This design comes from an exercise in tuning for small area on the open sky130 flow, not from production work. RTL that was checked went through simulation tests only; none was proved equivalent to the original. Some runs may be left out. An edit can pass the tests and still lose a function that they never use. Function not checked in runs 5 to 9: the RTL went through the layout flow alone. Power is estimated from default activity; no workload was simulated.

==> flow/design.v <==
module Mux8Bit #(parameter WIDTH = 8)(
input [WIDTH-1:0] A,
input Sel,
output reg [WIDTH-1:0] Out);
always@(*)
    if(Sel)
        Out <= {WIDTH{1'b0}};
    else
        Out <= A;
endmodule
module Mux32Bit#(parameter WIDTH = 32)(
input [WIDTH-1:0] A,
input [WIDTH-1:0] B,
input Sel,
output reg [WIDTH-1:0] Out);
always@(*)
    if(Sel)
        Out <= B;
    else
        Out <= A;
endmodule
module Concatenator(InA, InB, InC, InD, InE, out);
  input [7:0] InA, InB, InC;
  input [3:0] InD, InE;
  output [31:0] out;
  assign out = {InE, InD, InC, InB, InA};
endmodule
module ALU(
input [7:0] A,
input [7:0] B,
input [3:0] Sel,
output reg [7:0] Out,
output reg [3:0] Flag);
always@(*)
begin
    Flag = 4'h0;  
    Out = 8'h00;
    case(Sel)
        4'h0: {Flag[1:1], Out} = A+B;
        4'h1: {Flag[3:3], Out} = A-B;
        4'h2: 
            begin
            if(A > 8'hF && B > 8'hF)  
                Flag[2:2] = 1'b1;
            Out = A*B;
            end
        4'h3: 
            begin
            if(A < B)
                Flag[3:3] = 1'b1;
            Out = (B == 8'h00) ? 8'h00 : A/B;
            end        
        4'h4: {Flag[1:1], Out} = A<<B;
        4'h5: {Out, Flag[1:1]} = A>>B;
        4'h6: Out = A & B;  
        4'h7: Out = A | B;  
        4'h8: Out = A ^ B;
        4'h9: Out = A ~^ B;
        4'hA: Out = ~(A & B);
        4'hB: Out = ~(A | B);
        default:
            begin
            Out = 8'h00;
            Flag = 4'h0;
            end
    endcase
    if(Out == 0 && Sel < 4'hC)
        Flag[0:0] = 1'b1;
end   
endmodule
module Memory #(parameter WIDTH = 8, DinLength = 32) (
input [DinLength-1:0] Din,
input [WIDTH-1:0] Addr,
input R_W,
input Valid,
input Reset,
input Clk,
output reg [DinLength-1:0] Dout);
localparam AW = $clog2(WIDTH);
integer res;
reg [DinLength-1:0] Mem [0: WIDTH-1];
always @(posedge Clk or posedge Reset)
begin
    if(Reset)
        begin
           for(res = 0; res < WIDTH; res = res+1)
            begin
                Mem[res] <= {DinLength{1'b0}};
            end 
           Dout <= {DinLength{1'b0}};
        end
    else if(Valid) 
    begin
        if (R_W == 1'b0)
        begin
            if(Addr < WIDTH)
                Dout <= Mem[Addr[AW-1:0]];
            else
                Dout <= {DinLength{1'b0}};
        end
        else if(R_W == 1'b1)
        begin
            if(Addr < WIDTH)
                Mem[Addr[AW-1:0]] <= Din;
        end 
    end
end
endmodule
module DecInputKey(
input InputKey,
input ValidCmd,
input Reset,
input Clk,
input Busy,
output reg Active,
output reg Mode);
reg CorrectInput;
reg[1:0] ns;
wire[1:0] cs;
assign cs = ns;
always@(posedge Clk or posedge Reset)
begin
    if(Reset)
    begin
        Active <= 1'b0;
        Mode <= 1'b0;
        CorrectInput <= 1'b0;
        ns <= 2'b00;
    end
    else
    begin
        if(ValidCmd)
            begin
                if(!CorrectInput)
                    casex({InputKey, cs})
                        3'b1_00: ns <= 2'b01;
                        3'b0_01: ns <= 2'b10;
                        3'b1_10: ns <= 2'b11;
                        3'b0_11: CorrectInput <= 1'b1;
                        default: ns<= 2'b00;
                    endcase
            end
        if(CorrectInput && !Busy)
        begin
            Active <=1'b1;
            Mode <= InputKey;
        end
    end
end
endmodule
module RW_flow(
input Active, Mode, ValidCmd, RW, Reset, Clk, TxDone,
output reg AccessMem, RWMem, SampleData, TxData, Busy);
reg [1:0] ns;
wire [1:0] cs;
reg [1:0] rwFlag;
reg rwen;
assign cs = ns;
always@(posedge Clk or posedge Reset)
begin
    if(Reset)
        begin
            AccessMem <= 1'b0;
            RWMem <= 1'b0;
            SampleData <= 1'b0;
            TxData <= 1'b0;
            Busy <= 1'b0;
            rwFlag <= 2'b00;
            ns <= 2'b00;
            rwen <= 1'b0;
        end
    else if (Mode == 1'b1 && rwFlag != 2'b10)
        begin
            rwFlag <= 2'b01;
            casex({cs, ValidCmd, Active, Mode, RW, TxDone})
              7'b00_1_1_1_0_x: {ns, AccessMem, RWMem, Busy, rwen} <= 6'b01_1_0_1_1;
              7'b00_1_1_1_1_x: {ns, AccessMem, RWMem, TxData, Busy,rwen} <= 7'b11_1_1_1_1_0;
              7'b01_x_1_1_x_0: {ns,SampleData, AccessMem} <= 4'b10_1_0;
              7'b10_x_1_x_x_0: {ns,TxData,SampleData} <= 4'b11_1_0;
              7'b11_x_1_x_x_x: begin TxData <= 1'b0; if ((TxDone && rwen) || (!RW && !rwen))begin {ns, Busy,TxData, AccessMem, RWMem} <= 6'b00_0_0_0_0; end end
              default: {ns, AccessMem, RWMem, SampleData, TxData, Busy, rwFlag} <= 9'b00_0_0_0_0_0_00;
            endcase
        end
   else if (Mode == 1'b0 && (rwFlag != 2'b01))
       begin
            rwFlag <= 2'b10;
            casex({cs, ValidCmd, Active, Mode,TxDone})
              6'b00_1_1_0_x: {ns, SampleData, Busy} <= 4'b01_1_1;
              6'b01_x_1_0_0: {ns, SampleData, TxData} <= 4'b10_0_1;
              6'b10_x_1_x_x: begin TxData <= 1'b0; if(TxDone) begin {ns, Busy} <= 4'b00_0;  end end          
              default: {AccessMem, RWMem, Busy, rwFlag} <= 7'b00_0_0_0_00;
            endcase
       end
end
endmodule
module FrequencyDivider(
input [31:0] Din,
input ConfigDiv, Reset, Clk, Enable,
output reg ClkOut,
output Tick);
reg [31:0] T;
reg [31:0] counter;
assign Tick = Enable && ((T == 32'd1) || (!ClkOut && (counter < T/2)));
always@(posedge Clk or posedge Reset)
begin
    if(Reset)
    begin
        ClkOut <= 1'b0;
        counter <= 1;
        T <= 32'd0;
    end
    else
    begin
        if(!Enable)
        begin
            ClkOut <= 1'b0;
            if(ConfigDiv)
                T <= Din;
        end
        else
        begin
            if(T == 1)
                ClkOut <= 1'b1;
            else
            begin
                counter <= counter + 1;
                if(counter >=(T-1))
                    counter <= 0;
                ClkOut <= (counter<T/2)?1'b1:1'b0;
            end
        end
    end     
end
endmodule
module SerialTransciever #(parameter WIDTH = 4)(
input [31:0] DataIn,
input Sample, StartTx, Reset, Clk, Tick,
output reg TxDone, TxBusy, 
output reg [WIDTH-1:0] Dout);
reg TxStart, DataValid;
reg [31:0] data;
reg [5:0] cnt;
reg TxStart_n, DataValid_n, TxDone_n, TxBusy_n;
reg [31:0] data_n;
reg [5:0] cnt_n;
reg [WIDTH-1:0] Dout_n;
always@(*)
begin
    TxStart_n = TxStart;
    DataValid_n = DataValid;
    TxDone_n = TxDone;
    TxBusy_n = TxBusy;
    data_n = data;
    cnt_n = cnt;
    Dout_n = Dout;
    if(Sample && !StartTx)
    begin
        data_n = DataIn;
        DataValid_n = 1'b1;
        TxStart_n = 1'b0;
        TxDone_n = 1'b0;
    end
    else if(!Sample && StartTx && DataValid)
    begin
        TxStart_n = 1'b1;
        TxBusy_n = 1'b1;
        TxDone_n = 1'b0;
    end
    if(Tick)
    begin
        TxDone_n = 1'b0;
        if(TxStart_n)
        begin
            if(cnt_n < 32)
            begin
                Dout_n = data_n[31:32-WIDTH];
                data_n = {data_n[31-WIDTH:0], {WIDTH{1'b0}}};
                cnt_n = cnt_n + WIDTH;
            end
            else
            begin
                data_n = {32{1'b0}};
                DataValid_n = 1'b0;
                Dout_n = {WIDTH{1'b0}};
                TxDone_n = 1'b1;
                TxStart_n = 1'b0;
                TxBusy_n = 1'b0;
                cnt_n = 0;
            end
        end
    end
end
always@(posedge Clk or posedge Reset)
begin
    if(Reset)
    begin
        TxDone <= 1'b0;
        TxBusy <= 1'b0;
        Dout <= {WIDTH{1'b0}};
        cnt <= 0;
        TxStart <= 1'b0;
        DataValid <= 1'b0;
        data <= {32{1'b0}};
    end
    else
    begin
        TxDone <= TxDone_n;
        TxBusy <= TxBusy_n;
        Dout <= Dout_n;
        cnt <= cnt_n;
        TxStart <= TxStart_n;
        DataValid <= DataValid_n;
        data <= data_n;
    end
end
endmodule
module TopModule(
input InputKey, ValidCmd, RWMem, ConfigDiv, Reset, Clk,
input[7:0] Addr, InA, InB,
input[3:0] Sel,
input[31:0] DIn,
output CalcActive, CalcMode, Busy, DOutValid, ClkTx,
output [3:0] DataOut);
wire [31:0] ConcatOutTmp, MemDout, TxDinTmp;
wire [7:0] MuxInATmp, MuxInBTmp, AluOutTmp; 
wire [3:0] MuxSelTmp, AluFlagTmp;
wire SampleData, CtrlTransferDataTmp, ClkTmp, Active, CtrlRWMemTmp, CtrlAccessMemTmp, CtrlModeTmp;
wire TxData, TxTick;
reg ResetTmp, RWTmp;
always@(*)
begin
    if(!Active && Reset)
        ResetTmp <= 1'b1;
    else
        ResetTmp <= 1'b0;
    if(Active && RWMem)
        RWTmp <= 1'b1;
    else
        RWTmp <= 1'b0;
end
assign CalcActive = Active;
assign CalcMode = CtrlModeTmp;
assign ClkTx = ClkTmp;
Mux8Bit #(8) MuxA_DUT(InA, ResetTmp, MuxInATmp);
Mux8Bit #(8) MuxB_DUT(InB, ResetTmp, MuxInBTmp);
Mux8Bit #(4) MuxSel_DUT(Sel, ResetTmp, MuxSelTmp);
ALU ALU_DUT(MuxInATmp, MuxInBTmp, MuxSelTmp, AluOutTmp, AluFlagTmp);
DecInputKey InputKey_DUT(InputKey, ValidCmd, Reset, Clk, Busy, Active, CtrlModeTmp);
RW_flow Controller_DUT(Active, CtrlModeTmp, ValidCmd, RWTmp, Reset, Clk, CtrlTransferDataTmp, CtrlAccessMemTmp, CtrlRWMemTmp, SampleData, TxData, Busy);
Concatenator Concatenator_DUT(MuxInATmp, MuxInBTmp, AluOutTmp, MuxSelTmp, AluFlagTmp, ConcatOutTmp);
Memory #(8, 32) Memory_DUT(ConcatOutTmp, Addr, CtrlRWMemTmp, CtrlAccessMemTmp, Reset, Clk, MemDout);
Mux32Bit #(32) Mux32Bit_DUT(ConcatOutTmp, MemDout,CtrlModeTmp, TxDinTmp);
SerialTransciever #(4) SerialTransciever_DUT(TxDinTmp, SampleData, TxData, Reset, Clk, TxTick, CtrlTransferDataTmp, DOutValid, DataOut);
FrequencyDivider FrequencyDivider_DUT(DIn, ConfigDiv, Reset, Clk, Active, ClkTmp, TxTick);
endmodule
==> flow/run.sh <==
#!/bin/bash
# synth_recipe.tcl (not shown) runs the flow's synth.tcl, then flattens the netlist and writes it again
# the make line also repeats each setting of config.mk as NAME=value (left out here)
make -C /OpenROAD-flow-scripts/flow DESIGN_CONFIG=/design/flow/config.mk WORK_HOME=/design/flow/orfs CLKGATE_MAP_FILE= SYNTH_SCRIPT=/design/flow/synth_recipe.tcl finish
==> flow/config.mk <==
export PLATFORM = sky130hd
export DESIGN_NAME = TopModule
export DESIGN_NICKNAME = TopModule
export VERILOG_FILES = /design/flow/design.v
export SDC_FILE = /design/flow/constraint.sdc
export NUM_CORES = 4
export LEC_CHECK = 0
export CAP_MARGIN = 20
export CORE_MARGIN = 2
export CORE_UTILIZATION = 40
export PLACE_DENSITY = 0.6
export SLEW_MARGIN = 20
==> flow/constraint.sdc <==
create_clock -name core_clock -period 20.0 [get_ports {Clk}]
set_input_delay 4.0000 -clock core_clock [delete_from_list [all_inputs] [get_ports {Clk}]]
set_output_delay 4.0000 -clock core_clock [all_outputs]
set_load 0.01 [all_outputs]
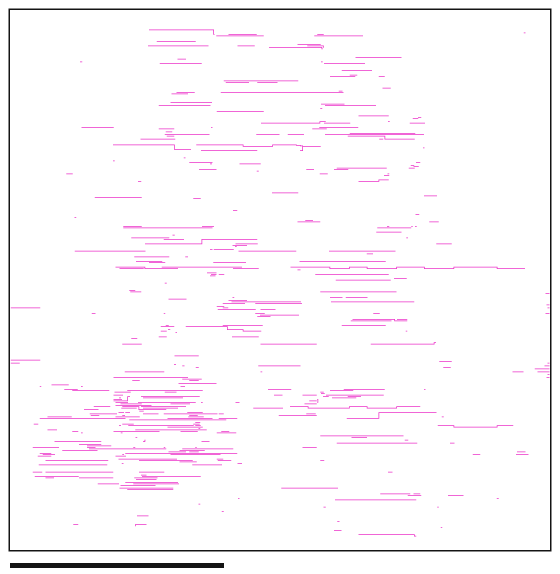
Run 1: the metal 3 layer
The bar under the picture is 100 um long.
share of all routed wire: 5.5%
longest straight run: 57.0 um
wire length on this layer: 4230 um

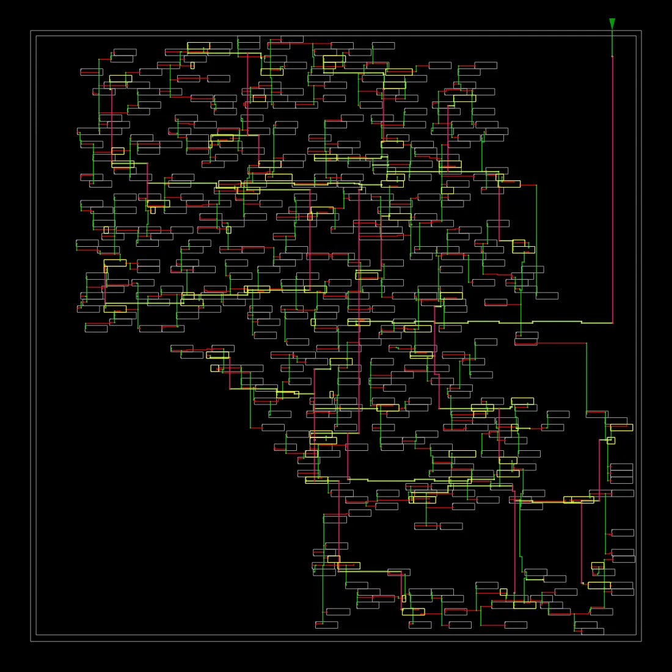
Run 1: clock routing
CLK BUF: 62
Clk. pwr: 885 uW

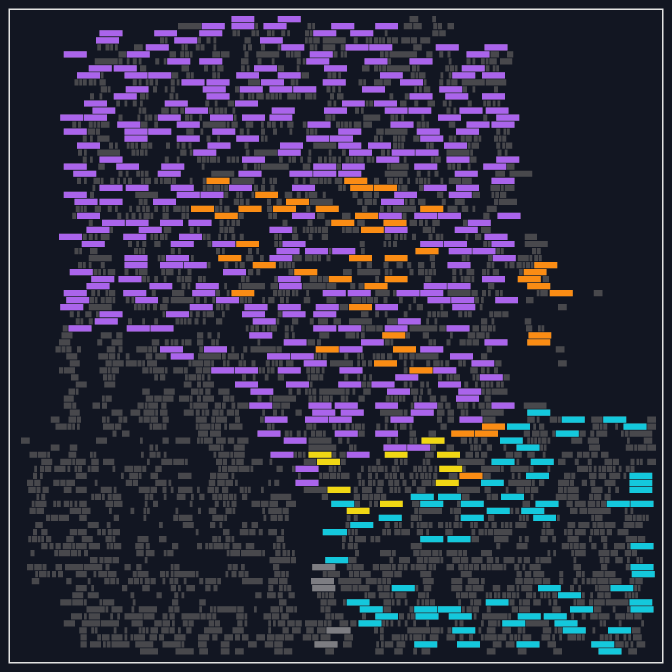
Run 1: hierarchy map of the flops
Other sequential cells in the stronger grey, the rest of the logic in the fainter grey.
legend:
  `SerialTransciever_DUT`:
    colour: orange
    placed_flops: 44
  `Controller_DUT`:
    colour: yellow
    placed_flops: 10
  `Memory_DUT`:
    colour: purple
    placed_flops: 288
  `FrequencyDivider_DUT`:
    colour: cyan
    placed_flops: 65

==> summary.txt, run 1 <==
status=finished clean; number of buffers created by CTS=46; Clock-cell share=5.722%; core region area=61370 um^2; Reg2Reg Launch Point=InputKey_DUT.Active$_DFFE_PP0P_; PD cells=96.88 nW/um^2; YS warnings=11; worst skew pair latency=0.61 ns; most numerous cell in the Yosys netlist=nand2_1; Non-clk bufs=115; Buf/Inv on CP=2; sequential share of power=37.9%; most frequent cells after synthesis=462 x nand2_1, 411 x dfrtp_1, 372 x o21ai_0; hold path endpoint=Memory_DUT.Mem[2][23]$_DFFE_PP0P_; Synth Area in XOR/XNOR=3.051%; Final Max Slew Viols=0; share of layout cells above drive strength 1=7.831%; WL per Instance=21.42 um; Post-Syn Area=24690 um^2; Seq Cell Count=412; routed wl met2=36.11 mm; Tot Pwr=2677 uW; Hold WS=0.4763 ns; setup_tns=0 ns; via count=21010; reg2reg path depth=44; GR Util met3=2.667%; area leader, netlist=dfrtp_1; Avg Synthesized Cell Area=8.758 um^2; #MultiIn Comb=2082; FF+latch area=10310 um^2; Worst Setup SP=Reset; Routability Congestion=0.9550; post-synthesis cell type count=100; Top Consumer=sequential cells; hold-critical path depth=2; P_sw=927.5 uW; fmax=60.76 MHz; min-delay src=Memory_DUT.Mem[2][23]$_DFFE_PP0P_; reg2reg setup slack=7.09 ns; Clock Tree Buf Depth=3; area fraction in compound gates after synthesis=21.96%; Yosys reg bits=412; Final min period=16.46 ns; most flop-heavy register=Memory_DUT.Mem; die width=252.4 um; clk sinks=412; Via-to-Cell Ratio=5.817; Die Y=252.4 um; fin util=45.03%; first-pass GRT wire length=121.1 mm; Internal Power=1750 uW; antenna diode count=0; clock transition at the registers of the reported paths=0.06 ns; final instance area=27640 um^2; H-tree depth=2; met1 wire length=34.92 mm; dpl cells=3528; Initial Util=40.23%; Crit-path slowest cell=a21oi_1; signal buffers share of area=4.002%; DRT Pass-1 Iters=5; Crit Path Class=input pin to register; Well Taps=790; Signal inverters=132; Synth Area in Adders=8.332%; most frequent CP cell=ha_1; Nets=3011; static leakage=0.01216 uW; Synth Area in Simple Gates=16.63%; Async S/R FF share, synth=100.0%; worst-margin pin slew=1.147 ns; Synth Flop Type=dfrtp_1; Port-buffer cells=74; post-route setup slack=3.543 ns; Final ANT Viol Nets=0; peak-usage layer in the global routing report=met2; Final period util=82.29%; Synth-to-Final Area Change=11.95%
==> run 2: a larger rewrite; changed files in full <==
==> flow/design.v <==
module TopModule(
input InputKey, ValidCmd, RWMem, ConfigDiv, Reset, Clk,
input[7:0] Addr, InA, InB,
input[3:0] Sel,
input[31:0] DIn,
output CalcActive, CalcMode, Busy, DOutValid, ClkTx,
output [3:0] DataOut);
reg Active, Mode, CorrectInput;
reg [1:0] kst;
always @(posedge Clk or posedge Reset)
begin
    if (Reset)
    begin
        Active <= 1'b0;
        Mode <= 1'b0;
        CorrectInput <= 1'b0;
        kst <= 2'b00;
    end
    else
    begin
        if (ValidCmd && !CorrectInput)
            case ({InputKey, kst})
                3'b1_00: kst <= 2'b01;
                3'b0_01: kst <= 2'b10;
                3'b1_10: kst <= 2'b11;
                3'b0_11: CorrectInput <= 1'b1;
                default: kst <= 2'b00;
            endcase
        if (CorrectInput && !Busy)
        begin
            Active <= 1'b1;
            Mode <= InputKey;
        end
    end
end
reg AccessMem, RWMemC, SampleData, TxData, BusyR, rwen;
reg [1:0] rwFlag, cs;
wire TxDone;
wire RW = Active && RWMem;
assign Busy = BusyR;
always @(posedge Clk or posedge Reset)
begin
    if (Reset)
    begin
        AccessMem <= 1'b0;
        RWMemC <= 1'b0;
        SampleData <= 1'b0;
        TxData <= 1'b0;
        BusyR <= 1'b0;
        rwFlag <= 2'b00;
        cs <= 2'b00;
        rwen <= 1'b0;
    end
    else if (Mode == 1'b1 && rwFlag != 2'b10)
    begin
        rwFlag <= 2'b01;
        casex ({cs, ValidCmd, Active, RW, TxDone})
            6'b00_1_1_0_x: {cs, AccessMem, RWMemC, BusyR, rwen} <= 6'b01_1_0_1_1;
            6'b00_1_1_1_x: {cs, AccessMem, RWMemC, TxData, BusyR, rwen} <= 7'b11_1_1_1_1_0;
            6'b01_x_1_x_0: {cs, SampleData, AccessMem} <= 4'b10_1_0;
            6'b10_x_1_x_0: {cs, TxData, SampleData} <= 4'b11_1_0;
            6'b11_x_1_x_x: begin
                TxData <= 1'b0;
                if ((TxDone && rwen) || (!RW && !rwen))
                    {cs, BusyR, TxData, AccessMem, RWMemC} <= 6'b00_0_0_0_0;
            end
            default: {cs, AccessMem, RWMemC, SampleData, TxData, BusyR, rwFlag} <= 9'b00_0_0_0_0_0_00;
        endcase
    end
    else if (Mode == 1'b0 && rwFlag != 2'b01)
    begin
        rwFlag <= 2'b10;
        casex ({cs, ValidCmd, Active, TxDone})
            5'b00_1_1_x: {cs, SampleData, BusyR} <= 4'b01_1_1;
            5'b01_x_1_0: {cs, SampleData, TxData} <= 4'b10_0_1;
            5'b10_x_1_x: begin
                TxData <= 1'b0;
                if (TxDone)
                    {cs, BusyR} <= 3'b00_0;
            end
            default: {AccessMem, RWMemC, BusyR, rwFlag} <= 5'b0_0_0_00;
        endcase
    end
end
wire [19:0] wdata = {Sel, InB, InA};
wire inRange = (Addr[7:3] == 5'd0);
wire memWrite = AccessMem && RWMemC && inRange;
wire memRead = AccessMem && !RWMemC;
reg [19:0] m0, m1, m2, m3, m4, m5, m6, m7;
reg [7:0] mv;
reg [19:0] rdData;
reg rdValid;
always @(posedge Clk)
begin
    if (memWrite && Addr[2:0] == 3'd0) m0 <= wdata;
    if (memWrite && Addr[2:0] == 3'd1) m1 <= wdata;
    if (memWrite && Addr[2:0] == 3'd2) m2 <= wdata;
    if (memWrite && Addr[2:0] == 3'd3) m3 <= wdata;
    if (memWrite && Addr[2:0] == 3'd4) m4 <= wdata;
    if (memWrite && Addr[2:0] == 3'd5) m5 <= wdata;
    if (memWrite && Addr[2:0] == 3'd6) m6 <= wdata;
    if (memWrite && Addr[2:0] == 3'd7) m7 <= wdata;
end
reg [19:0] rdMux;
always @(*)
    case (Addr[2:0])
        3'd0: rdMux = m0;
        3'd1: rdMux = m1;
        3'd2: rdMux = m2;
        3'd3: rdMux = m3;
        3'd4: rdMux = m4;
        3'd5: rdMux = m5;
        3'd6: rdMux = m6;
        default: rdMux = m7;
    endcase
always @(posedge Clk)
    if (memRead)
        rdData <= rdMux;
always @(posedge Clk or posedge Reset)
begin
    if (Reset)
    begin
        mv <= 8'd0;
        rdValid <= 1'b0;
    end
    else
    begin
        if (memWrite)
            mv[Addr[2:0]] <= 1'b1;
        if (memRead)
            rdValid <= inRange && mv[Addr[2:0]];
    end
end
localparam PA = 2'd0, PB = 2'd1, PC = 2'd2;
reg [31:0] T;
reg ClkOut;
reg [1:0] ph;
reg [30:0] d;
wire [31:0] Tn = (!Active && ConfigDiv) ? DIn : T;
wire Thi0 = (T[31:2] == 30'd0);
wire Tis0 = Thi0 && T[1:0] == 2'd0;
wire Tis1 = Thi0 && T[1:0] == 2'd1;
wire Tis2 = Thi0 && T[1:0] == 2'd2;
wire dGt1 = (d[30:1] != 30'd0);
wire dHi0 = (d[30:2] == 29'd0);
wire dEnd = dHi0 && (T[0] ? d[1:0] == 2'd1 : d[1:0] == 2'd2);
wire lowC = !Tis0 && ((ph == PC) || (ph == PA && dGt1));    
wire TxTick = Active && (Tis1 || (!ClkOut && lowC));
always @(posedge Clk or posedge Reset)
begin
    if (Reset)
    begin
        T <= 32'd0;
        ClkOut <= 1'b0;
    end
    else
    begin
        T <= Tn;
        ClkOut <= Active && (Tis1 || lowC);
    end
end
always @(posedge Clk)
begin
    if (!Active)
    begin
        ph <= PA;
        d <= Tn[31:1];
    end
    else
        case (ph)
            PA: if (dGt1)
                    d <= d - 31'd1;
                else if (Tis2)
                    ph <= PC;
                else
                begin
                    ph <= PB;
                    d <= T[31:1];
                end
            PB: if (dEnd)
                    ph <= PC;
                else
                    d <= d - 31'd1;
            default:
            begin
                ph <= PA;
                d <= T[31:1];
            end
        endcase
end
assign ClkTx = ClkOut;
function [31:0] aluWord;
    input [19:0] raw;
    reg [7:0] A, B, Out, q;
    reg [3:0] S, Flag;
    reg [8:0] as;
    reg sub;
    reg [8:0] sx, sy;
    reg [8:0] r;
    integer i;
    begin
        A = raw[7:0];
        B = raw[15:8];
        S = raw[19:16];
        sub = (S != 4'd0);
        as = {1'b0, A} + {1'b0, B ^ {8{sub}}} + {8'd0, sub};
        sx = (S[0]) ? {1'b0, A} : {A[0], A[1], A[2], A[3], A[4], A[5], A[6], A[7], 1'b0};
        sy = (B[7:4] != 4'd0) ? 9'd0 : (sx >> B[3:0]);
        r = 9'd0;
        q = 8'd0;
        for (i = 7; i >= 0; i = i - 1)
        begin
            r = {r[7:0], A[i]};
            if (r >= {1'b0, B})
            begin
                r = r - {1'b0, B};
                q[i] = 1'b1;
            end
        end
        Flag = 4'h0;
        Out = 8'h00;
        case (S)
            4'h0: begin Out = as[7:0]; Flag[1] = as[8]; end
            4'h1: begin Out = as[7:0]; Flag[3] = !as[8]; end
            4'h2: begin Out = A * B; Flag[2] = (A[7:4] != 4'd0) && (B[7:4] != 4'd0); end
            4'h3: begin Out = (B == 8'd0) ? 8'd0 : q; Flag[3] = !as[8]; end
            4'h4: begin Out = {sy[1], sy[2], sy[3], sy[4], sy[5], sy[6], sy[7], sy[8]}; Flag[1] = sy[0]; end
            4'h5: begin Out = sy[8:1]; Flag[1] = sy[0]; end
            4'h6: Out = A & B;
            4'h7: Out = A | B;
            4'h8: Out = A ^ B;
            4'h9: Out = A ~^ B;
            4'hA: Out = ~(A & B);
            4'hB: Out = ~(A | B);
            default: Out = 8'h00;
        endcase
        if (Out == 8'd0 && S < 4'hC)
            Flag[0] = 1'b1;
        aluWord = {Flag, S, Out, B, A};
    end
endfunction
reg TxStart, DataValid, TxDoneR, TxBusy;
reg [3:0] Dout;
reg [3:0] cnt;        
reg [3:0] k;
reg [19:0] R;
assign TxDone = TxDoneR;
wire [19:0] dinRaw = Mode ? rdData : wdata;
wire dinNz = Mode ? rdValid : 1'b1;
wire [31:0] word = aluWord(R);
reg [3:0] nib;
always @(*)
    case (k[2:0])
        3'd0: nib = word[31:28];
        3'd1: nib = word[27:24];
        3'd2: nib = word[23:20];
        3'd3: nib = word[19:16];
        3'd4: nib = word[15:12];
        3'd5: nib = word[11:8];
        3'd6: nib = word[7:4];
        default: nib = word[3:0];
    endcase
reg TxStart_n, DataValid_n, TxDone_n, TxBusy_n, load;
reg [3:0] Dout_n, cnt_n, k_n;
always @(*)
begin
    TxStart_n = TxStart;
    DataValid_n = DataValid;
    TxDone_n = TxDoneR;
    TxBusy_n = TxBusy;
    Dout_n = Dout;
    cnt_n = cnt;
    k_n = k;
    load = 1'b0;
    if (SampleData && !TxData)
    begin
        load = 1'b1;
        k_n = dinNz ? 4'd0 : 4'd8;
        DataValid_n = 1'b1;
        TxStart_n = 1'b0;
        TxDone_n = 1'b0;
    end
    else if (!SampleData && TxData && DataValid)
    begin
        TxStart_n = 1'b1;
        TxBusy_n = 1'b1;
        TxDone_n = 1'b0;
    end
    if (TxTick)
    begin
        TxDone_n = 1'b0;
        if (TxStart_n)
        begin
            if (!cnt[3])
            begin
                Dout_n = k[3] ? 4'd0 : nib;
                k_n = k[3] ? 4'd8 : k + 4'd1;
                cnt_n = cnt + 4'd1;
            end
            else
            begin
                k_n = 4'd8;
                DataValid_n = 1'b0;
                Dout_n = 4'd0;
                TxDone_n = 1'b1;
                TxStart_n = 1'b0;
                TxBusy_n = 1'b0;
                cnt_n = 4'd0;
            end
        end
    end
end
always @(posedge Clk or posedge Reset)
begin
    if (Reset)
    begin
        TxStart <= 1'b0;
        DataValid <= 1'b0;
        TxDoneR <= 1'b0;
        TxBusy <= 1'b0;
        Dout <= 4'd0;
        cnt <= 4'd0;
        k <= 4'd8;
    end
    else
    begin
        TxStart <= TxStart_n;
        DataValid <= DataValid_n;
        TxDoneR <= TxDone_n;
        TxBusy <= TxBusy_n;
        Dout <= Dout_n;
        cnt <= cnt_n;
        k <= k_n;
    end
end
always @(posedge Clk)
    if (load)
        R <= dinRaw;
assign CalcActive = Active;
assign CalcMode = Mode;
assign DOutValid = TxBusy;
assign DataOut = Dout;
endmodule
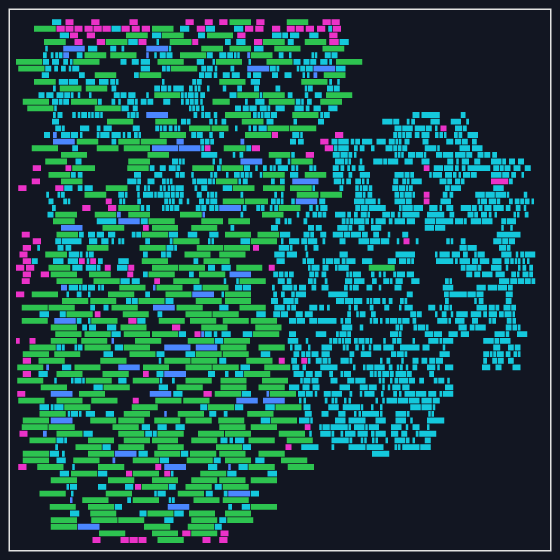
Run 2: cells coloured by class
legend:
  clock drivers and dummy loads:
    colour: blue
    cells: 52
  remaining logic cells:
    colour: cyan
    cells: 1331
  registers:
    colour: green
    cells: 306
  remaining buffers and delay cells:
    colour: magenta
    cells: 108

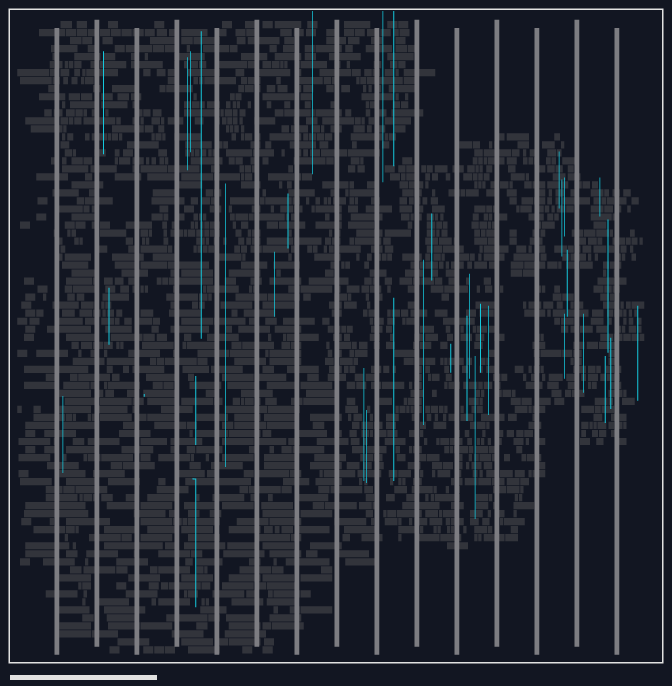
Run 2: signal wires on met4
The bar under the picture is 50 um long. Supply wires on this layer in grey. Cells faint in the background.
wire length on this layer: 1290 um
longest straight run: 104 um
share of all routed wire: 2.7%
main direction: vertical
WL final: 47.76 mm
via count: 13930

==> summary.txt, run 2 <==
Avg Synthesized Cell Area=10.98 um^2 (was 8.758 um^2); routed wl met2=22.71 mm (was 36.11 mm); number of buffers created by CTS=29 (was 46); static leakage=0.007945 uW (was 0.01216 uW); core region area=46560 um^2 (was 61370 um^2); Final Max Slew Viols=0 (unchanged); Final ANT Viol Nets=0 (unchanged); Post-Syn Area=18870 um^2 (was 24690 um^2); #MultiIn Comb=1243 (was 2082); min-delay src=mv[4]$_DFFE_PP0P_ (was Memory_DUT.Mem[2][23]$_DFFE_PP0P_); most frequent CP cell=o21ai_0 (was ha_1); reg2reg setup slack=1.72 ns (was 7.09 ns); Crit-path slowest cell=nor4_4 (was a21oi_1); most frequent cells after synthesis=231 x edfxtp_1, 137 x nand2_1, 132 x nor2_1 (was 462 x nand2_1, 411 x dfrtp_1, 372 x o21ai_0); P_sw=1760 uW (was 927.5 uW); YS warnings=1 (was 11); signal buffers share of area=4.744% (was 4.002%); Die Y=221.2 um (was 252.4 um); Internal Power=2246 uW (was 1750 uW); status=finished clean (unchanged); Clock Tree Buf Depth=3 (unchanged); Synth Area in Simple Gates=12.47% (was 16.63%); fmax=54.71 MHz (was 60.76 MHz); GR Util met3=1.912% (was 2.667%); most numerous cell in the Yosys netlist=edfxtp_1 (was nand2_1); Via-to-Cell Ratio=5.793 (was 5.817); Initial Util=40.53% (was 40.23%); hold path endpoint=mv[4]$_DFFE_PP0P_ (was Memory_DUT.Mem[2][23]$_DFFE_PP0P_); WL per Instance=19.87 um (was 21.42 um); Clock-cell share=4.284% (was 5.722%); Tot Pwr=4006 uW (was 2677 uW); Top Consumer=combinational cells (was sequential cells); sequential share of power=23.5% (was 37.9%); FF+latch area=8806 um^2 (was 10310 um^2); fin util=45.61% (was 45.03%); final instance area=21230 um^2 (was 27640 um^2); Final period util=91.38% (was 82.29%); share of layout cells above drive strength 1=11.74% (was 7.831%); post-synthesis cell type count=87 (was 100); Async S/R FF share, synth=23.86% (was 100.0%); post-route setup slack=1.723 ns (was 3.543 ns); reg2reg path depth=75 (was 44); Non-clk bufs=108 (was 115); H-tree depth=1 (was 2); Port-buffer cells=74 (unchanged); Synth Flop Type=edfxtp_1 (was dfrtp_1); Nets=1981 (was 3011)
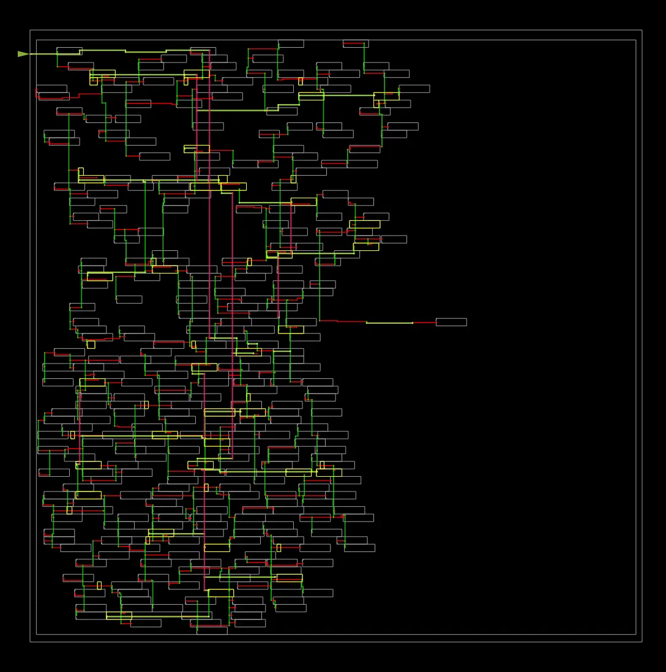
Run 2: clock routing
Clk. pwr: 534 uW
CLK BUF: 32

--- run 3 (diff from run 2) ---
--- a/flow/design.v
+++ b/flow/design.v
@@ -134,3 +134,4 @@
 localparam PA = 2'd0, PB = 2'd1, PC = 2'd2;
-reg [31:0] T;
+reg [31:0] T;         
+reg Tl;
 reg ClkOut;
@@ -138,6 +139,7 @@
 reg [30:0] d;
-wire [31:0] Tn = (!Active && ConfigDiv) ? DIn : T;
+wire Tload = !Active && ConfigDiv;
+wire [31:0] Tn = Tload ? DIn : T;
 wire Thi0 = (T[31:2] == 30'd0);
-wire Tis0 = Thi0 && T[1:0] == 2'd0;
-wire Tis1 = Thi0 && T[1:0] == 2'd1;
+wire Tis0 = !Tl || (Thi0 && T[1:0] == 2'd0);
+wire Tis1 = Tl && Thi0 && T[1:0] == 2'd1;
 wire Tis2 = Thi0 && T[1:0] == 2'd2;
@@ -148,2 +150,3 @@
 wire TxTick = Active && (Tis1 || (!ClkOut && lowC));
+wire dReload = !Active || ph == PC || (ph == PA && !dGt1);
 always @(posedge Clk or posedge Reset)
@@ -152,3 +155,3 @@
     begin
-        T <= 32'd0;
+        Tl <= 1'b0;
         ClkOut <= 1'b0;
@@ -157,3 +160,4 @@
     begin
-        T <= Tn;
+        if (Tload)
+            Tl <= 1'b1;
         ClkOut <= Active && (Tis1 || lowC);
@@ -163,27 +167,14 @@
 begin
+    T <= Tn;
+    d <= dReload ? Tn[31:1] : d - 31'd1;
     if (!Active)
-    begin
         ph <= PA;
-        d <= Tn[31:1];
-    end
     else
         case (ph)
-            PA: if (dGt1)
-                    d <= d - 31'd1;
-                else if (Tis2)
-                    ph <= PC;
-                else
-                begin
-                    ph <= PB;
-                    d <= T[31:1];
-                end
+            PA: if (!dGt1)
+                    ph <= Tis2 ? PC : PB;
             PB: if (dEnd)
                     ph <= PC;
-                else
-                    d <= d - 31'd1;
             default:
-            begin
                 ph <= PA;
-                d <= T[31:1];
-            end
         endcase
@@ -191,52 +182,2 @@
 assign ClkTx = ClkOut;
-function [31:0] aluWord;
-    input [19:0] raw;
-    reg [7:0] A, B, Out, q;
-    reg [3:0] S, Flag;
-    reg [8:0] as;
-    reg sub;
-    reg [8:0] sx, sy;
-    reg [8:0] r;
-    integer i;
-    begin
-        A = raw[7:0];
-        B = raw[15:8];
-        S = raw[19:16];
-        sub = (S != 4'd0);
-        as = {1'b0, A} + {1'b0, B ^ {8{sub}}} + {8'd0, sub};
-        sx = (S[0]) ? {1'b0, A} : {A[0], A[1], A[2], A[3], A[4], A[5], A[6], A[7], 1'b0};
-        sy = (B[7:4] != 4'd0) ? 9'd0 : (sx >> B[3:0]);
-        r = 9'd0;
-        q = 8'd0;
-        for (i = 7; i >= 0; i = i - 1)
-        begin
-            r = {r[7:0], A[i]};
-            if (r >= {1'b0, B})
-            begin
-                r = r - {1'b0, B};
-                q[i] = 1'b1;
-            end
-        end
-        Flag = 4'h0;
-        Out = 8'h00;
-        case (S)
-            4'h0: begin Out = as[7:0]; Flag[1] = as[8]; end
-            4'h1: begin Out = as[7:0]; Flag[3] = !as[8]; end
-            4'h2: begin Out = A * B; Flag[2] = (A[7:4] != 4'd0) && (B[7:4] != 4'd0); end
-            4'h3: begin Out = (B == 8'd0) ? 8'd0 : q; Flag[3] = !as[8]; end
-            4'h4: begin Out = {sy[1], sy[2], sy[3], sy[4], sy[5], sy[6], sy[7], sy[8]}; Flag[1] = sy[0]; end
-            4'h5: begin Out = sy[8:1]; Flag[1] = sy[0]; end
-            4'h6: Out = A & B;
-            4'h7: Out = A | B;
-            4'h8: Out = A ^ B;
-            4'h9: Out = A ~^ B;
-            4'hA: Out = ~(A & B);
-            4'hB: Out = ~(A | B);
-            default: Out = 8'h00;
-        endcase
-        if (Out == 8'd0 && S < 4'hC)
-            Flag[0] = 1'b1;
-        aluWord = {Flag, S, Out, B, A};
-    end
-endfunction
 reg TxStart, DataValid, TxDoneR, TxBusy;
@@ -249,3 +190,4 @@
 wire dinNz = Mode ? rdValid : 1'b1;
-wire [31:0] word = aluWord(R);
+wire [31:0] word;
+CalcALU alu(.raw(R), .word(word));
 reg [3:0] nib;
@@ -343 +285,74 @@
 endmodule
+module CalcALU(input [19:0] raw, output [31:0] word);
+  wire [7:0] A = raw[7:0];
+  wire [7:0] B = raw[15:8];
+  wire [3:0] S = raw[19:16];
+  genvar i, j;
+  wire sub = (S != 4'd0);
+  wire [7:0] Bx = B ^ {8{sub}};
+  wire [8:0] c;
+  wire [7:0] as;
+  assign c[0] = sub;
+  generate for (j = 0; j < 8; j = j + 1) begin : ad
+    assign as[j] = A[j] ^ Bx[j] ^ c[j];
+    assign c[j+1] = (A[j] & Bx[j]) | (c[j] & (A[j] ^ Bx[j]));
+  end endgenerate
+  wire [7:0] row [0:7];
+  assign row[0] = A & {8{B[0]}};
+  generate for (i = 1; i < 8; i = i + 1) begin : mr
+    wire [7:0] pp = (A << i) & {8{B[i]}};
+    wire [8:0] cc;
+    assign cc[0] = 1'b0;
+    for (j = 0; j < 8; j = j + 1) begin : b
+      assign row[i][j] = row[i-1][j] ^ pp[j] ^ cc[j];
+      assign cc[j+1] = (row[i-1][j] & pp[j]) | (cc[j] & (row[i-1][j] ^ pp[j]));
+    end
+  end endgenerate
+  wire [7:0] mul = row[7];
+  wire [7:0] q;
+  wire [7:0] rem [0:8];
+  assign rem[8] = 8'd0;
+  generate for (i = 7; i >= 0; i = i - 1) begin : dv
+    localparam W = 8 - i;
+    wire [W-1:0] x;
+    if (W == 1) assign x = A[i]; else assign x = {rem[i+1][W-2:0], A[i]};
+    wire [W:0] bw;
+    wire [W-1:0] df;
+    assign bw[0] = 1'b0;
+    for (j = 0; j < W; j = j + 1) begin : b
+      assign df[j] = x[j] ^ B[j] ^ bw[j];
+      assign bw[j+1] = (~x[j] & B[j]) | (~(x[j] ^ B[j]) & bw[j]);
+    end
+    wire hz;
+    if (W == 8) assign hz = 1'b1; else assign hz = ~|B[7:W];
+    assign q[i] = hz & ~bw[W];
+    wire [W-1:0] rn = q[i] ? df : x;
+    if (W == 8) assign rem[i] = rn; else assign rem[i] = {{(8-W){1'b0}}, rn};
+  end endgenerate
+  wire bz = (B == 8'd0);
+  wire [8:0] sx = S[0] ? {1'b0, A} : {A[0], A[1], A[2], A[3], A[4], A[5], A[6], A[7], 1'b0};
+  wire [8:0] sy = (B[7:4] != 4'd0) ? 9'd0 : (sx >> B[3:0]);
+  reg [7:0] Out;
+  reg [3:0] Flag;
+  always @(*)
+  begin
+    Flag = 4'h0;
+    case (S)
+      4'h0: begin Out = as; Flag[1] = c[8]; end
+      4'h1: begin Out = as; Flag[3] = !c[8]; end
+      4'h2: begin Out = mul; Flag[2] = (A[7:4] != 4'd0) && (B[7:4] != 4'd0); end
+      4'h3: begin Out = bz ? 8'd0 : q; Flag[3] = !c[8]; end
+      4'h4: begin Out = {sy[1], sy[2], sy[3], sy[4], sy[5], sy[6], sy[7], sy[8]}; Flag[1] = sy[0]; end
+      4'h5: begin Out = sy[8:1]; Flag[1] = sy[0]; end
+      4'h6: Out = A & B;
+      4'h7: Out = A | B;
+      4'h8: Out = A ^ B;
+      4'h9: Out = A ~^ B;
+      4'hA: Out = ~(A & B);
+      4'hB: Out = ~(A | B);
+      default: Out = 8'h00;
+    endcase
+    Flag[0] = (Out == 8'd0) && !(S[3] && S[2]);
+  end
+  assign word = {Flag, S, Out, B, A};
+endmodule
--- a/flow/config.mk
+++ b/flow/config.mk
@@ -10,2 +10,4 @@
 export CORE_UTILIZATION = 40
+export CTS_BUF_LIST = sky130_fd_sc_hd__clkbuf_4
+export GPL_TIMING_DRIVEN = 0
 export PLACE_DENSITY = 0.6
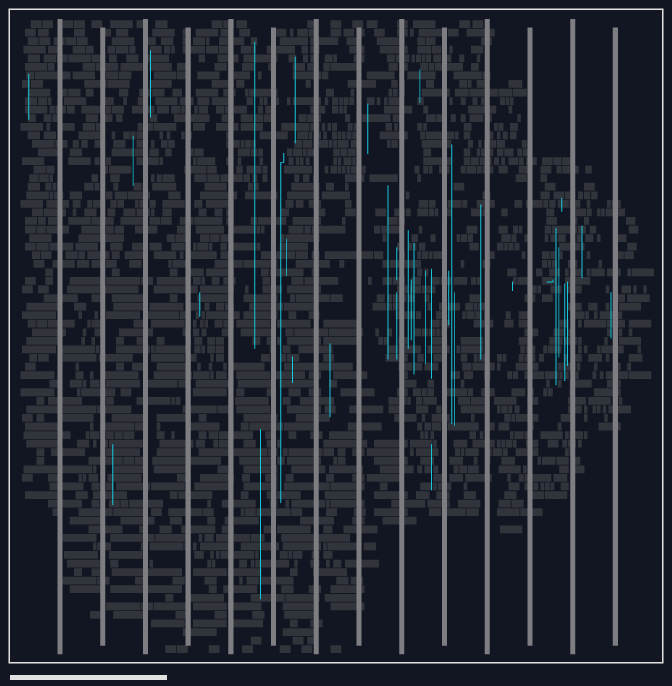
Run 3: signal wires on met4
The bar under the picture is 50 um long. Supply wires on this layer in grey. Cells faint in the background.
nets with wire on the layer: 25
longest straight run: 108 um

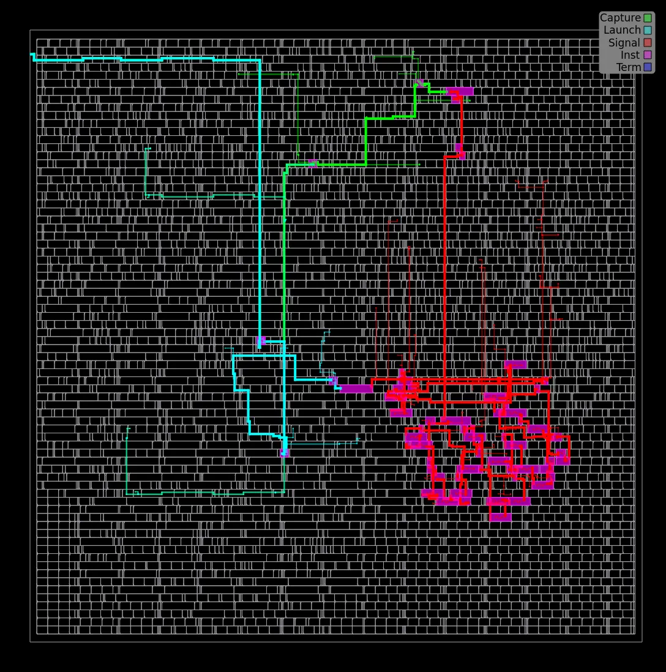
Run 3: path with the least slack
Final min period: 15.94 ns
Finished Layout Cells: 2115
post-route setup slack: 4.058 ns

==> summary.txt, run 3 <==
Crit-path slowest cell=clkbuf_1 (was nor4_4); Crit Path Class=register to register (unchanged); Synth Area in XOR/XNOR=2.654% (was 3.806%); Final Max Slew Viols=0 (unchanged); signal buffers share of area=6.017% (was 4.744%); Internal Power=1735 uW (was 2246 uW); status=finished clean (unchanged); Synth Flop Type=edfxtp_1 (unchanged); Avg Synthesized Cell Area=11.97 um^2 (was 10.98 um^2); sequential share of power=31.3% (was 23.5%); via count=11740 (was 13930); Buf/Inv on CP=10 (was 7); hold-critical path depth=1 (unchanged); P_sw=1221 uW (was 1760 uW); CLK BUF=108 (was 32); worst-margin pin slew=0.9963 ns (was 1.047 ns); Port-buffer cells=74 (unchanged); Async S/R FF share, synth=13.68% (was 23.86%); setup_tns=0 ns (unchanged); FF+latch area=8369 um^2 (was 8806 um^2); routed wl met2=21.03 mm (was 22.71 mm); dpl cells=1986 (was 2347); Synth Area in Adders=9.601% (was 9.973%); Hold WS=0.4674 ns (was 0.4575 ns); Signal inverters=74 (was 88); reg2reg path depth=60 (was 75); Synth Area in Simple Gates=11.88% (was 12.47%); Initial Util=40.50% (was 40.53%); min-delay src=mv[5]$_DFFE_PP0P_ (was mv[4]$_DFFE_PP0P_); Nets=1701 (was 1981); area leader, netlist=edfxtp_1 (unchanged); Reg2Reg Launch Point=R[7]$_DFFE_PP_ (was R[12]$_DFFE_PP_); Seq Cell Count=307 (was 306); most frequent CP cell=fa_1 (was o21ai_0); core region area=40740 um^2 (was 46560 um^2); Synth-to-Final Area Change=14.70% (was 12.53%); Final ANT Viol Nets=0 (unchanged); die width=207.1 um (was 221.2 um); clk sinks=307 (was 306); WL final=43.59 mm (was 47.76 mm); fmax=62.73 MHz (was 54.71 MHz); Post-Syn Area=16500 um^2 (was 18870 um^2); number of buffers created by CTS=76 (was 29); peak-usage layer in the global routing report=met2 (unchanged); Routability Congestion=0.9644 (was 0.8956); Final period util=79.71% (was 91.38%); PD cells=156.2 nW/um^2 (was 188.7 nW/um^2); YS warnings=2 (was 1); DRT Pass-1 Iters=6 (was 5); first-pass GRT wire length=68.34 mm (was 76.18 mm); H-tree depth=3 (was 1); most flop-heavy register=T (unchanged)
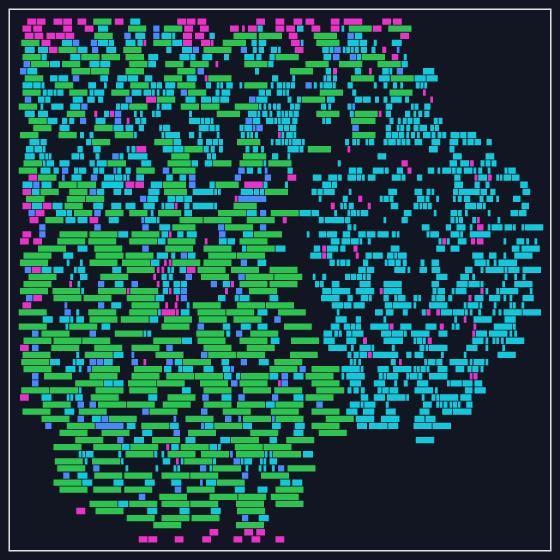
Run 3: cells coloured by class
legend:
  clock drivers and dummy loads:
    colour: blue
    cells: 127
  registers:
    colour: green
    cells: 307
  remaining buffers and delay cells:
    colour: magenta
    cells: 153
  remaining logic cells:
    colour: cyan
    cells: 995
fin util: 46.45%
cell row count: 74
final instance area: 18920 um^2
Seq area share: 44.23%

--- run 4 (diff from run 3) ---
--- a/flow/config.mk
+++ b/flow/config.mk
@@ -10,4 +10,2 @@
 export CORE_UTILIZATION = 40
-export CTS_BUF_LIST = sky130_fd_sc_hd__clkbuf_4
-export GPL_TIMING_DRIVEN = 0
 export PLACE_DENSITY = 0.6
==> summary.txt, run 4 <==
most numerous cell in the Yosys netlist=edfxtp_1 (unchanged); most frequent cells after synthesis=201 x edfxtp_1, 123 x mux2_2, 112 x nand2_1 (unchanged); CLK BUF=43 (was 108); Final ANT Viol Nets=0 (unchanged); Routability Congestion=0.9184 (was 0.9644); worst skew pair latency=0.52 ns (was 0.69 ns); WL final=41.56 mm (was 43.59 mm); Die Y=207.1 um (unchanged); status=finished clean (unchanged); Yosys reg bits=307 (unchanged); Nets=1613 (was 1701); worst-margin pin slew=1.085 ns (was 0.9963 ns); routed wl met2=20.08 mm (was 21.03 mm); fmax=66.04 MHz (was 62.73 MHz); PD cells=159.0 nW/um^2 (was 156.2 nW/um^2); Buf/Inv on CP=6 (was 10); most flop-heavy register=T (unchanged); Crit Path Class=register to register (unchanged); Finished Layout Cells=2002 (was 2115); Worst Setup SP=R[12]$_DFFE_PP_ (was R[7]$_DFFE_PP_); Post-Syn Area=16500 um^2 (unchanged); post-synthesis cell type count=93 (unchanged); Reg2Reg Launch Point=R[12]$_DFFE_PP_ (was R[7]$_DFFE_PP_); number of buffers created by CTS=34 (was 76); via count=11260 (was 11740); Top Consumer=combinational cells (unchanged); first-pass GRT wire length=65.16 mm (was 68.34 mm); Crit-path slowest cell=edfxtp_1 (was clkbuf_1); Synth Area in Simple Gates=11.88% (unchanged); min-delay src=mv[5]$_DFFE_PP0P_ (unchanged); area fraction in compound gates after synthesis=10.84% (unchanged); static leakage=0.006959 uW (was 0.007042 uW); Well Taps=532 (unchanged); reg2reg path depth=56 (was 60); Synth-to-Final Area Change=14.37% (was 14.70%); antenna diode count=0 (was 1); Avg Synthesized Cell Area=11.97 um^2 (unchanged); FF+latch area=8369 um^2 (unchanged); signal buffers share of area=5.252% (was 6.017%); P_sw=1206 uW (was 1221 uW); peak-usage layer in the global routing report=met2 (unchanged); DRT Pass-1 Iters=6 (unchanged); Seq Cell Count=307 (unchanged); clk sinks=307 (unchanged); YS warnings=2 (unchanged); hold-critical path depth=1 (unchanged); Signal inverters=74 (unchanged); hold path endpoint=mv[5]$_DFFE_PP0P_ (unchanged); dpl cells=1940 (was 1986); Clock Tree Buf Depth=3 (unchanged); H-tree depth=2 (was 3); Via-to-Cell Ratio=5.624 (was 5.552); Tot Pwr=3001 uW (was 2956 uW); Port-buffer cells=74 (unchanged); Clk. pwr=595 uW (was 507 uW); #MultiIn Comb=921 (unchanged); area leader, netlist=edfxtp_1 (unchanged); Clock-cell share=5.577% (was 4.946%)
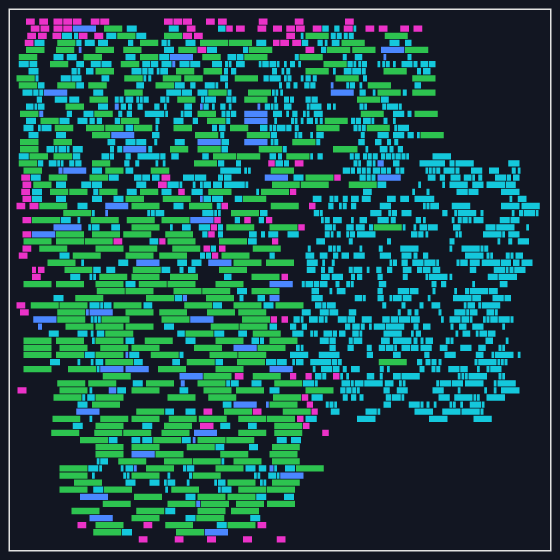
Run 4: cells coloured by class
core region area: 40740 um^2
Seq area share: 44.35%
fin util: 46.32%
final instance area: 18870 um^2

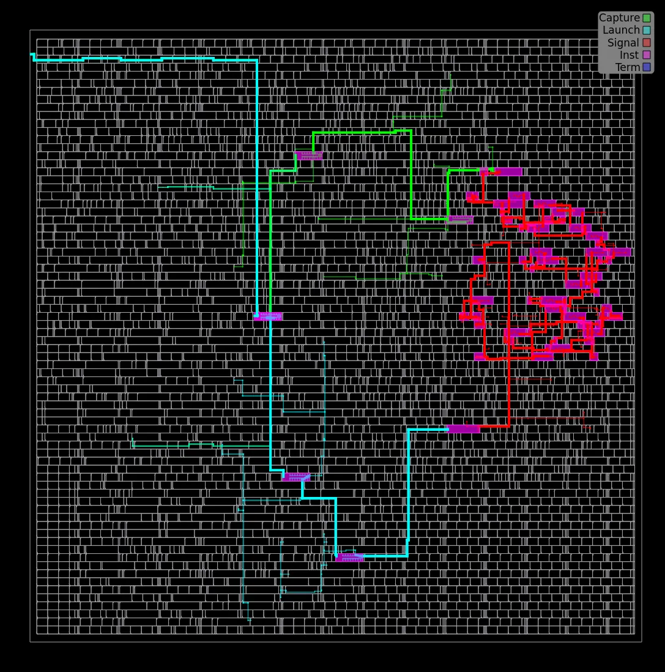
Run 4: path with the least slack
Final min period: 15.14 ns
post-route setup slack: 4.858 ns
setup_tns: 0 ns

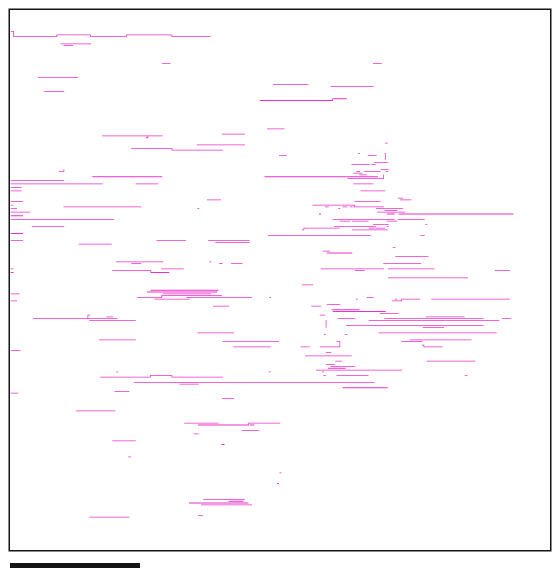
Run 4: the metal 3 layer
The bar under the picture is 50 um long.
wire length on this layer: 2190 um
main direction: horizontal
longest straight run: 92.0 um

Run 4, clock routing:
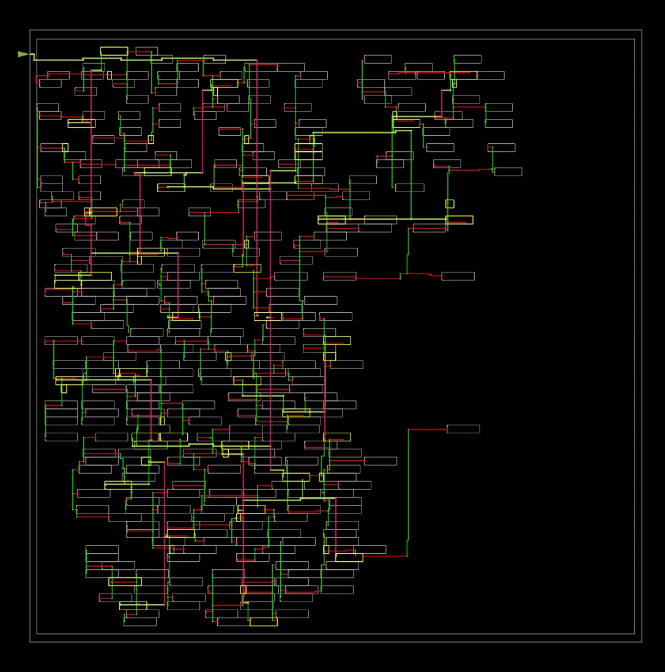

--- run 5 (diff from run 4) ---
--- a/flow/design.v
+++ b/flow/design.v
@@ -90,4 +90,4 @@
 reg [7:0] mv;
-reg [19:0] rdData;
-reg rdValid;
+reg [2:0] rdAddr;      
+reg rdValid;           
 always @(posedge Clk)
@@ -105,3 +105,3 @@
 always @(*)
-    case (Addr[2:0])
+    case (rdAddr)
         3'd0: rdMux = m0;
@@ -117,3 +117,3 @@
     if (memRead)
-        rdData <= rdMux;
+        rdAddr <= Addr[2:0];
 always @(posedge Clk or posedge Reset)
@@ -130,3 +130,3 @@
         if (memRead)
-            rdValid <= inRange && mv[Addr[2:0]];
+            rdValid <= inRange;
     end
@@ -188,4 +188,4 @@
 assign TxDone = TxDoneR;
-wire [19:0] dinRaw = Mode ? rdData : wdata;
-wire dinNz = Mode ? rdValid : 1'b1;
+wire [19:0] dinRaw = Mode ? rdMux : wdata;
+wire dinNz = Mode ? (rdValid && mv[rdAddr]) : 1'b1;
 wire [31:0] word;
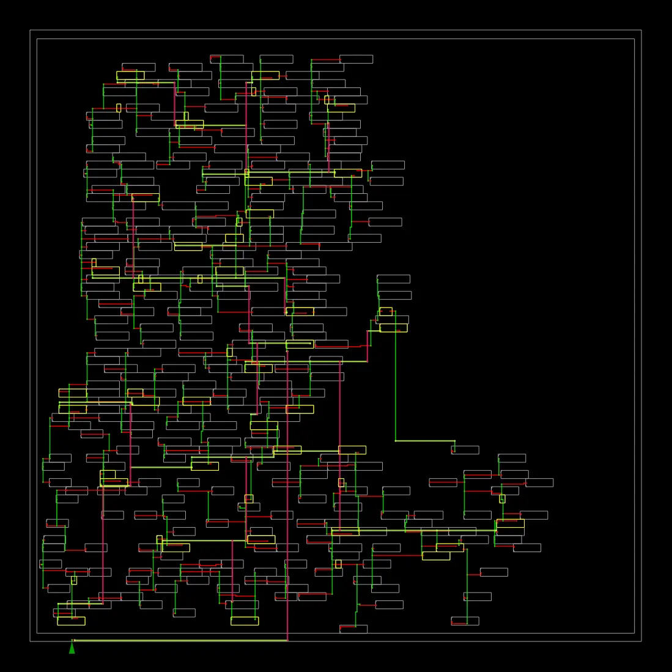
Run 5: clock routing
clk sinks: 290
worst skew pair latency: 0.58 ns
number of buffers created by CTS: 30

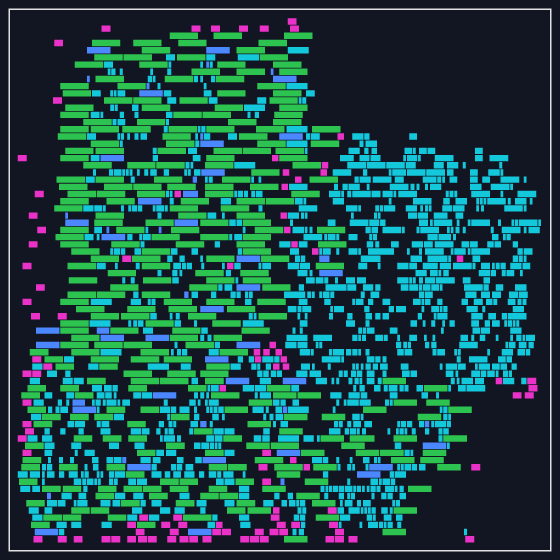
Run 5: cells coloured by class
core region area: 39640 um^2
Seq area share: 42.84%
fin util: 46.27%

==> summary.txt, run 5 <==
Nets=1616 (was 1613); Initial Util=40.46% (was 40.50%); reg2reg path depth=57 (was 56); setup_tns=0 ns (unchanged); worst slack, placed=5.211 ns (was 4.856 ns); Finished Layout Cells=1996 (was 2002); Tot Pwr=3088 uW (was 3001 uW); Mapped Cells=1385 (was 1378); fmax=67.20 MHz (was 66.04 MHz); Routability Congestion=0.9219 (was 0.9184); routed wl met2=18.29 mm (was 20.08 mm); Internal Power=1800 uW (was 1795 uW); post-CTS setup-driven buffer insertion count=0 (unchanged); share of cell area taken by multi-input logic gates=41.17% (was 39.82%); GR Util met3=2.423% (was 3.381%); Top Consumer=combinational cells (unchanged); Final Max Slew Viols=0 (unchanged); Yosys reg bits=290 (was 307); antenna diode count=0 (unchanged); Hold WS=0.4661 ns (was 0.4569 ns); dpl cells=1942 (was 1940); Synth Area in Simple Gates=11.69% (was 11.88%); P_sw=1288 uW (was 1206 uW); Largest regs=T (32), d (31) (unchanged); most frequent CP cell=fa_1 (unchanged); Final period util=74.41% (was 75.71%); cell row count=73 (was 74); placed cell areas=17360 um^2 (was 17800 um^2); Non-clk bufs=102 (was 107); min-delay src=mv[6]$_DFFE_PP0P_ (was mv[5]$_DFFE_PP0P_); PD cells=168.4 nW/um^2 (was 159.0 nW/um^2); Final Hold Vio Count=0 (unchanged); max incr delay on CP=0.83 ns (was 0.69 ns); Clock-cell share=5.334% (was 5.577%); DRT Pass-1 Iters=5 (was 6); FF+latch area=7859 um^2 (was 8369 um^2); reg2reg setup slack=5.12 ns (was 4.86 ns); #MultiIn Comb=933 (was 921); Port-buffer cells=74 (unchanged); clock transition at the registers of the reported paths=0.07 ns (was 0.06 ns); static leakage=0.006917 uW (was 0.006959 uW); Well Taps=525 (was 532); YS warnings=2 (unchanged); Reg2Reg Launch Point=R[12]$_DFFE_PP_ (unchanged); Hold WC Path Type=register to register (unchanged); hold buffer count at cts=0 (unchanged); Async S/R FF share, synth=14.48% (was 13.68%); Crit-path slowest cell=nor4_4 (was edfxtp_1); peak-usage layer in the global routing report=met2 (unchanged); status=finished clean (unchanged); most numerous cell in the Yosys netlist=edfxtp_1 (unchanged); Synth Flop Type=edfxtp_1 (unchanged); Via-to-Cell Ratio=5.507 (was 5.624); H-tree depth=1 (was 2); post-route setup slack=5.118 ns (was 4.858 ns); CLK BUF=43 (unchanged); signal buffers share of area=5.184% (was 5.252%); first-pass GRT wire length=62.14 mm (was 65.16 mm); RSZ-0062 raised after global routing=no (unchanged); Final ANT Viol Nets=0 (unchanged); Synth Area in XOR/XNOR=2.730% (was 2.654%); post-synthesis cell type count=90 (was 93); die width=204.2 um (was 207.1 um); area leader, netlist=edfxtp_1 (unchanged); Synth Area in Adders=9.798% (was 9.601%); Clock Tree Buf Depth=3 (unchanged); share of layout cells above drive strength 1=14.68% (was 16.46%); hold-critical path depth=1 (unchanged); hold path endpoint=mv[6]$_DFFE_PP0P_ (was mv[5]$_DFFE_PP0P_); most flop-heavy register=T (unchanged); Avg Synthesized Cell Area=11.58 um^2 (was 11.97 um^2); Signal inverters=92 (was 74); Final min period=14.88 ns (was 15.14 ns); Worst Setup SP=R[12]$_DFFE_PP_ (unchanged); Clk. pwr=546 uW (was 595 uW); Crit Path Class=register to register (unchanged); met1 wire length=18.15 mm (was 18.00 mm); worst-margin pin slew=0.9502 ns (was 1.085 ns); Post-Syn Area=16040 um^2 (was 16500 um^2); top-area cell type share of the netlist area=34.45% (was 36.58%); Die Y=204.2 um (was 207.1 um); final instance area=18340 um^2 (was 18870 um^2); Buf/Inv on CP=6 (unchanged); most frequent cells after synthesis=184 x edfxtp_1, 105 x nand2_1, 90 x nor2_1 (was 201 x edfxtp_1, 123 x mux2_2, 112 x nand2_1); post-synth net total=1552 (was 1546); Synth-to-Final Area Change=14.36% (was 14.37%); Seq Cell Count=290 (was 307)
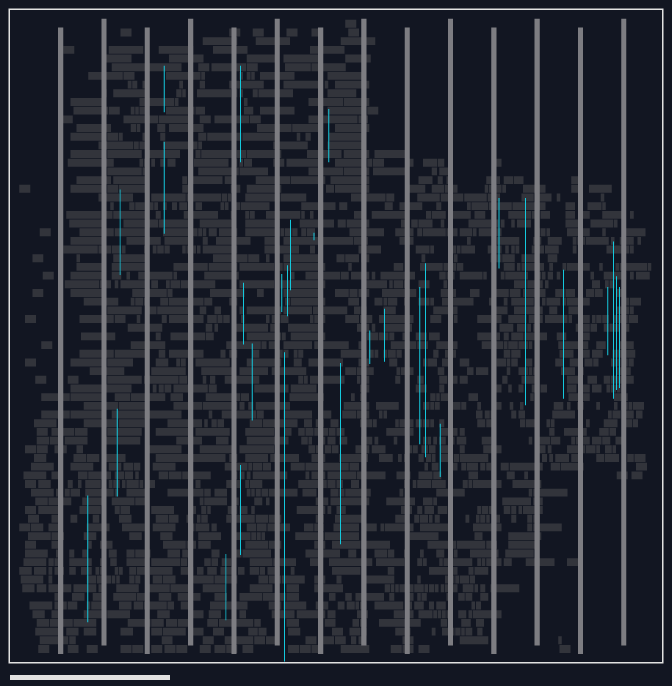
Run 5: signal wires on met4
The bar under the picture is 50 um long. Supply wires on this layer in grey. Cells faint in the background.
WL final: 39.39 mm
via count: 10990

--- run 6 (diff from run 5) ---
==> flow/flow/run.sh (new file) <==
#!/bin/bash
# Standard ORFS layout with smaller port buffers and no CTS dummy loads.
set -euo pipefail
export BUFFER_PORTS_ARGS="-buffer_cell sky130_fd_sc_hd__buf_1"
export CTS_ARGS="-sink_clustering_enable -repair_clock_nets -dont_use_dummy_load"
bash standard.sh > standard.log 2>&1
==> flow/standard.sh (new file) <==
#!/bin/bash
# synth_recipe.tcl (not shown) runs the flow's synth.tcl, then flattens the netlist and writes it again
# the make line also repeats each setting of config.mk as NAME=value (left out here)
make -C /OpenROAD-flow-scripts/flow DESIGN_CONFIG=/design/flow/config.mk WORK_HOME=/design/flow/orfs CLKGATE_MAP_FILE= SYNTH_SCRIPT=/design/flow/synth_recipe.tcl "${@:-finish}"
removed: flow/run.sh
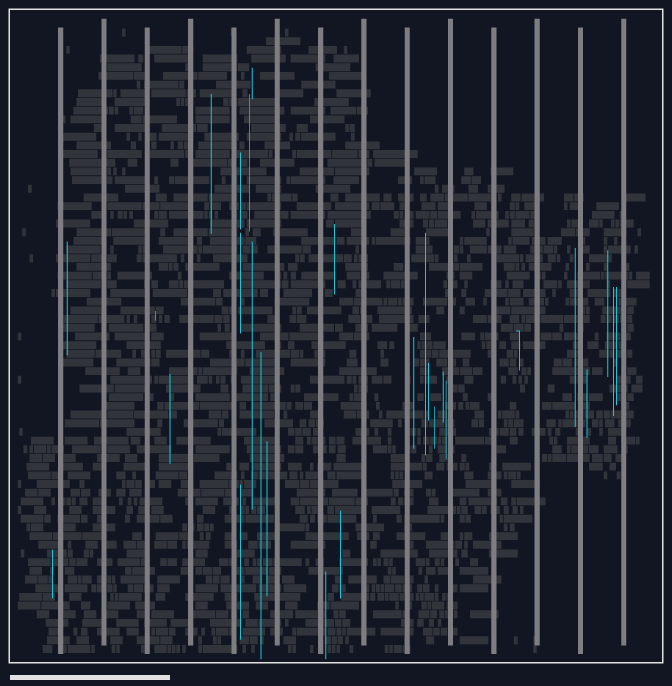
Run 6: signal wires on met4
The bar under the picture is 50 um long. Supply wires on this layer in grey. Cells faint in the background.
wire length on this layer: 965 um
share of all routed wire: 2.5%
nets with wire on the layer: 20
longest straight run: 95.9 um
main direction: vertical

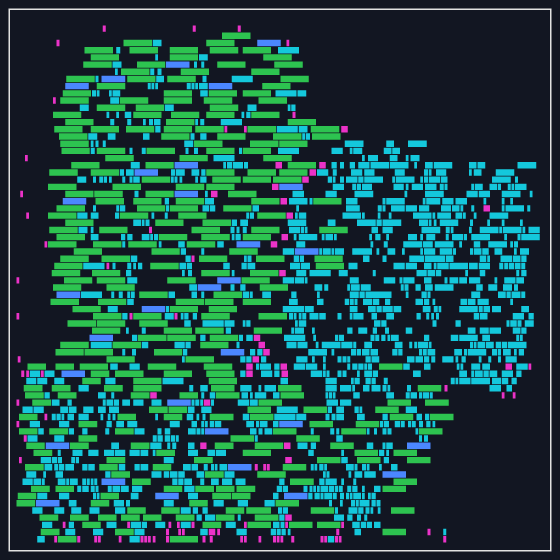
Run 6: cells coloured by class
fin util: 44.55%
cell row count: 73

==> summary.txt, run 6 <==
worst skew pair latency=0.55 ns (was 0.58 ns); Top Consumer=combinational cells (unchanged); Yosys reg bits=290 (unchanged); Final Max Slew Viols=0 (unchanged); FF+latch area=7860 um^2 (was 7859 um^2); Clk. pwr=462 uW (was 546 uW); RSZ-0062 raised after global routing=no (unchanged); DRT Pass-1 Iters=5 (unchanged); most numerous cell in the Yosys netlist=edfxtp_1 (unchanged); via count=11020 (was 10990); Final period util=74.78% (was 74.41%); Synth Area in Simple Gates=11.69% (unchanged); Nets=1617 (was 1616); hold path endpoint=mv[5]$_DFFE_PP0P_ (was mv[6]$_DFFE_PP0P_); Port-buffer cells=74 (unchanged); Async S/R FF share, synth=14.48% (unchanged); placed cell areas=16910 um^2 (was 17360 um^2); most frequent cells after synthesis=184 x edfxtp_1, 105 x nand2_1, 90 x nor2_1 (unchanged); Synth Area in XOR/XNOR=2.730% (unchanged); Well Taps=525 (unchanged); Levels on crit path=59 (was 57); Clock Tree Buf Depth=3 (unchanged); GR Util met3=2.647% (was 2.423%); die width=204.2 um (unchanged); clock transition at the registers of the reported paths=0.06 ns (was 0.07 ns); Hold WC Path Type=register to register (unchanged); max incr delay on CP=0.82 ns (was 0.83 ns); Final ANT Viol Nets=0 (unchanged); setup_tns=0 ns (unchanged); core region area=39640 um^2 (unchanged); min-delay src=mv[5]$_DFFE_PP0P_ (was mv[6]$_DFFE_PP0P_); Internal Power=1739 uW (was 1800 uW); Hold WS=0.4673 ns (was 0.4661 ns); Seq area share=44.51% (was 42.84%); sequential share of power=29.0% (was 28.3%); P_sw=1271 uW (was 1288 uW); top-area cell type share of the netlist area=34.45% (unchanged); most frequent CP cell=fa_1 (unchanged); Final Hold Vio Count=0 (unchanged); Avg Synthesized Cell Area=11.58 um^2 (unchanged); Routability Congestion=0.9473 (was 0.9219); reg2reg setup slack=5.04 ns (was 5.12 ns); Synth Area in Adders=9.798% (unchanged); area leader, netlist=edfxtp_1 (unchanged); post-route setup slack=5.043 ns (was 5.118 ns); CLK BUF=30 (was 43); status=finished clean (unchanged); H-tree depth=1 (unchanged); Final min period=14.96 ns (was 14.88 ns); share of cell area taken by multi-input logic gates=42.76% (was 41.17%); Via-to-Cell Ratio=5.583 (was 5.507); Worst Setup SP=R[12]$_DFFE_PP_ (unchanged); Clock-cell share=4.251% (was 5.334%); Synth Flop Type=edfxtp_1 (unchanged); antenna diode count=0 (unchanged); Post-Syn Area=16040 um^2 (unchanged); Largest regs=T (32), d (31) (unchanged); Buf/Inv on CP=6 (unchanged); largest class=flip-flops and latches (unchanged); final instance area=17660 um^2 (was 18340 um^2); Signal inverters=92 (unchanged); Non-clk bufs=103 (was 102); area fraction in compound gates after synthesis=11.05% (unchanged); routed wl met2=18.34 mm (was 18.29 mm); Mapped Cells=1385 (unchanged); signal buffers share of area=2.806% (was 5.184%); clk sinks=290 (unchanged); hold buffer count at cts=0 (unchanged); Synth-to-Final Area Change=10.11% (was 14.36%); peak-usage layer in the global routing report=met2 (unchanged); post-synth net total=1552 (unchanged); Seq Cell Count=290 (unchanged); hold-critical path depth=1 (unchanged); WL per Instance=20.00 um (was 19.73 um); first-pass GRT wire length=61.63 mm (was 62.14 mm); Tot Pwr=3010 uW (was 3088 uW); fmax=66.86 MHz (was 67.20 MHz); Crit-path slowest cell=nor4_4 (unchanged); worst-margin pin slew=0.9246 ns (was 0.9502 ns); Crit Path Class=register to register (unchanged); Initial Util=40.46% (unchanged); #MultiIn Comb=933 (unchanged); static leakage=0.006605 uW (was 0.006917 uW)
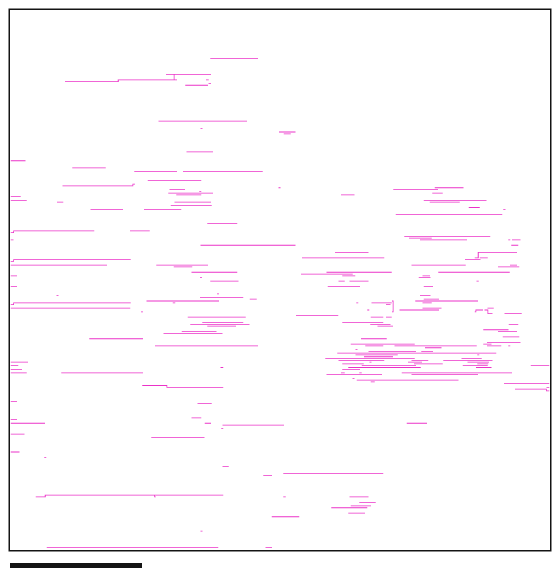
Run 6: the metal 3 layer
The bar under the picture is 50 um long.
share of all routed wire: 6.0%
nets with wire on the layer: 120
wire length on this layer: 2380 um

--- run 7 (diff from run 6) ---
--- a/flow/design.v
+++ b/flow/design.v
@@ -103,14 +103,8 @@
 end
-reg [19:0] rdMux;
-always @(*)
-    case (rdAddr)
-        3'd0: rdMux = m0;
-        3'd1: rdMux = m1;
-        3'd2: rdMux = m2;
-        3'd3: rdMux = m3;
-        3'd4: rdMux = m4;
-        3'd5: rdMux = m5;
-        3'd6: rdMux = m6;
-        default: rdMux = m7;
-    endcase
+wire [7:0] rdSel = 8'd1 << rdAddr;
+wire [19:0] rdMux;
+genvar gb;
+generate for (gb = 0; gb < 20; gb = gb + 1) begin : rp
+    RdBit rb(.m({m7[gb], m6[gb], m5[gb], m4[gb], m3[gb], m2[gb], m1[gb], m0[gb]}), .s(rdSel), .o(rdMux[gb]));
+end endgenerate
 always @(posedge Clk)
@@ -289,14 +283,71 @@
   wire [3:0] S = raw[19:16];
-  genvar i, j;
   wire sub = (S != 4'd0);
+  wire [7:0] as;
+  wire c8;
+  AluAddSub u_as(.A(A), .B(B), .sub(sub), .S(as), .co(c8));
+  wire [7:0] mul;
+  AluMul u_mul(.A(A), .B(B), .P(mul));
+  wire [7:0] q;
+  AluDiv u_div(.A(A), .B(B), .Q(q));
+  wire bSmall = (B[7:3] == 5'd0);
+  wire eAdd = (S[3:1] == 3'd0);
+  wire eMul = (S == 4'h2);
+  wire eDiv = (S == 4'h3) && (B != 8'd0);
+  wire eShl = (S == 4'h4);
+  wire eShr = (S == 4'h5);
+  wire [14:0] sh;
+  genvar j;
+  generate for (j = 0; j < 8; j = j + 1) begin : sl
+    assign sh[7 - j] = eShl && bSmall && (B[2:0] == j);
+  end
+  for (j = 0; j < 7; j = j + 1) begin : sr
+    assign sh[8 + j] = eShr && bSmall && (B[2:0] == j);
+  end endgenerate
+  wire [7:0] cs;
+  generate for (j = 0; j < 8; j = j + 1) begin : co
+    assign cs[j] = (eShl && B == 8 - j) || (eShr && bSmall && B[2:0] == j);
+  end endgenerate
+  reg [3:0] tt;
+  always @(*)
+    case (S)
+      4'h6: tt = 4'b1000;
+      4'h7: tt = 4'b1110;
+      4'h8: tt = 4'b0110;
+      4'h9: tt = 4'b1001;
+      4'hA: tt = 4'b0111;
+      4'hB: tt = 4'b0001;
+      default: tt = 4'b0000;
+    endcase
+  wire [7:0] Out;
+  genvar i;
+  generate for (i = 0; i < 8; i = i + 1) begin : ob
+    AluOutBit u_o(.v({as[i], mul[i], q[i]}), .e({eAdd, eMul, eDiv}), .A(A), .s(sh[7 - i +: 8]),
+                  .a(A[i]), .b(B[i]), .tt(tt), .o(Out[i]));
+  end endgenerate
+  wire [3:0] Flag;
+  assign Flag[0] = (Out == 8'd0) && !(S[3] && S[2]);
+  assign Flag[1] = (S == 4'h0 && c8) || (|(A & cs));
+  assign Flag[2] = eMul && (A[7:4] != 4'd0) && (B[7:4] != 4'd0);
+  assign Flag[3] = (S == 4'h1 || S == 4'h3) && !c8;
+  assign word = {Flag, S, Out, B, A};
+endmodule
+module AluOutBit(input [2:0] v, input [2:0] e, input [7:0] A, input [7:0] s,
+                 input a, input b, input [3:0] tt, output o);
+  assign o = (|(v & e)) | (|(A & s)) | tt[{a, b}];
+endmodule
+module AluAddSub(input [7:0] A, input [7:0] B, input sub, output [7:0] S, output co);
   wire [7:0] Bx = B ^ {8{sub}};
   wire [8:0] c;
-  wire [7:0] as;
   assign c[0] = sub;
+  genvar j;
   generate for (j = 0; j < 8; j = j + 1) begin : ad
-    assign as[j] = A[j] ^ Bx[j] ^ c[j];
+    assign S[j] = A[j] ^ Bx[j] ^ c[j];
     assign c[j+1] = (A[j] & Bx[j]) | (c[j] & (A[j] ^ Bx[j]));
   end endgenerate
+  assign co = c[8];
+endmodule
+module AluMul(input [7:0] A, input [7:0] B, output [7:0] P);
   wire [7:0] row [0:7];
   assign row[0] = A & {8{B[0]}};
+  genvar i, j;
   generate for (i = 1; i < 8; i = i + 1) begin : mr
@@ -310,6 +361,8 @@
   end endgenerate
-  wire [7:0] mul = row[7];
-  wire [7:0] q;
+  assign P = row[7];
+endmodule
+module AluDiv(input [7:0] A, input [7:0] B, output [7:0] Q);
   wire [7:0] rem [0:8];
   assign rem[8] = 8'd0;
+  genvar i, j;
   generate for (i = 7; i >= 0; i = i - 1) begin : dv
@@ -327,32 +380,9 @@
     if (W == 8) assign hz = 1'b1; else assign hz = ~|B[7:W];
-    assign q[i] = hz & ~bw[W];
-    wire [W-1:0] rn = q[i] ? df : x;
+    assign Q[i] = hz & ~bw[W];
+    wire [W-1:0] rn = Q[i] ? df : x;
     if (W == 8) assign rem[i] = rn; else assign rem[i] = {{(8-W){1'b0}}, rn};
   end endgenerate
-  wire bz = (B == 8'd0);
-  wire [8:0] sx = S[0] ? {1'b0, A} : {A[0], A[1], A[2], A[3], A[4], A[5], A[6], A[7], 1'b0};
-  wire [8:0] sy = (B[7:4] != 4'd0) ? 9'd0 : (sx >> B[3:0]);
-  reg [7:0] Out;
-  reg [3:0] Flag;
-  always @(*)
-  begin
-    Flag = 4'h0;
-    case (S)
-      4'h0: begin Out = as; Flag[1] = c[8]; end
-      4'h1: begin Out = as; Flag[3] = !c[8]; end
-      4'h2: begin Out = mul; Flag[2] = (A[7:4] != 4'd0) && (B[7:4] != 4'd0); end
-      4'h3: begin Out = bz ? 8'd0 : q; Flag[3] = !c[8]; end
-      4'h4: begin Out = {sy[1], sy[2], sy[3], sy[4], sy[5], sy[6], sy[7], sy[8]}; Flag[1] = sy[0]; end
-      4'h5: begin Out = sy[8:1]; Flag[1] = sy[0]; end
-      4'h6: Out = A & B;
-      4'h7: Out = A | B;
-      4'h8: Out = A ^ B;
-      4'h9: Out = A ~^ B;
-      4'hA: Out = ~(A & B);
-      4'hB: Out = ~(A | B);
-      default: Out = 8'h00;
-    endcase
-    Flag[0] = (Out == 8'd0) && !(S[3] && S[2]);
-  end
-  assign word = {Flag, S, Out, B, A};
+endmodule
+module RdBit(input [7:0] m, input [7:0] s, output o);
+assign o = |(m & s);
 endmodule
--- a/flow/config.mk
+++ b/flow/config.mk
@@ -12 +12,3 @@
 export SLEW_MARGIN = 20
+export SYNTH_HIERARCHICAL = 1
+export SYNTH_MINIMUM_KEEP_SIZE = 0
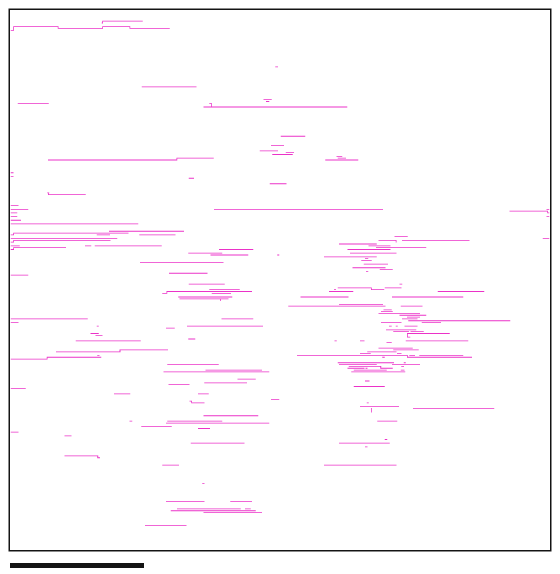
Run 7: the metal 3 layer
The bar under the picture is 50 um long.
share of all routed wire: 6.1%
wire length on this layer: 2230 um
GR Util met3: 2.760%
WL final: 36.60 mm
via count: 10450

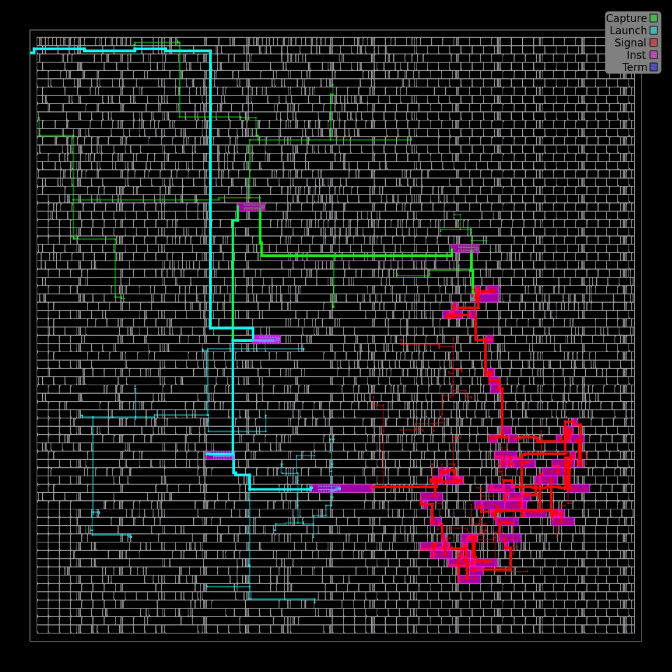
Run 7: path with the least slack
post-route setup slack: 5.147 ns
Final min period: 14.85 ns
fin util: 44.50%

==> summary.txt, run 7 <==
fmax=67.33 MHz (was 66.86 MHz); routed wl met2=17.42 mm (was 18.34 mm); share of layout cells above drive strength 1=16.22% (was 13.95%); max incr delay on CP=0.81 ns (was 0.82 ns); Synth-to-Final Area Change=10.26% (was 10.11%); YS warnings=10 (was 2); worst slack, placed=5.180 ns (was 5.095 ns); Reg2Reg Launch Point=R[7]$_DFFE_PP_ (was R[12]$_DFFE_PP_); Crit Path Class=register to register (unchanged); Internal Power=1624 uW (was 1739 uW); worst-margin pin slew=1.138 ns (was 0.9246 ns); post-CTS setup-driven buffer insertion count=0 (unchanged); most flop-heavy register=T (unchanged); clk sinks=290 (unchanged); #MultiIn Comb=843 (was 933); post-synth net total=1408 (was 1552); Synth Flop Type=edfxtp_1 (unchanged); Die Y=201.0 um (was 204.2 um); Nets=1489 (was 1617); Port-buffer cells=74 (unchanged); dpl cells=1832 (was 1943); Synth Area in XOR/XNOR=2.909% (was 2.730%); hold buffer count at cts=0 (unchanged); signal buffers share of area=3.011% (was 2.806%); Clock Tree Buf Depth=3 (unchanged); share of cell area taken by multi-input logic gates=41.32% (was 42.76%); reg2reg setup slack=5.15 ns (was 5.04 ns); Async S/R FF share, synth=14.48% (unchanged); placed cell areas=16360 um^2 (was 16910 um^2); Clock-cell share=4.239% (was 4.251%); Clk. pwr=456 uW (was 462 uW); Tot Pwr=2672 uW (was 3010 uW); Post-Syn Area=15520 um^2 (was 16040 um^2); most numerous cell in the Yosys netlist=edfxtp_1 (unchanged); worst skew pair latency=0.55 ns (about the same); peak-usage layer in the global routing report=met2 (unchanged); Non-clk bufs=103 (unchanged); Seq Cell Count=290 (unchanged); die width=201.0 um (was 204.2 um); Final ANT Viol Nets=0 (unchanged); first-pass GRT wire length=58.59 mm (was 61.63 mm); Final period util=74.27% (was 74.78%); Largest regs=T (32), d (31) (unchanged); Top Consumer=combinational cells (unchanged); Final Max Slew Viols=0 (unchanged); antenna diode count=0 (unchanged); Via-to-Cell Ratio=5.611 (was 5.583); area fraction in compound gates after synthesis=11.14% (was 11.05%); Mapped Cells=1265 (was 1385); clock transition at the registers of the reported paths=0.06 ns (about the same); RSZ-0062 raised after global routing=no (unchanged); met1 wire length=16.23 mm (was 17.73 mm); CLK BUF=29 (was 30); Worst Setup SP=R[7]$_DFFE_PP_ (was R[12]$_DFFE_PP_); Yosys reg bits=290 (unchanged); Hold WC Path Type=register to register (unchanged); most frequent CP cell=fa_1 (unchanged); FF+latch area=7859 um^2 (was 7860 um^2); Levels on crit path=68 (was 59); sequential share of power=32.6% (was 29.0%); Routability Congestion=0.8393 (was 0.9473); P_sw=1048 uW (was 1271 uW); Final Hold Vio Count=0 (unchanged); min-delay src=mv[7]$_DFFE_PP0P_ (was mv[5]$_DFFE_PP0P_); DRT Pass-1 Iters=8 (was 5); hold path endpoint=mv[7]$_DFFE_PP0P_ (was mv[5]$_DFFE_PP0P_); status=finished clean (unchanged); top-area cell type share of the netlist area=35.59% (was 34.45%); area leader, netlist=edfxtp_1 (unchanged)
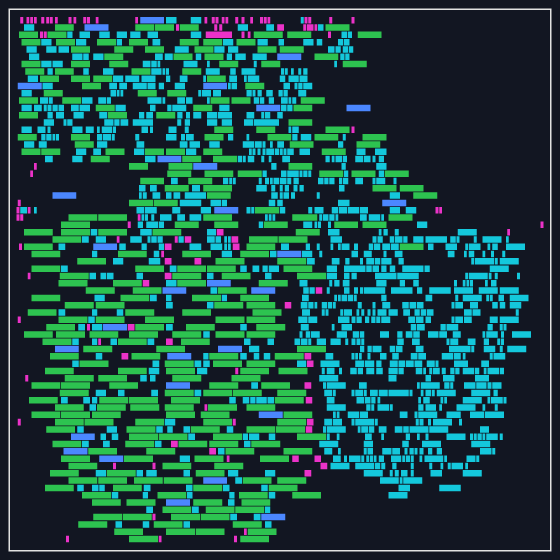
Run 7: cells coloured by class
legend:
  registers:
    colour: green
    cells: 290
  remaining logic cells:
    colour: cyan
    cells: 922
  remaining buffers and delay cells:
    colour: magenta
    cells: 103
  clock-net drivers:
    colour: blue
    cells: 29
cell row count: 72
Seq area share: 45.91%
core region area: 38470 um^2
final instance area: 17120 um^2

--- run 8 (diff from run 7) ---
==> flow/flow/run.sh (replaced) <==
#!/bin/bash
# Standard ORFS layout with smaller port buffers, smaller clock buffers and
# no CTS dummy loads.
set -euo pipefail
export BUFFER_PORTS_ARGS="-buffer_cell sky130_fd_sc_hd__buf_1"
export CTS_ARGS="-sink_clustering_enable -repair_clock_nets -dont_use_dummy_load -buf_list sky130_fd_sc_hd__clkbuf_8 -sink_clustering_size 16 -sink_clustering_max_diameter 50"
bash standard.sh > standard.log 2>&1
--- a/flow/config.mk
+++ b/flow/config.mk
@@ -7,3 +7,3 @@
 export LEC_CHECK = 0
-export CAP_MARGIN = 20
+export CAP_MARGIN = 0
 export CORE_MARGIN = 2
@@ -11,3 +11,3 @@
 export PLACE_DENSITY = 0.6
-export SLEW_MARGIN = 20
+export SLEW_MARGIN = 0
 export SYNTH_HIERARCHICAL = 1
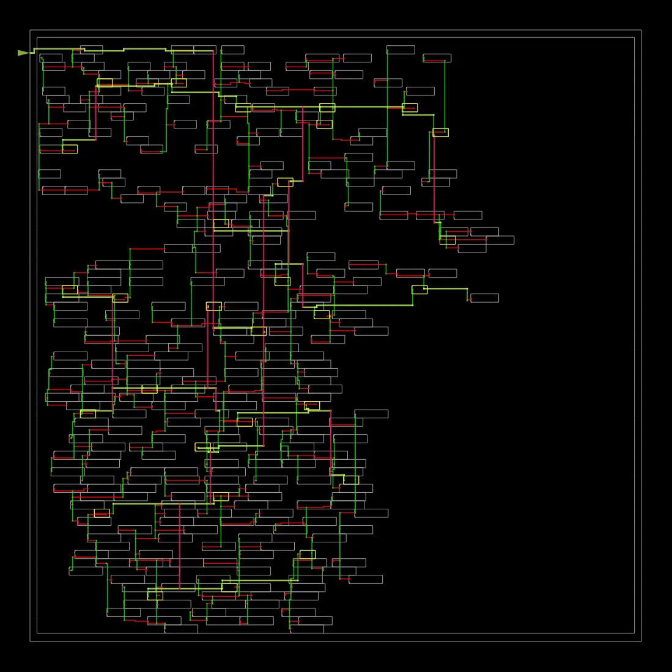
Run 8: clock routing
Clk. pwr: 316 uW
skew final: 0.04740 ns
number of buffers created by CTS: 29
Seq Cell Count: 290

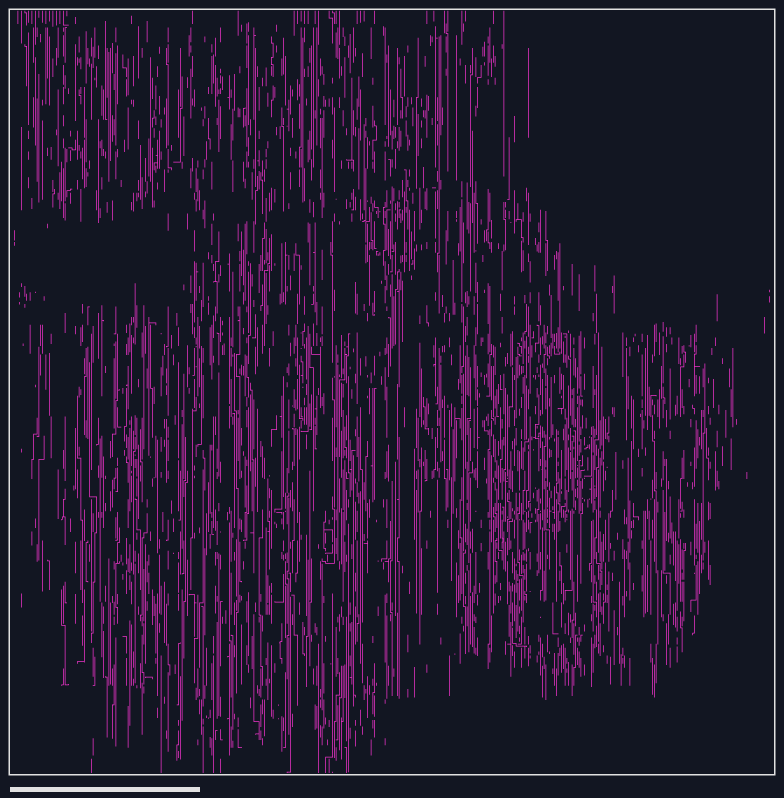
Run 8: metal 2
The bar under the picture is 50 um long.
wire length on this layer: 17400 um
main direction: vertical
share of all routed wire: 48%
nets with wire on the layer: 1236

==> summary.txt, run 8 <==
status=finished clean (unchanged); Hold WC Path Type=register to register (unchanged); share of cell area taken by multi-input logic gates=42.19% (was 41.32%); CLK BUF=29 (unchanged); setup_tns=0 ns (unchanged); most numerous cell in the Yosys netlist=edfxtp_1 (unchanged); worst slack, placed=5.180 ns (unchanged); reg2reg path depth=68 (unchanged); fin util=43.58% (was 44.50%); worst-margin pin slew=1.168 ns (was 1.138 ns); core region area=38470 um^2 (unchanged); area leader, netlist=edfxtp_1 (unchanged); post-synth net total=1408 (unchanged); most frequent CP cell=fa_1 (unchanged); first-pass GRT wire length=58.62 mm (was 58.59 mm); hold buffer count at cts=0 (unchanged); WL final=36.53 mm (was 36.60 mm); Finished Layout Cells=1861 (was 1862); Crit Path Class=register to register (unchanged); Via-to-Cell Ratio=5.608 (was 5.611); Post-Syn Area=15520 um^2 (unchanged); static leakage=0.006091 uW (was 0.006251 uW); PD cells=151.0 nW/um^2 (was 156.1 nW/um^2); Synth Area in Adders=8.285% (unchanged); Mapped Cells=1265 (unchanged); Seq area share=46.88% (was 45.91%); Final Hold Vio Count=0 (unchanged); sequential share of power=34.4% (was 32.6%); Clock Tree Buf Depth=3 (unchanged); Final min period=14.88 ns (was 14.85 ns); Initial Util=40.36% (unchanged); Die Y=201.0 um (unchanged); Port-buffer cells=74 (unchanged); Synth Area in Simple Gates=12.99% (unchanged); most flop-heavy register=T (unchanged); Yosys reg bits=290 (unchanged); YS warnings=10 (unchanged); P_sw=1032 uW (was 1048 uW); GR Util met3=2.646% (was 2.760%); Largest regs=T (32), d (31) (unchanged); top-area cell type share of the netlist area=35.59% (unchanged); final instance area=16760 um^2 (was 17120 um^2); Nets=1488 (was 1489); worst skew pair latency=0.61 ns (was 0.55 ns); via count=10440 (was 10450); FF+latch area=7859 um^2 (unchanged); Hold WS=0.4753 ns (was 0.4608 ns); Non-clk bufs=102 (was 103); Async S/R FF share, synth=14.48% (unchanged); met1 wire length=16.30 mm (was 16.23 mm); most frequent cells after synthesis=184 x edfxtp_1, 102 x a22oi_1, 87 x mux2_2 (unchanged); share of layout cells above drive strength 1=16.16% (was 16.22%); Buf/Inv on CP=10 (unchanged)
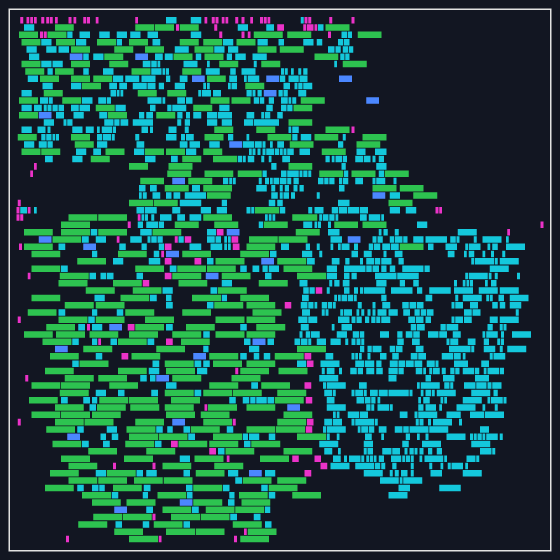
Run 8: cells coloured by class
legend:
  remaining buffers and delay cells:
    colour: magenta
    cells: 102
  clock-net drivers:
    colour: blue
    cells: 29
  registers:
    colour: green
    cells: 290
  remaining logic cells:
    colour: cyan
    cells: 922

--- run 9 (diff from run 8) ---
--- a/flow/design.v
+++ b/flow/design.v
@@ -103,8 +103,2 @@
 end
-wire [7:0] rdSel = 8'd1 << rdAddr;
-wire [19:0] rdMux;
-genvar gb;
-generate for (gb = 0; gb < 20; gb = gb + 1) begin : rp
-    RdBit rb(.m({m7[gb], m6[gb], m5[gb], m4[gb], m3[gb], m2[gb], m1[gb], m0[gb]}), .s(rdSel), .o(rdMux[gb]));
-end endgenerate
 always @(posedge Clk)
@@ -176,26 +170,34 @@
 assign ClkTx = ClkOut;
-reg TxStart, DataValid, TxDoneR, TxBusy;
-reg [3:0] Dout;
+reg TxStart, DataValid, TxDoneR;
 reg [3:0] cnt;        
-reg [3:0] k;
+reg z;                
+reg rp;               
 reg [19:0] R;
 assign TxDone = TxDoneR;
-wire [19:0] dinRaw = Mode ? rdMux : wdata;
+wire load = SampleData && !TxData;
+wire start = !SampleData && TxData && DataValid;
 wire dinNz = Mode ? (rdValid && mv[rdAddr]) : 1'b1;
+wire [8:0] srcSel = rp ? {1'b0, 8'd1 << rdAddr} : 9'h100;
+wire [19:0] src;
+genvar gb;
+generate for (gb = 0; gb < 20; gb = gb + 1) begin : sp
+    SrcBit sb(.m({R[gb], m7[gb], m6[gb], m5[gb], m4[gb], m3[gb], m2[gb], m1[gb], m0[gb]}), .s(srcSel), .o(src[gb]));
+end endgenerate
 wire [31:0] word;
-CalcALU alu(.raw(R), .word(word));
+CalcALU alu(.raw(src), .word(word));
 reg [3:0] nib;
 always @(*)
-    case (k[2:0])
-        3'd0: nib = word[31:28];
-        3'd1: nib = word[27:24];
-        3'd2: nib = word[23:20];
-        3'd3: nib = word[19:16];
-        3'd4: nib = word[15:12];
-        3'd5: nib = word[11:8];
-        3'd6: nib = word[7:4];
-        default: nib = word[3:0];
+    case (cnt)
+        4'd1: nib = word[31:28];
+        4'd2: nib = word[27:24];
+        4'd3: nib = word[23:20];
+        4'd4: nib = word[19:16];
+        4'd5: nib = word[15:12];
+        4'd6: nib = word[11:8];
+        4'd7: nib = word[7:4];
+        4'd8: nib = word[3:0];
+        default: nib = 4'd0;
     endcase
-reg TxStart_n, DataValid_n, TxDone_n, TxBusy_n, load;
-reg [3:0] Dout_n, cnt_n, k_n;
+reg TxStart_n, DataValid_n, TxDone_n;
+reg [3:0] cnt_n;
 always @(*)
@@ -205,11 +207,5 @@
     TxDone_n = TxDoneR;
-    TxBusy_n = TxBusy;
-    Dout_n = Dout;
     cnt_n = cnt;
-    k_n = k;
-    load = 1'b0;
-    if (SampleData && !TxData)
+    if (load)
     begin
-        load = 1'b1;
-        k_n = dinNz ? 4'd0 : 4'd8;
         DataValid_n = 1'b1;
@@ -218,6 +214,5 @@
     end
-    else if (!SampleData && TxData && DataValid)
+    else if (start)
     begin
         TxStart_n = 1'b1;
-        TxBusy_n = 1'b1;
         TxDone_n = 1'b0;
@@ -230,15 +225,8 @@
             if (!cnt[3])
-            begin
-                Dout_n = k[3] ? 4'd0 : nib;
-                k_n = k[3] ? 4'd8 : k + 4'd1;
                 cnt_n = cnt + 4'd1;
-            end
             else
             begin
-                k_n = 4'd8;
                 DataValid_n = 1'b0;
-                Dout_n = 4'd0;
                 TxDone_n = 1'b1;
                 TxStart_n = 1'b0;
-                TxBusy_n = 1'b0;
                 cnt_n = 4'd0;
@@ -255,6 +243,3 @@
         TxDoneR <= 1'b0;
-        TxBusy <= 1'b0;
-        Dout <= 4'd0;
         cnt <= 4'd0;
-        k <= 4'd8;
     end
@@ -265,6 +250,3 @@
         TxDoneR <= TxDone_n;
-        TxBusy <= TxBusy_n;
-        Dout <= Dout_n;
         cnt <= cnt_n;
-        k <= k_n;
     end
@@ -272,8 +254,15 @@
 always @(posedge Clk)
+begin
     if (load)
-        R <= dinRaw;
+    begin
+        z <= !dinNz;
+        rp <= Mode;
+    end
+    if (load && !Mode)
+        R <= wdata;
+end
 assign CalcActive = Active;
 assign CalcMode = Mode;
-assign DOutValid = TxBusy;
-assign DataOut = Dout;
+assign DOutValid = TxStart;
+assign DataOut = (TxStart && !z) ? nib : 4'd0;
 endmodule
@@ -385,3 +374,3 @@
 endmodule
-module RdBit(input [7:0] m, input [7:0] s, output o);
+module SrcBit(input [8:0] m, input [8:0] s, output o);
 assign o = |(m & s);
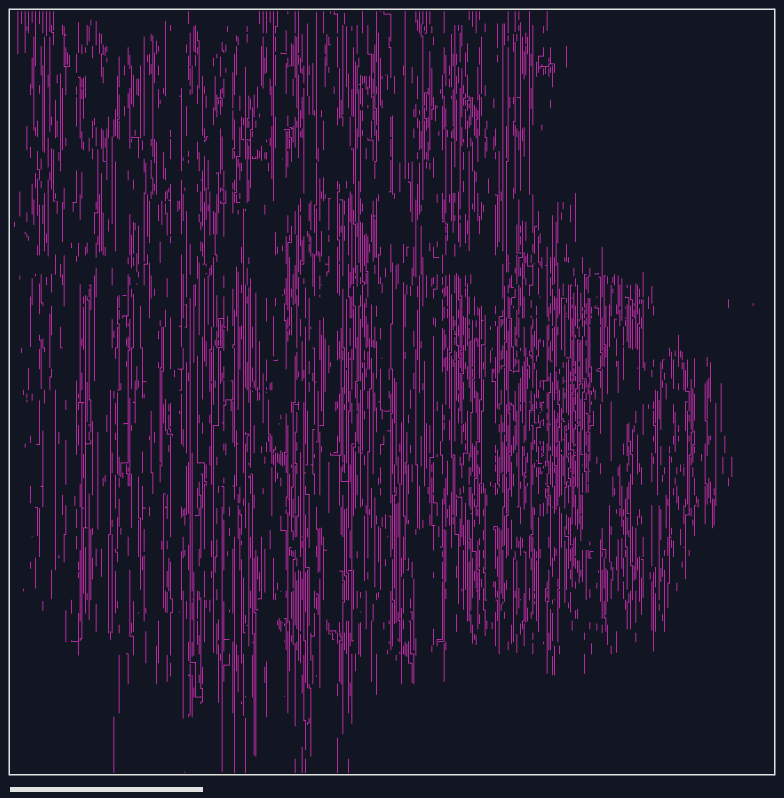
Run 9: metal 2
The bar under the picture is 50 um long.
nets with wire on the layer: 1267
main direction: vertical
share of all routed wire: 48%
WL final: 36.56 mm
via count: 10570

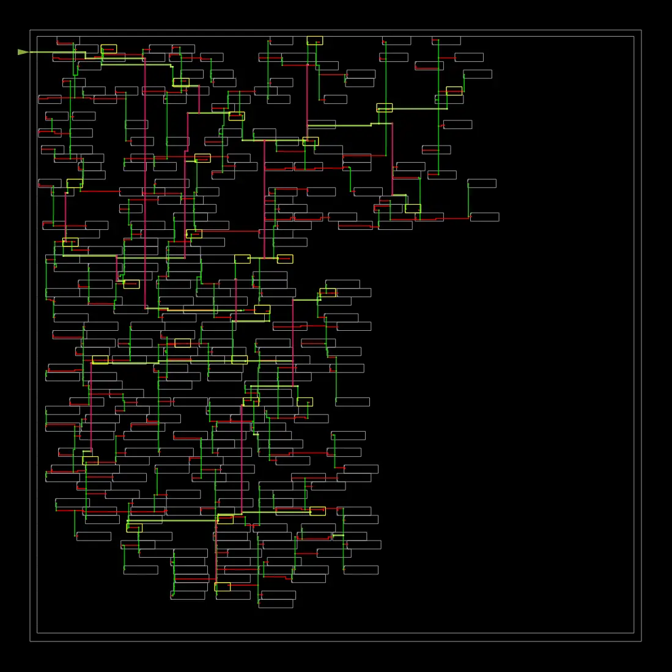
Run 9: clock routing
Seq Cell Count: 283
worst skew pair latency: 0.57 ns

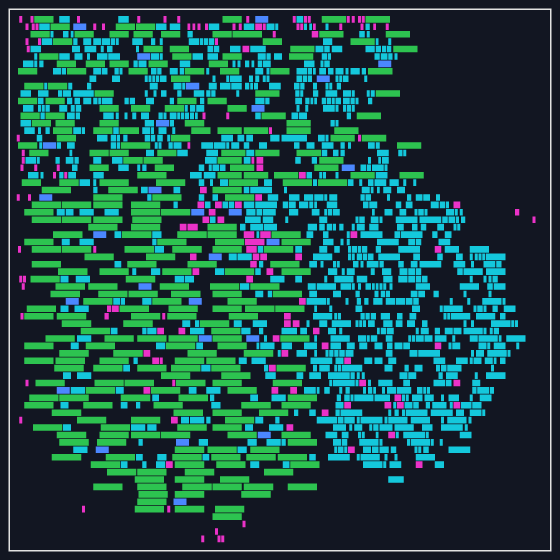
Run 9: cells coloured by class
legend:
  clock-net drivers:
    colour: blue
    cells: 27
  remaining logic cells:
    colour: cyan
    cells: 921
  registers:
    colour: green
    cells: 283
  remaining buffers and delay cells:
    colour: magenta
    cells: 140
fin util: 44.82%
Seq area share: 46.00%

==> summary.txt, run 9 <==
most frequent cells after synthesis=186 x edfxtp_1, 106 x nand2_1, 82 x inv_1 (was 184 x edfxtp_1, 102 x a22oi_1, 87 x mux2_2); max incr delay on CP=0.55 ns (was 0.81 ns); hold-critical path depth=1 (unchanged); fmax=51.85 MHz (was 67.20 MHz); number of buffers created by CTS=27 (was 29); PD cells=143.3 nW/um^2 (was 151.0 nW/um^2); Avg Synthesized Cell Area=12.01 um^2 (was 12.27 um^2); Hold WS=0.4743 ns (was 0.4753 ns); CLK BUF=27 (was 29); Hold WC Path Type=register to register (unchanged); area fraction in compound gates after synthesis=14.70% (was 11.14%); post-synthesis cell type count=91 (was 89); post-synth net total=1394 (was 1408); Well Taps=474 (was 518); Nets=1515 (was 1488); status=finished clean (unchanged); YS warnings=10 (unchanged); Die Y=197.9 um (was 201.0 um); area leader, netlist=edfxtp_1 (unchanged); most flop-heavy register=T (unchanged); Async S/R FF share, synth=11.66% (was 14.48%); sequential share of power=33.5% (was 34.4%); Crit-path slowest cell=or4_4 (was edfxtp_1); hold buffer count at cts=0 (unchanged); skew final=0.04988 ns (was 0.04740 ns); Clk. pwr=297 uW (was 316 uW); Via-to-Cell Ratio=5.727 (was 5.608); WL per Instance=19.81 um (was 19.63 um); setup_tns=0 ns (unchanged); Top Consumer=combinational cells (unchanged); Yosys reg bits=283 (was 290); share of cell area taken by multi-input logic gates=41.58% (was 42.19%); hold path endpoint=mv[5]$_DFFE_PP0P_ (was mv[7]$_DFFE_PP0P_); first-pass GRT wire length=57.15 mm (was 58.62 mm); Largest regs=T (32), d (31) (unchanged); top-area cell type share of the netlist area=37.14% (was 35.59%); Post-Syn Area=15040 um^2 (was 15520 um^2); FF+latch area=7692 um^2 (was 7859 um^2); DRT Pass-1 Iters=10 (was 6); Synth Flop Type=edfxtp_1 (unchanged)
--- run 10 (diff from run 9) ---
--- a/flow/design.v
+++ b/flow/design.v
@@ -35,3 +35,3 @@
 end
-reg AccessMem, RWMemC, SampleData, TxData, BusyR, rwen;
+reg AccessMem, TxData, BusyR, rwen;
 reg [1:0] rwFlag, cs;
@@ -39,2 +39,4 @@
 wire RW = Active && RWMem;
+wire RWMemC = AccessMem && cs[1];
+wire SampleData = cs[0] ^ (BusyR && rwFlag[0]);
 assign Busy = BusyR;
@@ -45,4 +47,2 @@
         AccessMem <= 1'b0;
-        RWMemC <= 1'b0;
-        SampleData <= 1'b0;
         TxData <= 1'b0;
@@ -57,6 +57,6 @@
         casex ({cs, ValidCmd, Active, RW, TxDone})
-            6'b00_1_1_0_x: {cs, AccessMem, RWMemC, BusyR, rwen} <= 6'b01_1_0_1_1;
-            6'b00_1_1_1_x: {cs, AccessMem, RWMemC, TxData, BusyR, rwen} <= 7'b11_1_1_1_1_0;
-            6'b01_x_1_x_0: {cs, SampleData, AccessMem} <= 4'b10_1_0;
-            6'b10_x_1_x_0: {cs, TxData, SampleData} <= 4'b11_1_0;
+            6'b00_1_1_0_x: {cs, AccessMem, BusyR, rwen} <= 5'b01_1_1_1;
+            6'b00_1_1_1_x: {cs, AccessMem, TxData, BusyR, rwen} <= 6'b11_1_1_1_0;
+            6'b01_x_1_x_0: {cs, AccessMem} <= 3'b10_0;
+            6'b10_x_1_x_0: {cs, TxData} <= 3'b11_1;
             6'b11_x_1_x_x: begin
@@ -64,5 +64,5 @@
                 if ((TxDone && rwen) || (!RW && !rwen))
-                    {cs, BusyR, TxData, AccessMem, RWMemC} <= 6'b00_0_0_0_0;
+                    {cs, BusyR, TxData, AccessMem} <= 5'b00_0_0_0;
             end
-            default: {cs, AccessMem, RWMemC, SampleData, TxData, BusyR, rwFlag} <= 9'b00_0_0_0_0_0_00;
+            default: {cs, AccessMem, TxData, BusyR, rwFlag} <= 7'b00_0_0_0_00;
         endcase
@@ -73,4 +73,4 @@
         casex ({cs, ValidCmd, Active, TxDone})
-            5'b00_1_1_x: {cs, SampleData, BusyR} <= 4'b01_1_1;
-            5'b01_x_1_0: {cs, SampleData, TxData} <= 4'b10_0_1;
+            5'b00_1_1_x: {cs, BusyR} <= 3'b01_1;
+            5'b01_x_1_0: {cs, TxData} <= 3'b10_1;
             5'b10_x_1_x: begin
@@ -80,3 +80,3 @@
             end
-            default: {AccessMem, RWMemC, BusyR, rwFlag} <= 5'b0_0_0_00;
+            default: {AccessMem, BusyR, rwFlag} <= 4'b0_0_00;
         endcase
@@ -121,3 +121,3 @@
 end
-localparam PA = 2'd0, PB = 2'd1, PC = 2'd2;
+localparam PA = 2'd0, PB = 2'd1, PC = 2'd2, P1 = 2'd3;
 reg [31:0] T;         
@@ -128,3 +128,2 @@
 wire Tload = !Active && ConfigDiv;
-wire [31:0] Tn = Tload ? DIn : T;
 wire Thi0 = (T[31:2] == 30'd0);
@@ -133,8 +132,9 @@
 wire Tis2 = Thi0 && T[1:0] == 2'd2;
-wire dGt1 = (d[30:1] != 30'd0);
 wire dHi0 = (d[30:2] == 29'd0);
+wire dGe3 = !dHi0 || d[1:0] == 2'd3;
+wire dIs2 = dHi0 && d[1:0] == 2'd2;
 wire dEnd = dHi0 && (T[0] ? d[1:0] == 2'd1 : d[1:0] == 2'd2);
-wire lowC = !Tis0 && ((ph == PC) || (ph == PA && dGt1));    
+wire lowC = !Tis0 && ((ph == PC) || (ph == P1 && !Thi0) || (ph == PA && dGe3));    
 wire TxTick = Active && (Tis1 || (!ClkOut && lowC));
-wire dReload = !Active || ph == PC || (ph == PA && !dGt1);
+wire dReload = ph == P1 || (ph == PA && dIs2);
 always @(posedge Clk or posedge Reset)
@@ -155,10 +155,12 @@
 begin
-    T <= Tn;
-    d <= dReload ? Tn[31:1] : d - 31'd1;
+    if (Tload)
+        T <= DIn;
+    d <= dReload ? T[31:1] : d - 31'd1;
     if (!Active)
-        ph <= PA;
+        ph <= P1;
     else
         case (ph)
-            PA: if (!dGt1)
-                    ph <= Tis2 ? PC : PB;
+            P1: ph <= Tis2 ? PC : (Thi0 ? PB : PA);
+            PA: if (dIs2)
+                    ph <= PB;
             PB: if (dEnd)
@@ -166,3 +168,3 @@
             default:
-                ph <= PA;
+                ph <= P1;
         endcase
@@ -171,2 +173,3 @@
 reg TxStart, DataValid, TxDoneR;
+reg [3:0] Dout;
 reg [3:0] cnt;        
@@ -189,15 +192,14 @@
 always @(*)
-    case (cnt)
-        4'd1: nib = word[31:28];
-        4'd2: nib = word[27:24];
-        4'd3: nib = word[23:20];
-        4'd4: nib = word[19:16];
-        4'd5: nib = word[15:12];
-        4'd6: nib = word[11:8];
-        4'd7: nib = word[7:4];
-        4'd8: nib = word[3:0];
-        default: nib = 4'd0;
+    case (cnt[2:0])
+        3'd0: nib = word[31:28];
+        3'd1: nib = word[27:24];
+        3'd2: nib = word[23:20];
+        3'd3: nib = word[19:16];
+        3'd4: nib = word[15:12];
+        3'd5: nib = word[11:8];
+        3'd6: nib = word[7:4];
+        default: nib = word[3:0];
     endcase
 reg TxStart_n, DataValid_n, TxDone_n;
-reg [3:0] cnt_n;
+reg [3:0] cnt_n, Dout_n;
 always @(*)
@@ -208,2 +210,3 @@
     cnt_n = cnt;
+    Dout_n = Dout;
     if (load)
@@ -225,5 +228,9 @@
             if (!cnt[3])
+            begin
+                Dout_n = z ? 4'd0 : nib;
                 cnt_n = cnt + 4'd1;
+            end
             else
             begin
+                Dout_n = 4'd0;
                 DataValid_n = 1'b0;
@@ -244,2 +251,3 @@
         cnt <= 4'd0;
+        Dout <= 4'd0;
     end
@@ -251,2 +259,3 @@
         cnt <= cnt_n;
+        Dout <= Dout_n;
     end
@@ -266,3 +275,3 @@
 assign DOutValid = TxStart;
-assign DataOut = (TxStart && !z) ? nib : 4'd0;
+assign DataOut = Dout;
 endmodule
==> summary.txt, run 10 <==
Synth Area in Adders=8.631% (was 8.469%); status=finished clean (unchanged); Clock-cell share=2.190% (was 2.222%); sequential share of power=27.8% (was 33.5%); worst slack, placed=2.139 ns (was -0.02902 ns); Internal Power=1589 uW (was 1417 uW); hold-critical path depth=1 (unchanged); GR Util met3=1.465% (was 1.976%); P_sw=1242 uW (was 978.1 uW); number of buffers created by CTS=26 (was 27); most frequent cells after synthesis=217 x edfxtp_1, 87 x nor2_1, 80 x inv_1 (was 186 x edfxtp_1, 106 x nand2_1, 82 x inv_1); first-pass GRT wire length=55.19 mm (was 57.15 mm); WL per Instance=19.07 um (was 19.81 um); Worst Setup SP=rdAddr[0]$_DFFE_PP_ (was rp$_DFFE_PP_); FF+latch area=8053 um^2 (was 7692 um^2); Port-buffer cells=74 (unchanged); reg2reg setup slack=2.05 ns (was 17.19 ns); post-synth net total=1351 (was 1394); share of layout cells above drive strength 1=11.43% (was 18.02%); reg2reg path depth=69 (was 7); Routability Congestion=0.8412 (was 0.8339); max incr delay on CP=0.71 ns (was 0.55 ns); #MultiIn Comb=800 (was 837); cell row count=71 (unchanged); Initial Util=40.24% (was 40.31%); Hold WS=0.4697 ns (was 0.4743 ns); Post-Syn Area=15050 um^2 (was 15040 um^2); combinational share of power=62.1% (was 54.1%); area leader, netlist=edfxtp_1 (unchanged); Reg2Reg Launch Point=rdAddr[0]$_DFFE_PP_ (was d[22]$_DFF_P_); Final period util=89.75% (was 96.44%); largest net degree at the start of global routing=62 (was 60); Yosys reg bits=285 (was 283); min-delay src=mv[7]$_DFFE_PP0P_ (was mv[5]$_DFFE_PP0P_); commonest non-fill, non-tap cell in the layout=edfxtp_1 (unchanged); Synth Flop Type=edfxtp_1 (unchanged); Seq area share=49.28% (was 46.00%); total grt overflow=0 (unchanged); antenna diode count=0 (unchanged); core region area=37400 um^2 (was 37310 um^2); final instance area=16340 um^2 (was 16720 um^2); Synth Area in XOR/XNOR=2.993% (was 3.003%); Final min period=17.95 ns (was 19.29 ns); clk sinks=285 (was 283); peak-usage layer in the global routing report=met2 (unchanged); dpl cells=1780 (was 1795); Final ANT Viol Nets=0 (unchanged); share of cell area taken by multi-input logic gates=39.70% (was 41.58%); PD cells=173.2 nW/um^2 (was 143.3 nW/um^2); YS warnings=10 (unchanged); most numerous cell in the Yosys netlist=edfxtp_1 (unchanged); top-area cell type share of the netlist area=43.30% (was 37.14%); worst-margin pin slew=1.176 ns (was 1.188 ns); Crit Path Class=register to register (was register to output pin); most flop-heavy register=T (unchanged); Clk. pwr=287 uW (was 297 uW); clock transition at the registers of the reported paths=0.07 ns (was 0.08 ns); met1 wire length=15.66 mm (was 16.32 mm); Seq Cell Count=285 (was 283); DRT Pass-1 Iters=10 (unchanged); die width=198.0 um (was 197.9 um); area fraction in compound gates after synthesis=13.92% (was 14.70%); Tot Pwr=2830 uW (was 2396 uW); most frequent CP cell=fa_1; Hold WC Path Type=register to register (unchanged); post-synthesis cell type count=83 (was 91); Synth Area in Simple Gates=12.86% (was 13.09%); Signal inverters=80 (was 84); Die Y=198.0 um (was 197.9 um); Largest regs=T (32), d (31) (unchanged); Worst Setup EP=Dout[0]$_DFFE_PP0P_ (was DataOut[0]); placed cell areas=15980 um^2 (was 15990 um^2); signal buffers share of area=3.078% (was 4.766%); Levels on crit path=69 (was 73); Peak VDD IR=0.1078 mV (was 0.07444 mV); Buf/Inv on CP=9 (was 13); skew final=0.04097 ns (was 0.04988 ns); Via-to-Cell Ratio=5.652 (was 5.727); Nets=1441 (was 1515); Avg Synthesized Cell Area=12.47 um^2 (was 12.01 um^2); hold buffer count at cts=0 (unchanged); RSZ-0062 raised after global routing=no; static leakage=0.005847 uW (was 0.006031 uW); worst skew pair latency=0.56 ns (was 0.57 ns); fmax=55.71 MHz (was 51.85 MHz); Final Max Slew Viols=0 (unchanged); Synth-to-Final Area Change=8.589% (was 11.19%); Async S/R FF share, synth=12.28% (was 11.66%); Well Taps=511 (was 474); Non-clk bufs=104 (was 140); largest class=flip-flops and latches (unchanged); post-CTS setup-driven buffer insertion count=0 (was 6); Top Consumer=combinational cells (unchanged); CLK BUF=26 (was 27)
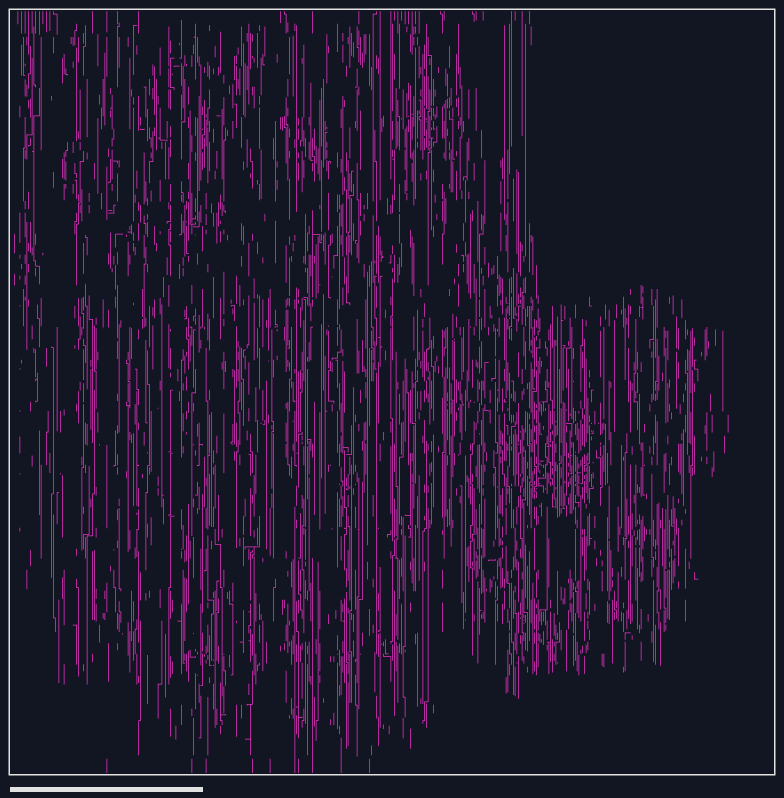
Run 10: metal 2
The bar under the picture is 50 um long.
wire length on this layer: 16600 um
share of all routed wire: 48%
nets with wire on the layer: 1221
main direction: vertical
WL final: 34.43 mm
met2 usage: 29.96%
via count: 10210

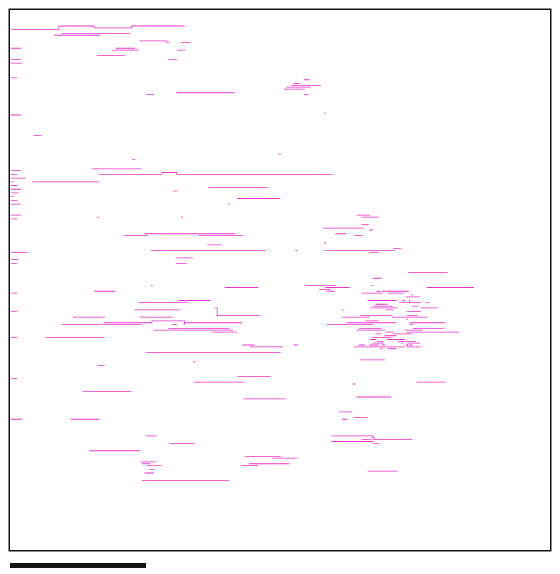
Run 10: the metal 3 layer
The bar under the picture is 50 um long.
wire length on this layer: 1650 um
nets with wire on the layer: 132

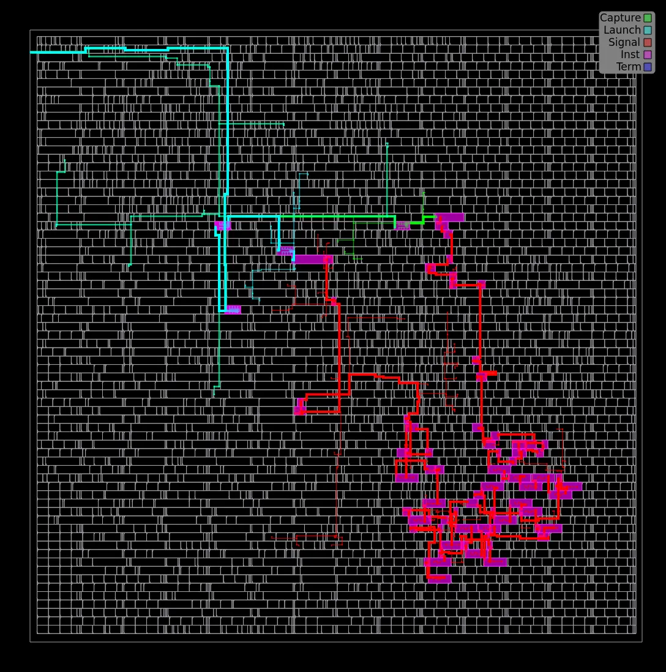
Run 10: path with the least slack
fin util: 43.69%
Finished Layout Cells: 1806


## Gallery

Clock routing.
Plate I
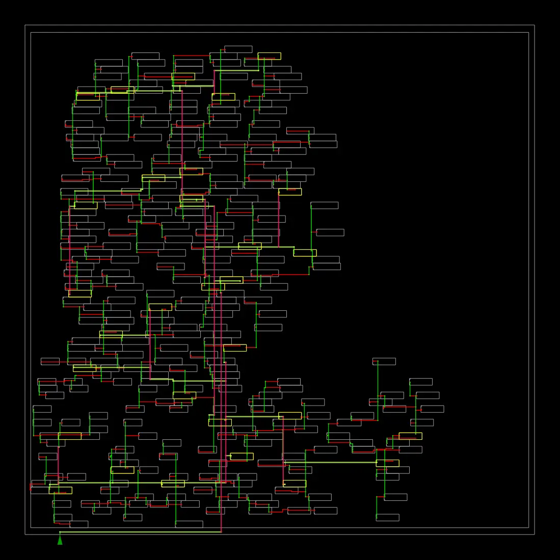
Plate II
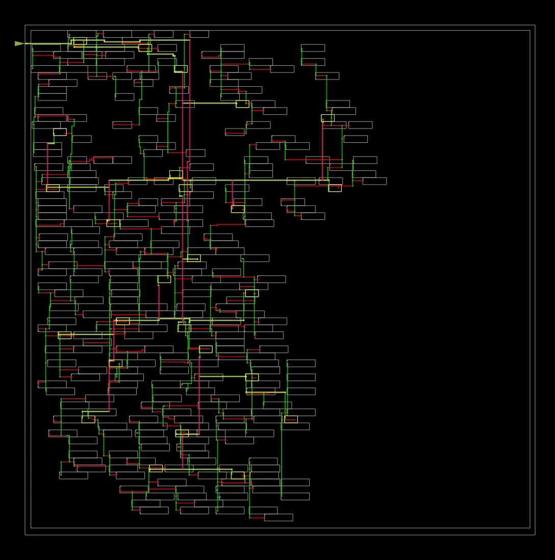
- run 10 = Plate II
- run 6 = Plate I

[afterwards: timing with drivers on the ports]
The results above use ideal ports. As a check the final layouts listed here were re-extracted and re-timed, cells and wires unchanged.
Step 1 assumes that a clkbuf_16 drives the clock port and a buf_2 every other input.
Step 2, shift: input delay + t, output delay - t, t = (earliest + latest rising clock arrival at the registers) / 2. This alone moves slack from input paths to output paths.
a / b / c = ideal ports / drivers / drivers and shift; a / b = the first two.
| run | t, ns | setup slack, ns | cell pins on the clock port's net |
|---|---|---|---|
| run 1 | 0.639 | 3.543 / 3.568 / 2.929 | 1 |
| run 2 | 0.603 | 1.723 / 1.723 / 1.723 | 1 |
| run 3 | 0.716 | 4.058 / 4.058 / 4.058 | 1 |
| run 4 | 0.561 | 4.858 / 4.858 / 4.858 | 1 |
| run 5 | 0.607 | 5.118 / 5.118 / 5.118 | 1 |
| run 6 | 0.582 | 5.043 / 5.043 / 5.043 | 1 |
| run 7 | 0.589 | 5.147 / 5.147 / 5.147 | 1 |
| run 8 | 0.626 | 5.119 / 5.119 / 5.119 | 1 |
| run 9 | 0.601 | 0.712 / 0.666 / 1.267 | 1 |
| run 10 | 0.572 | 2.050 / 2.050 / 2.050 | 1 |
After both steps setup and hold are still met in every run listed. The setup slack of run 1, which loses most, moves by +0.025 ns with the drivers and by -0.614 ns with both steps.
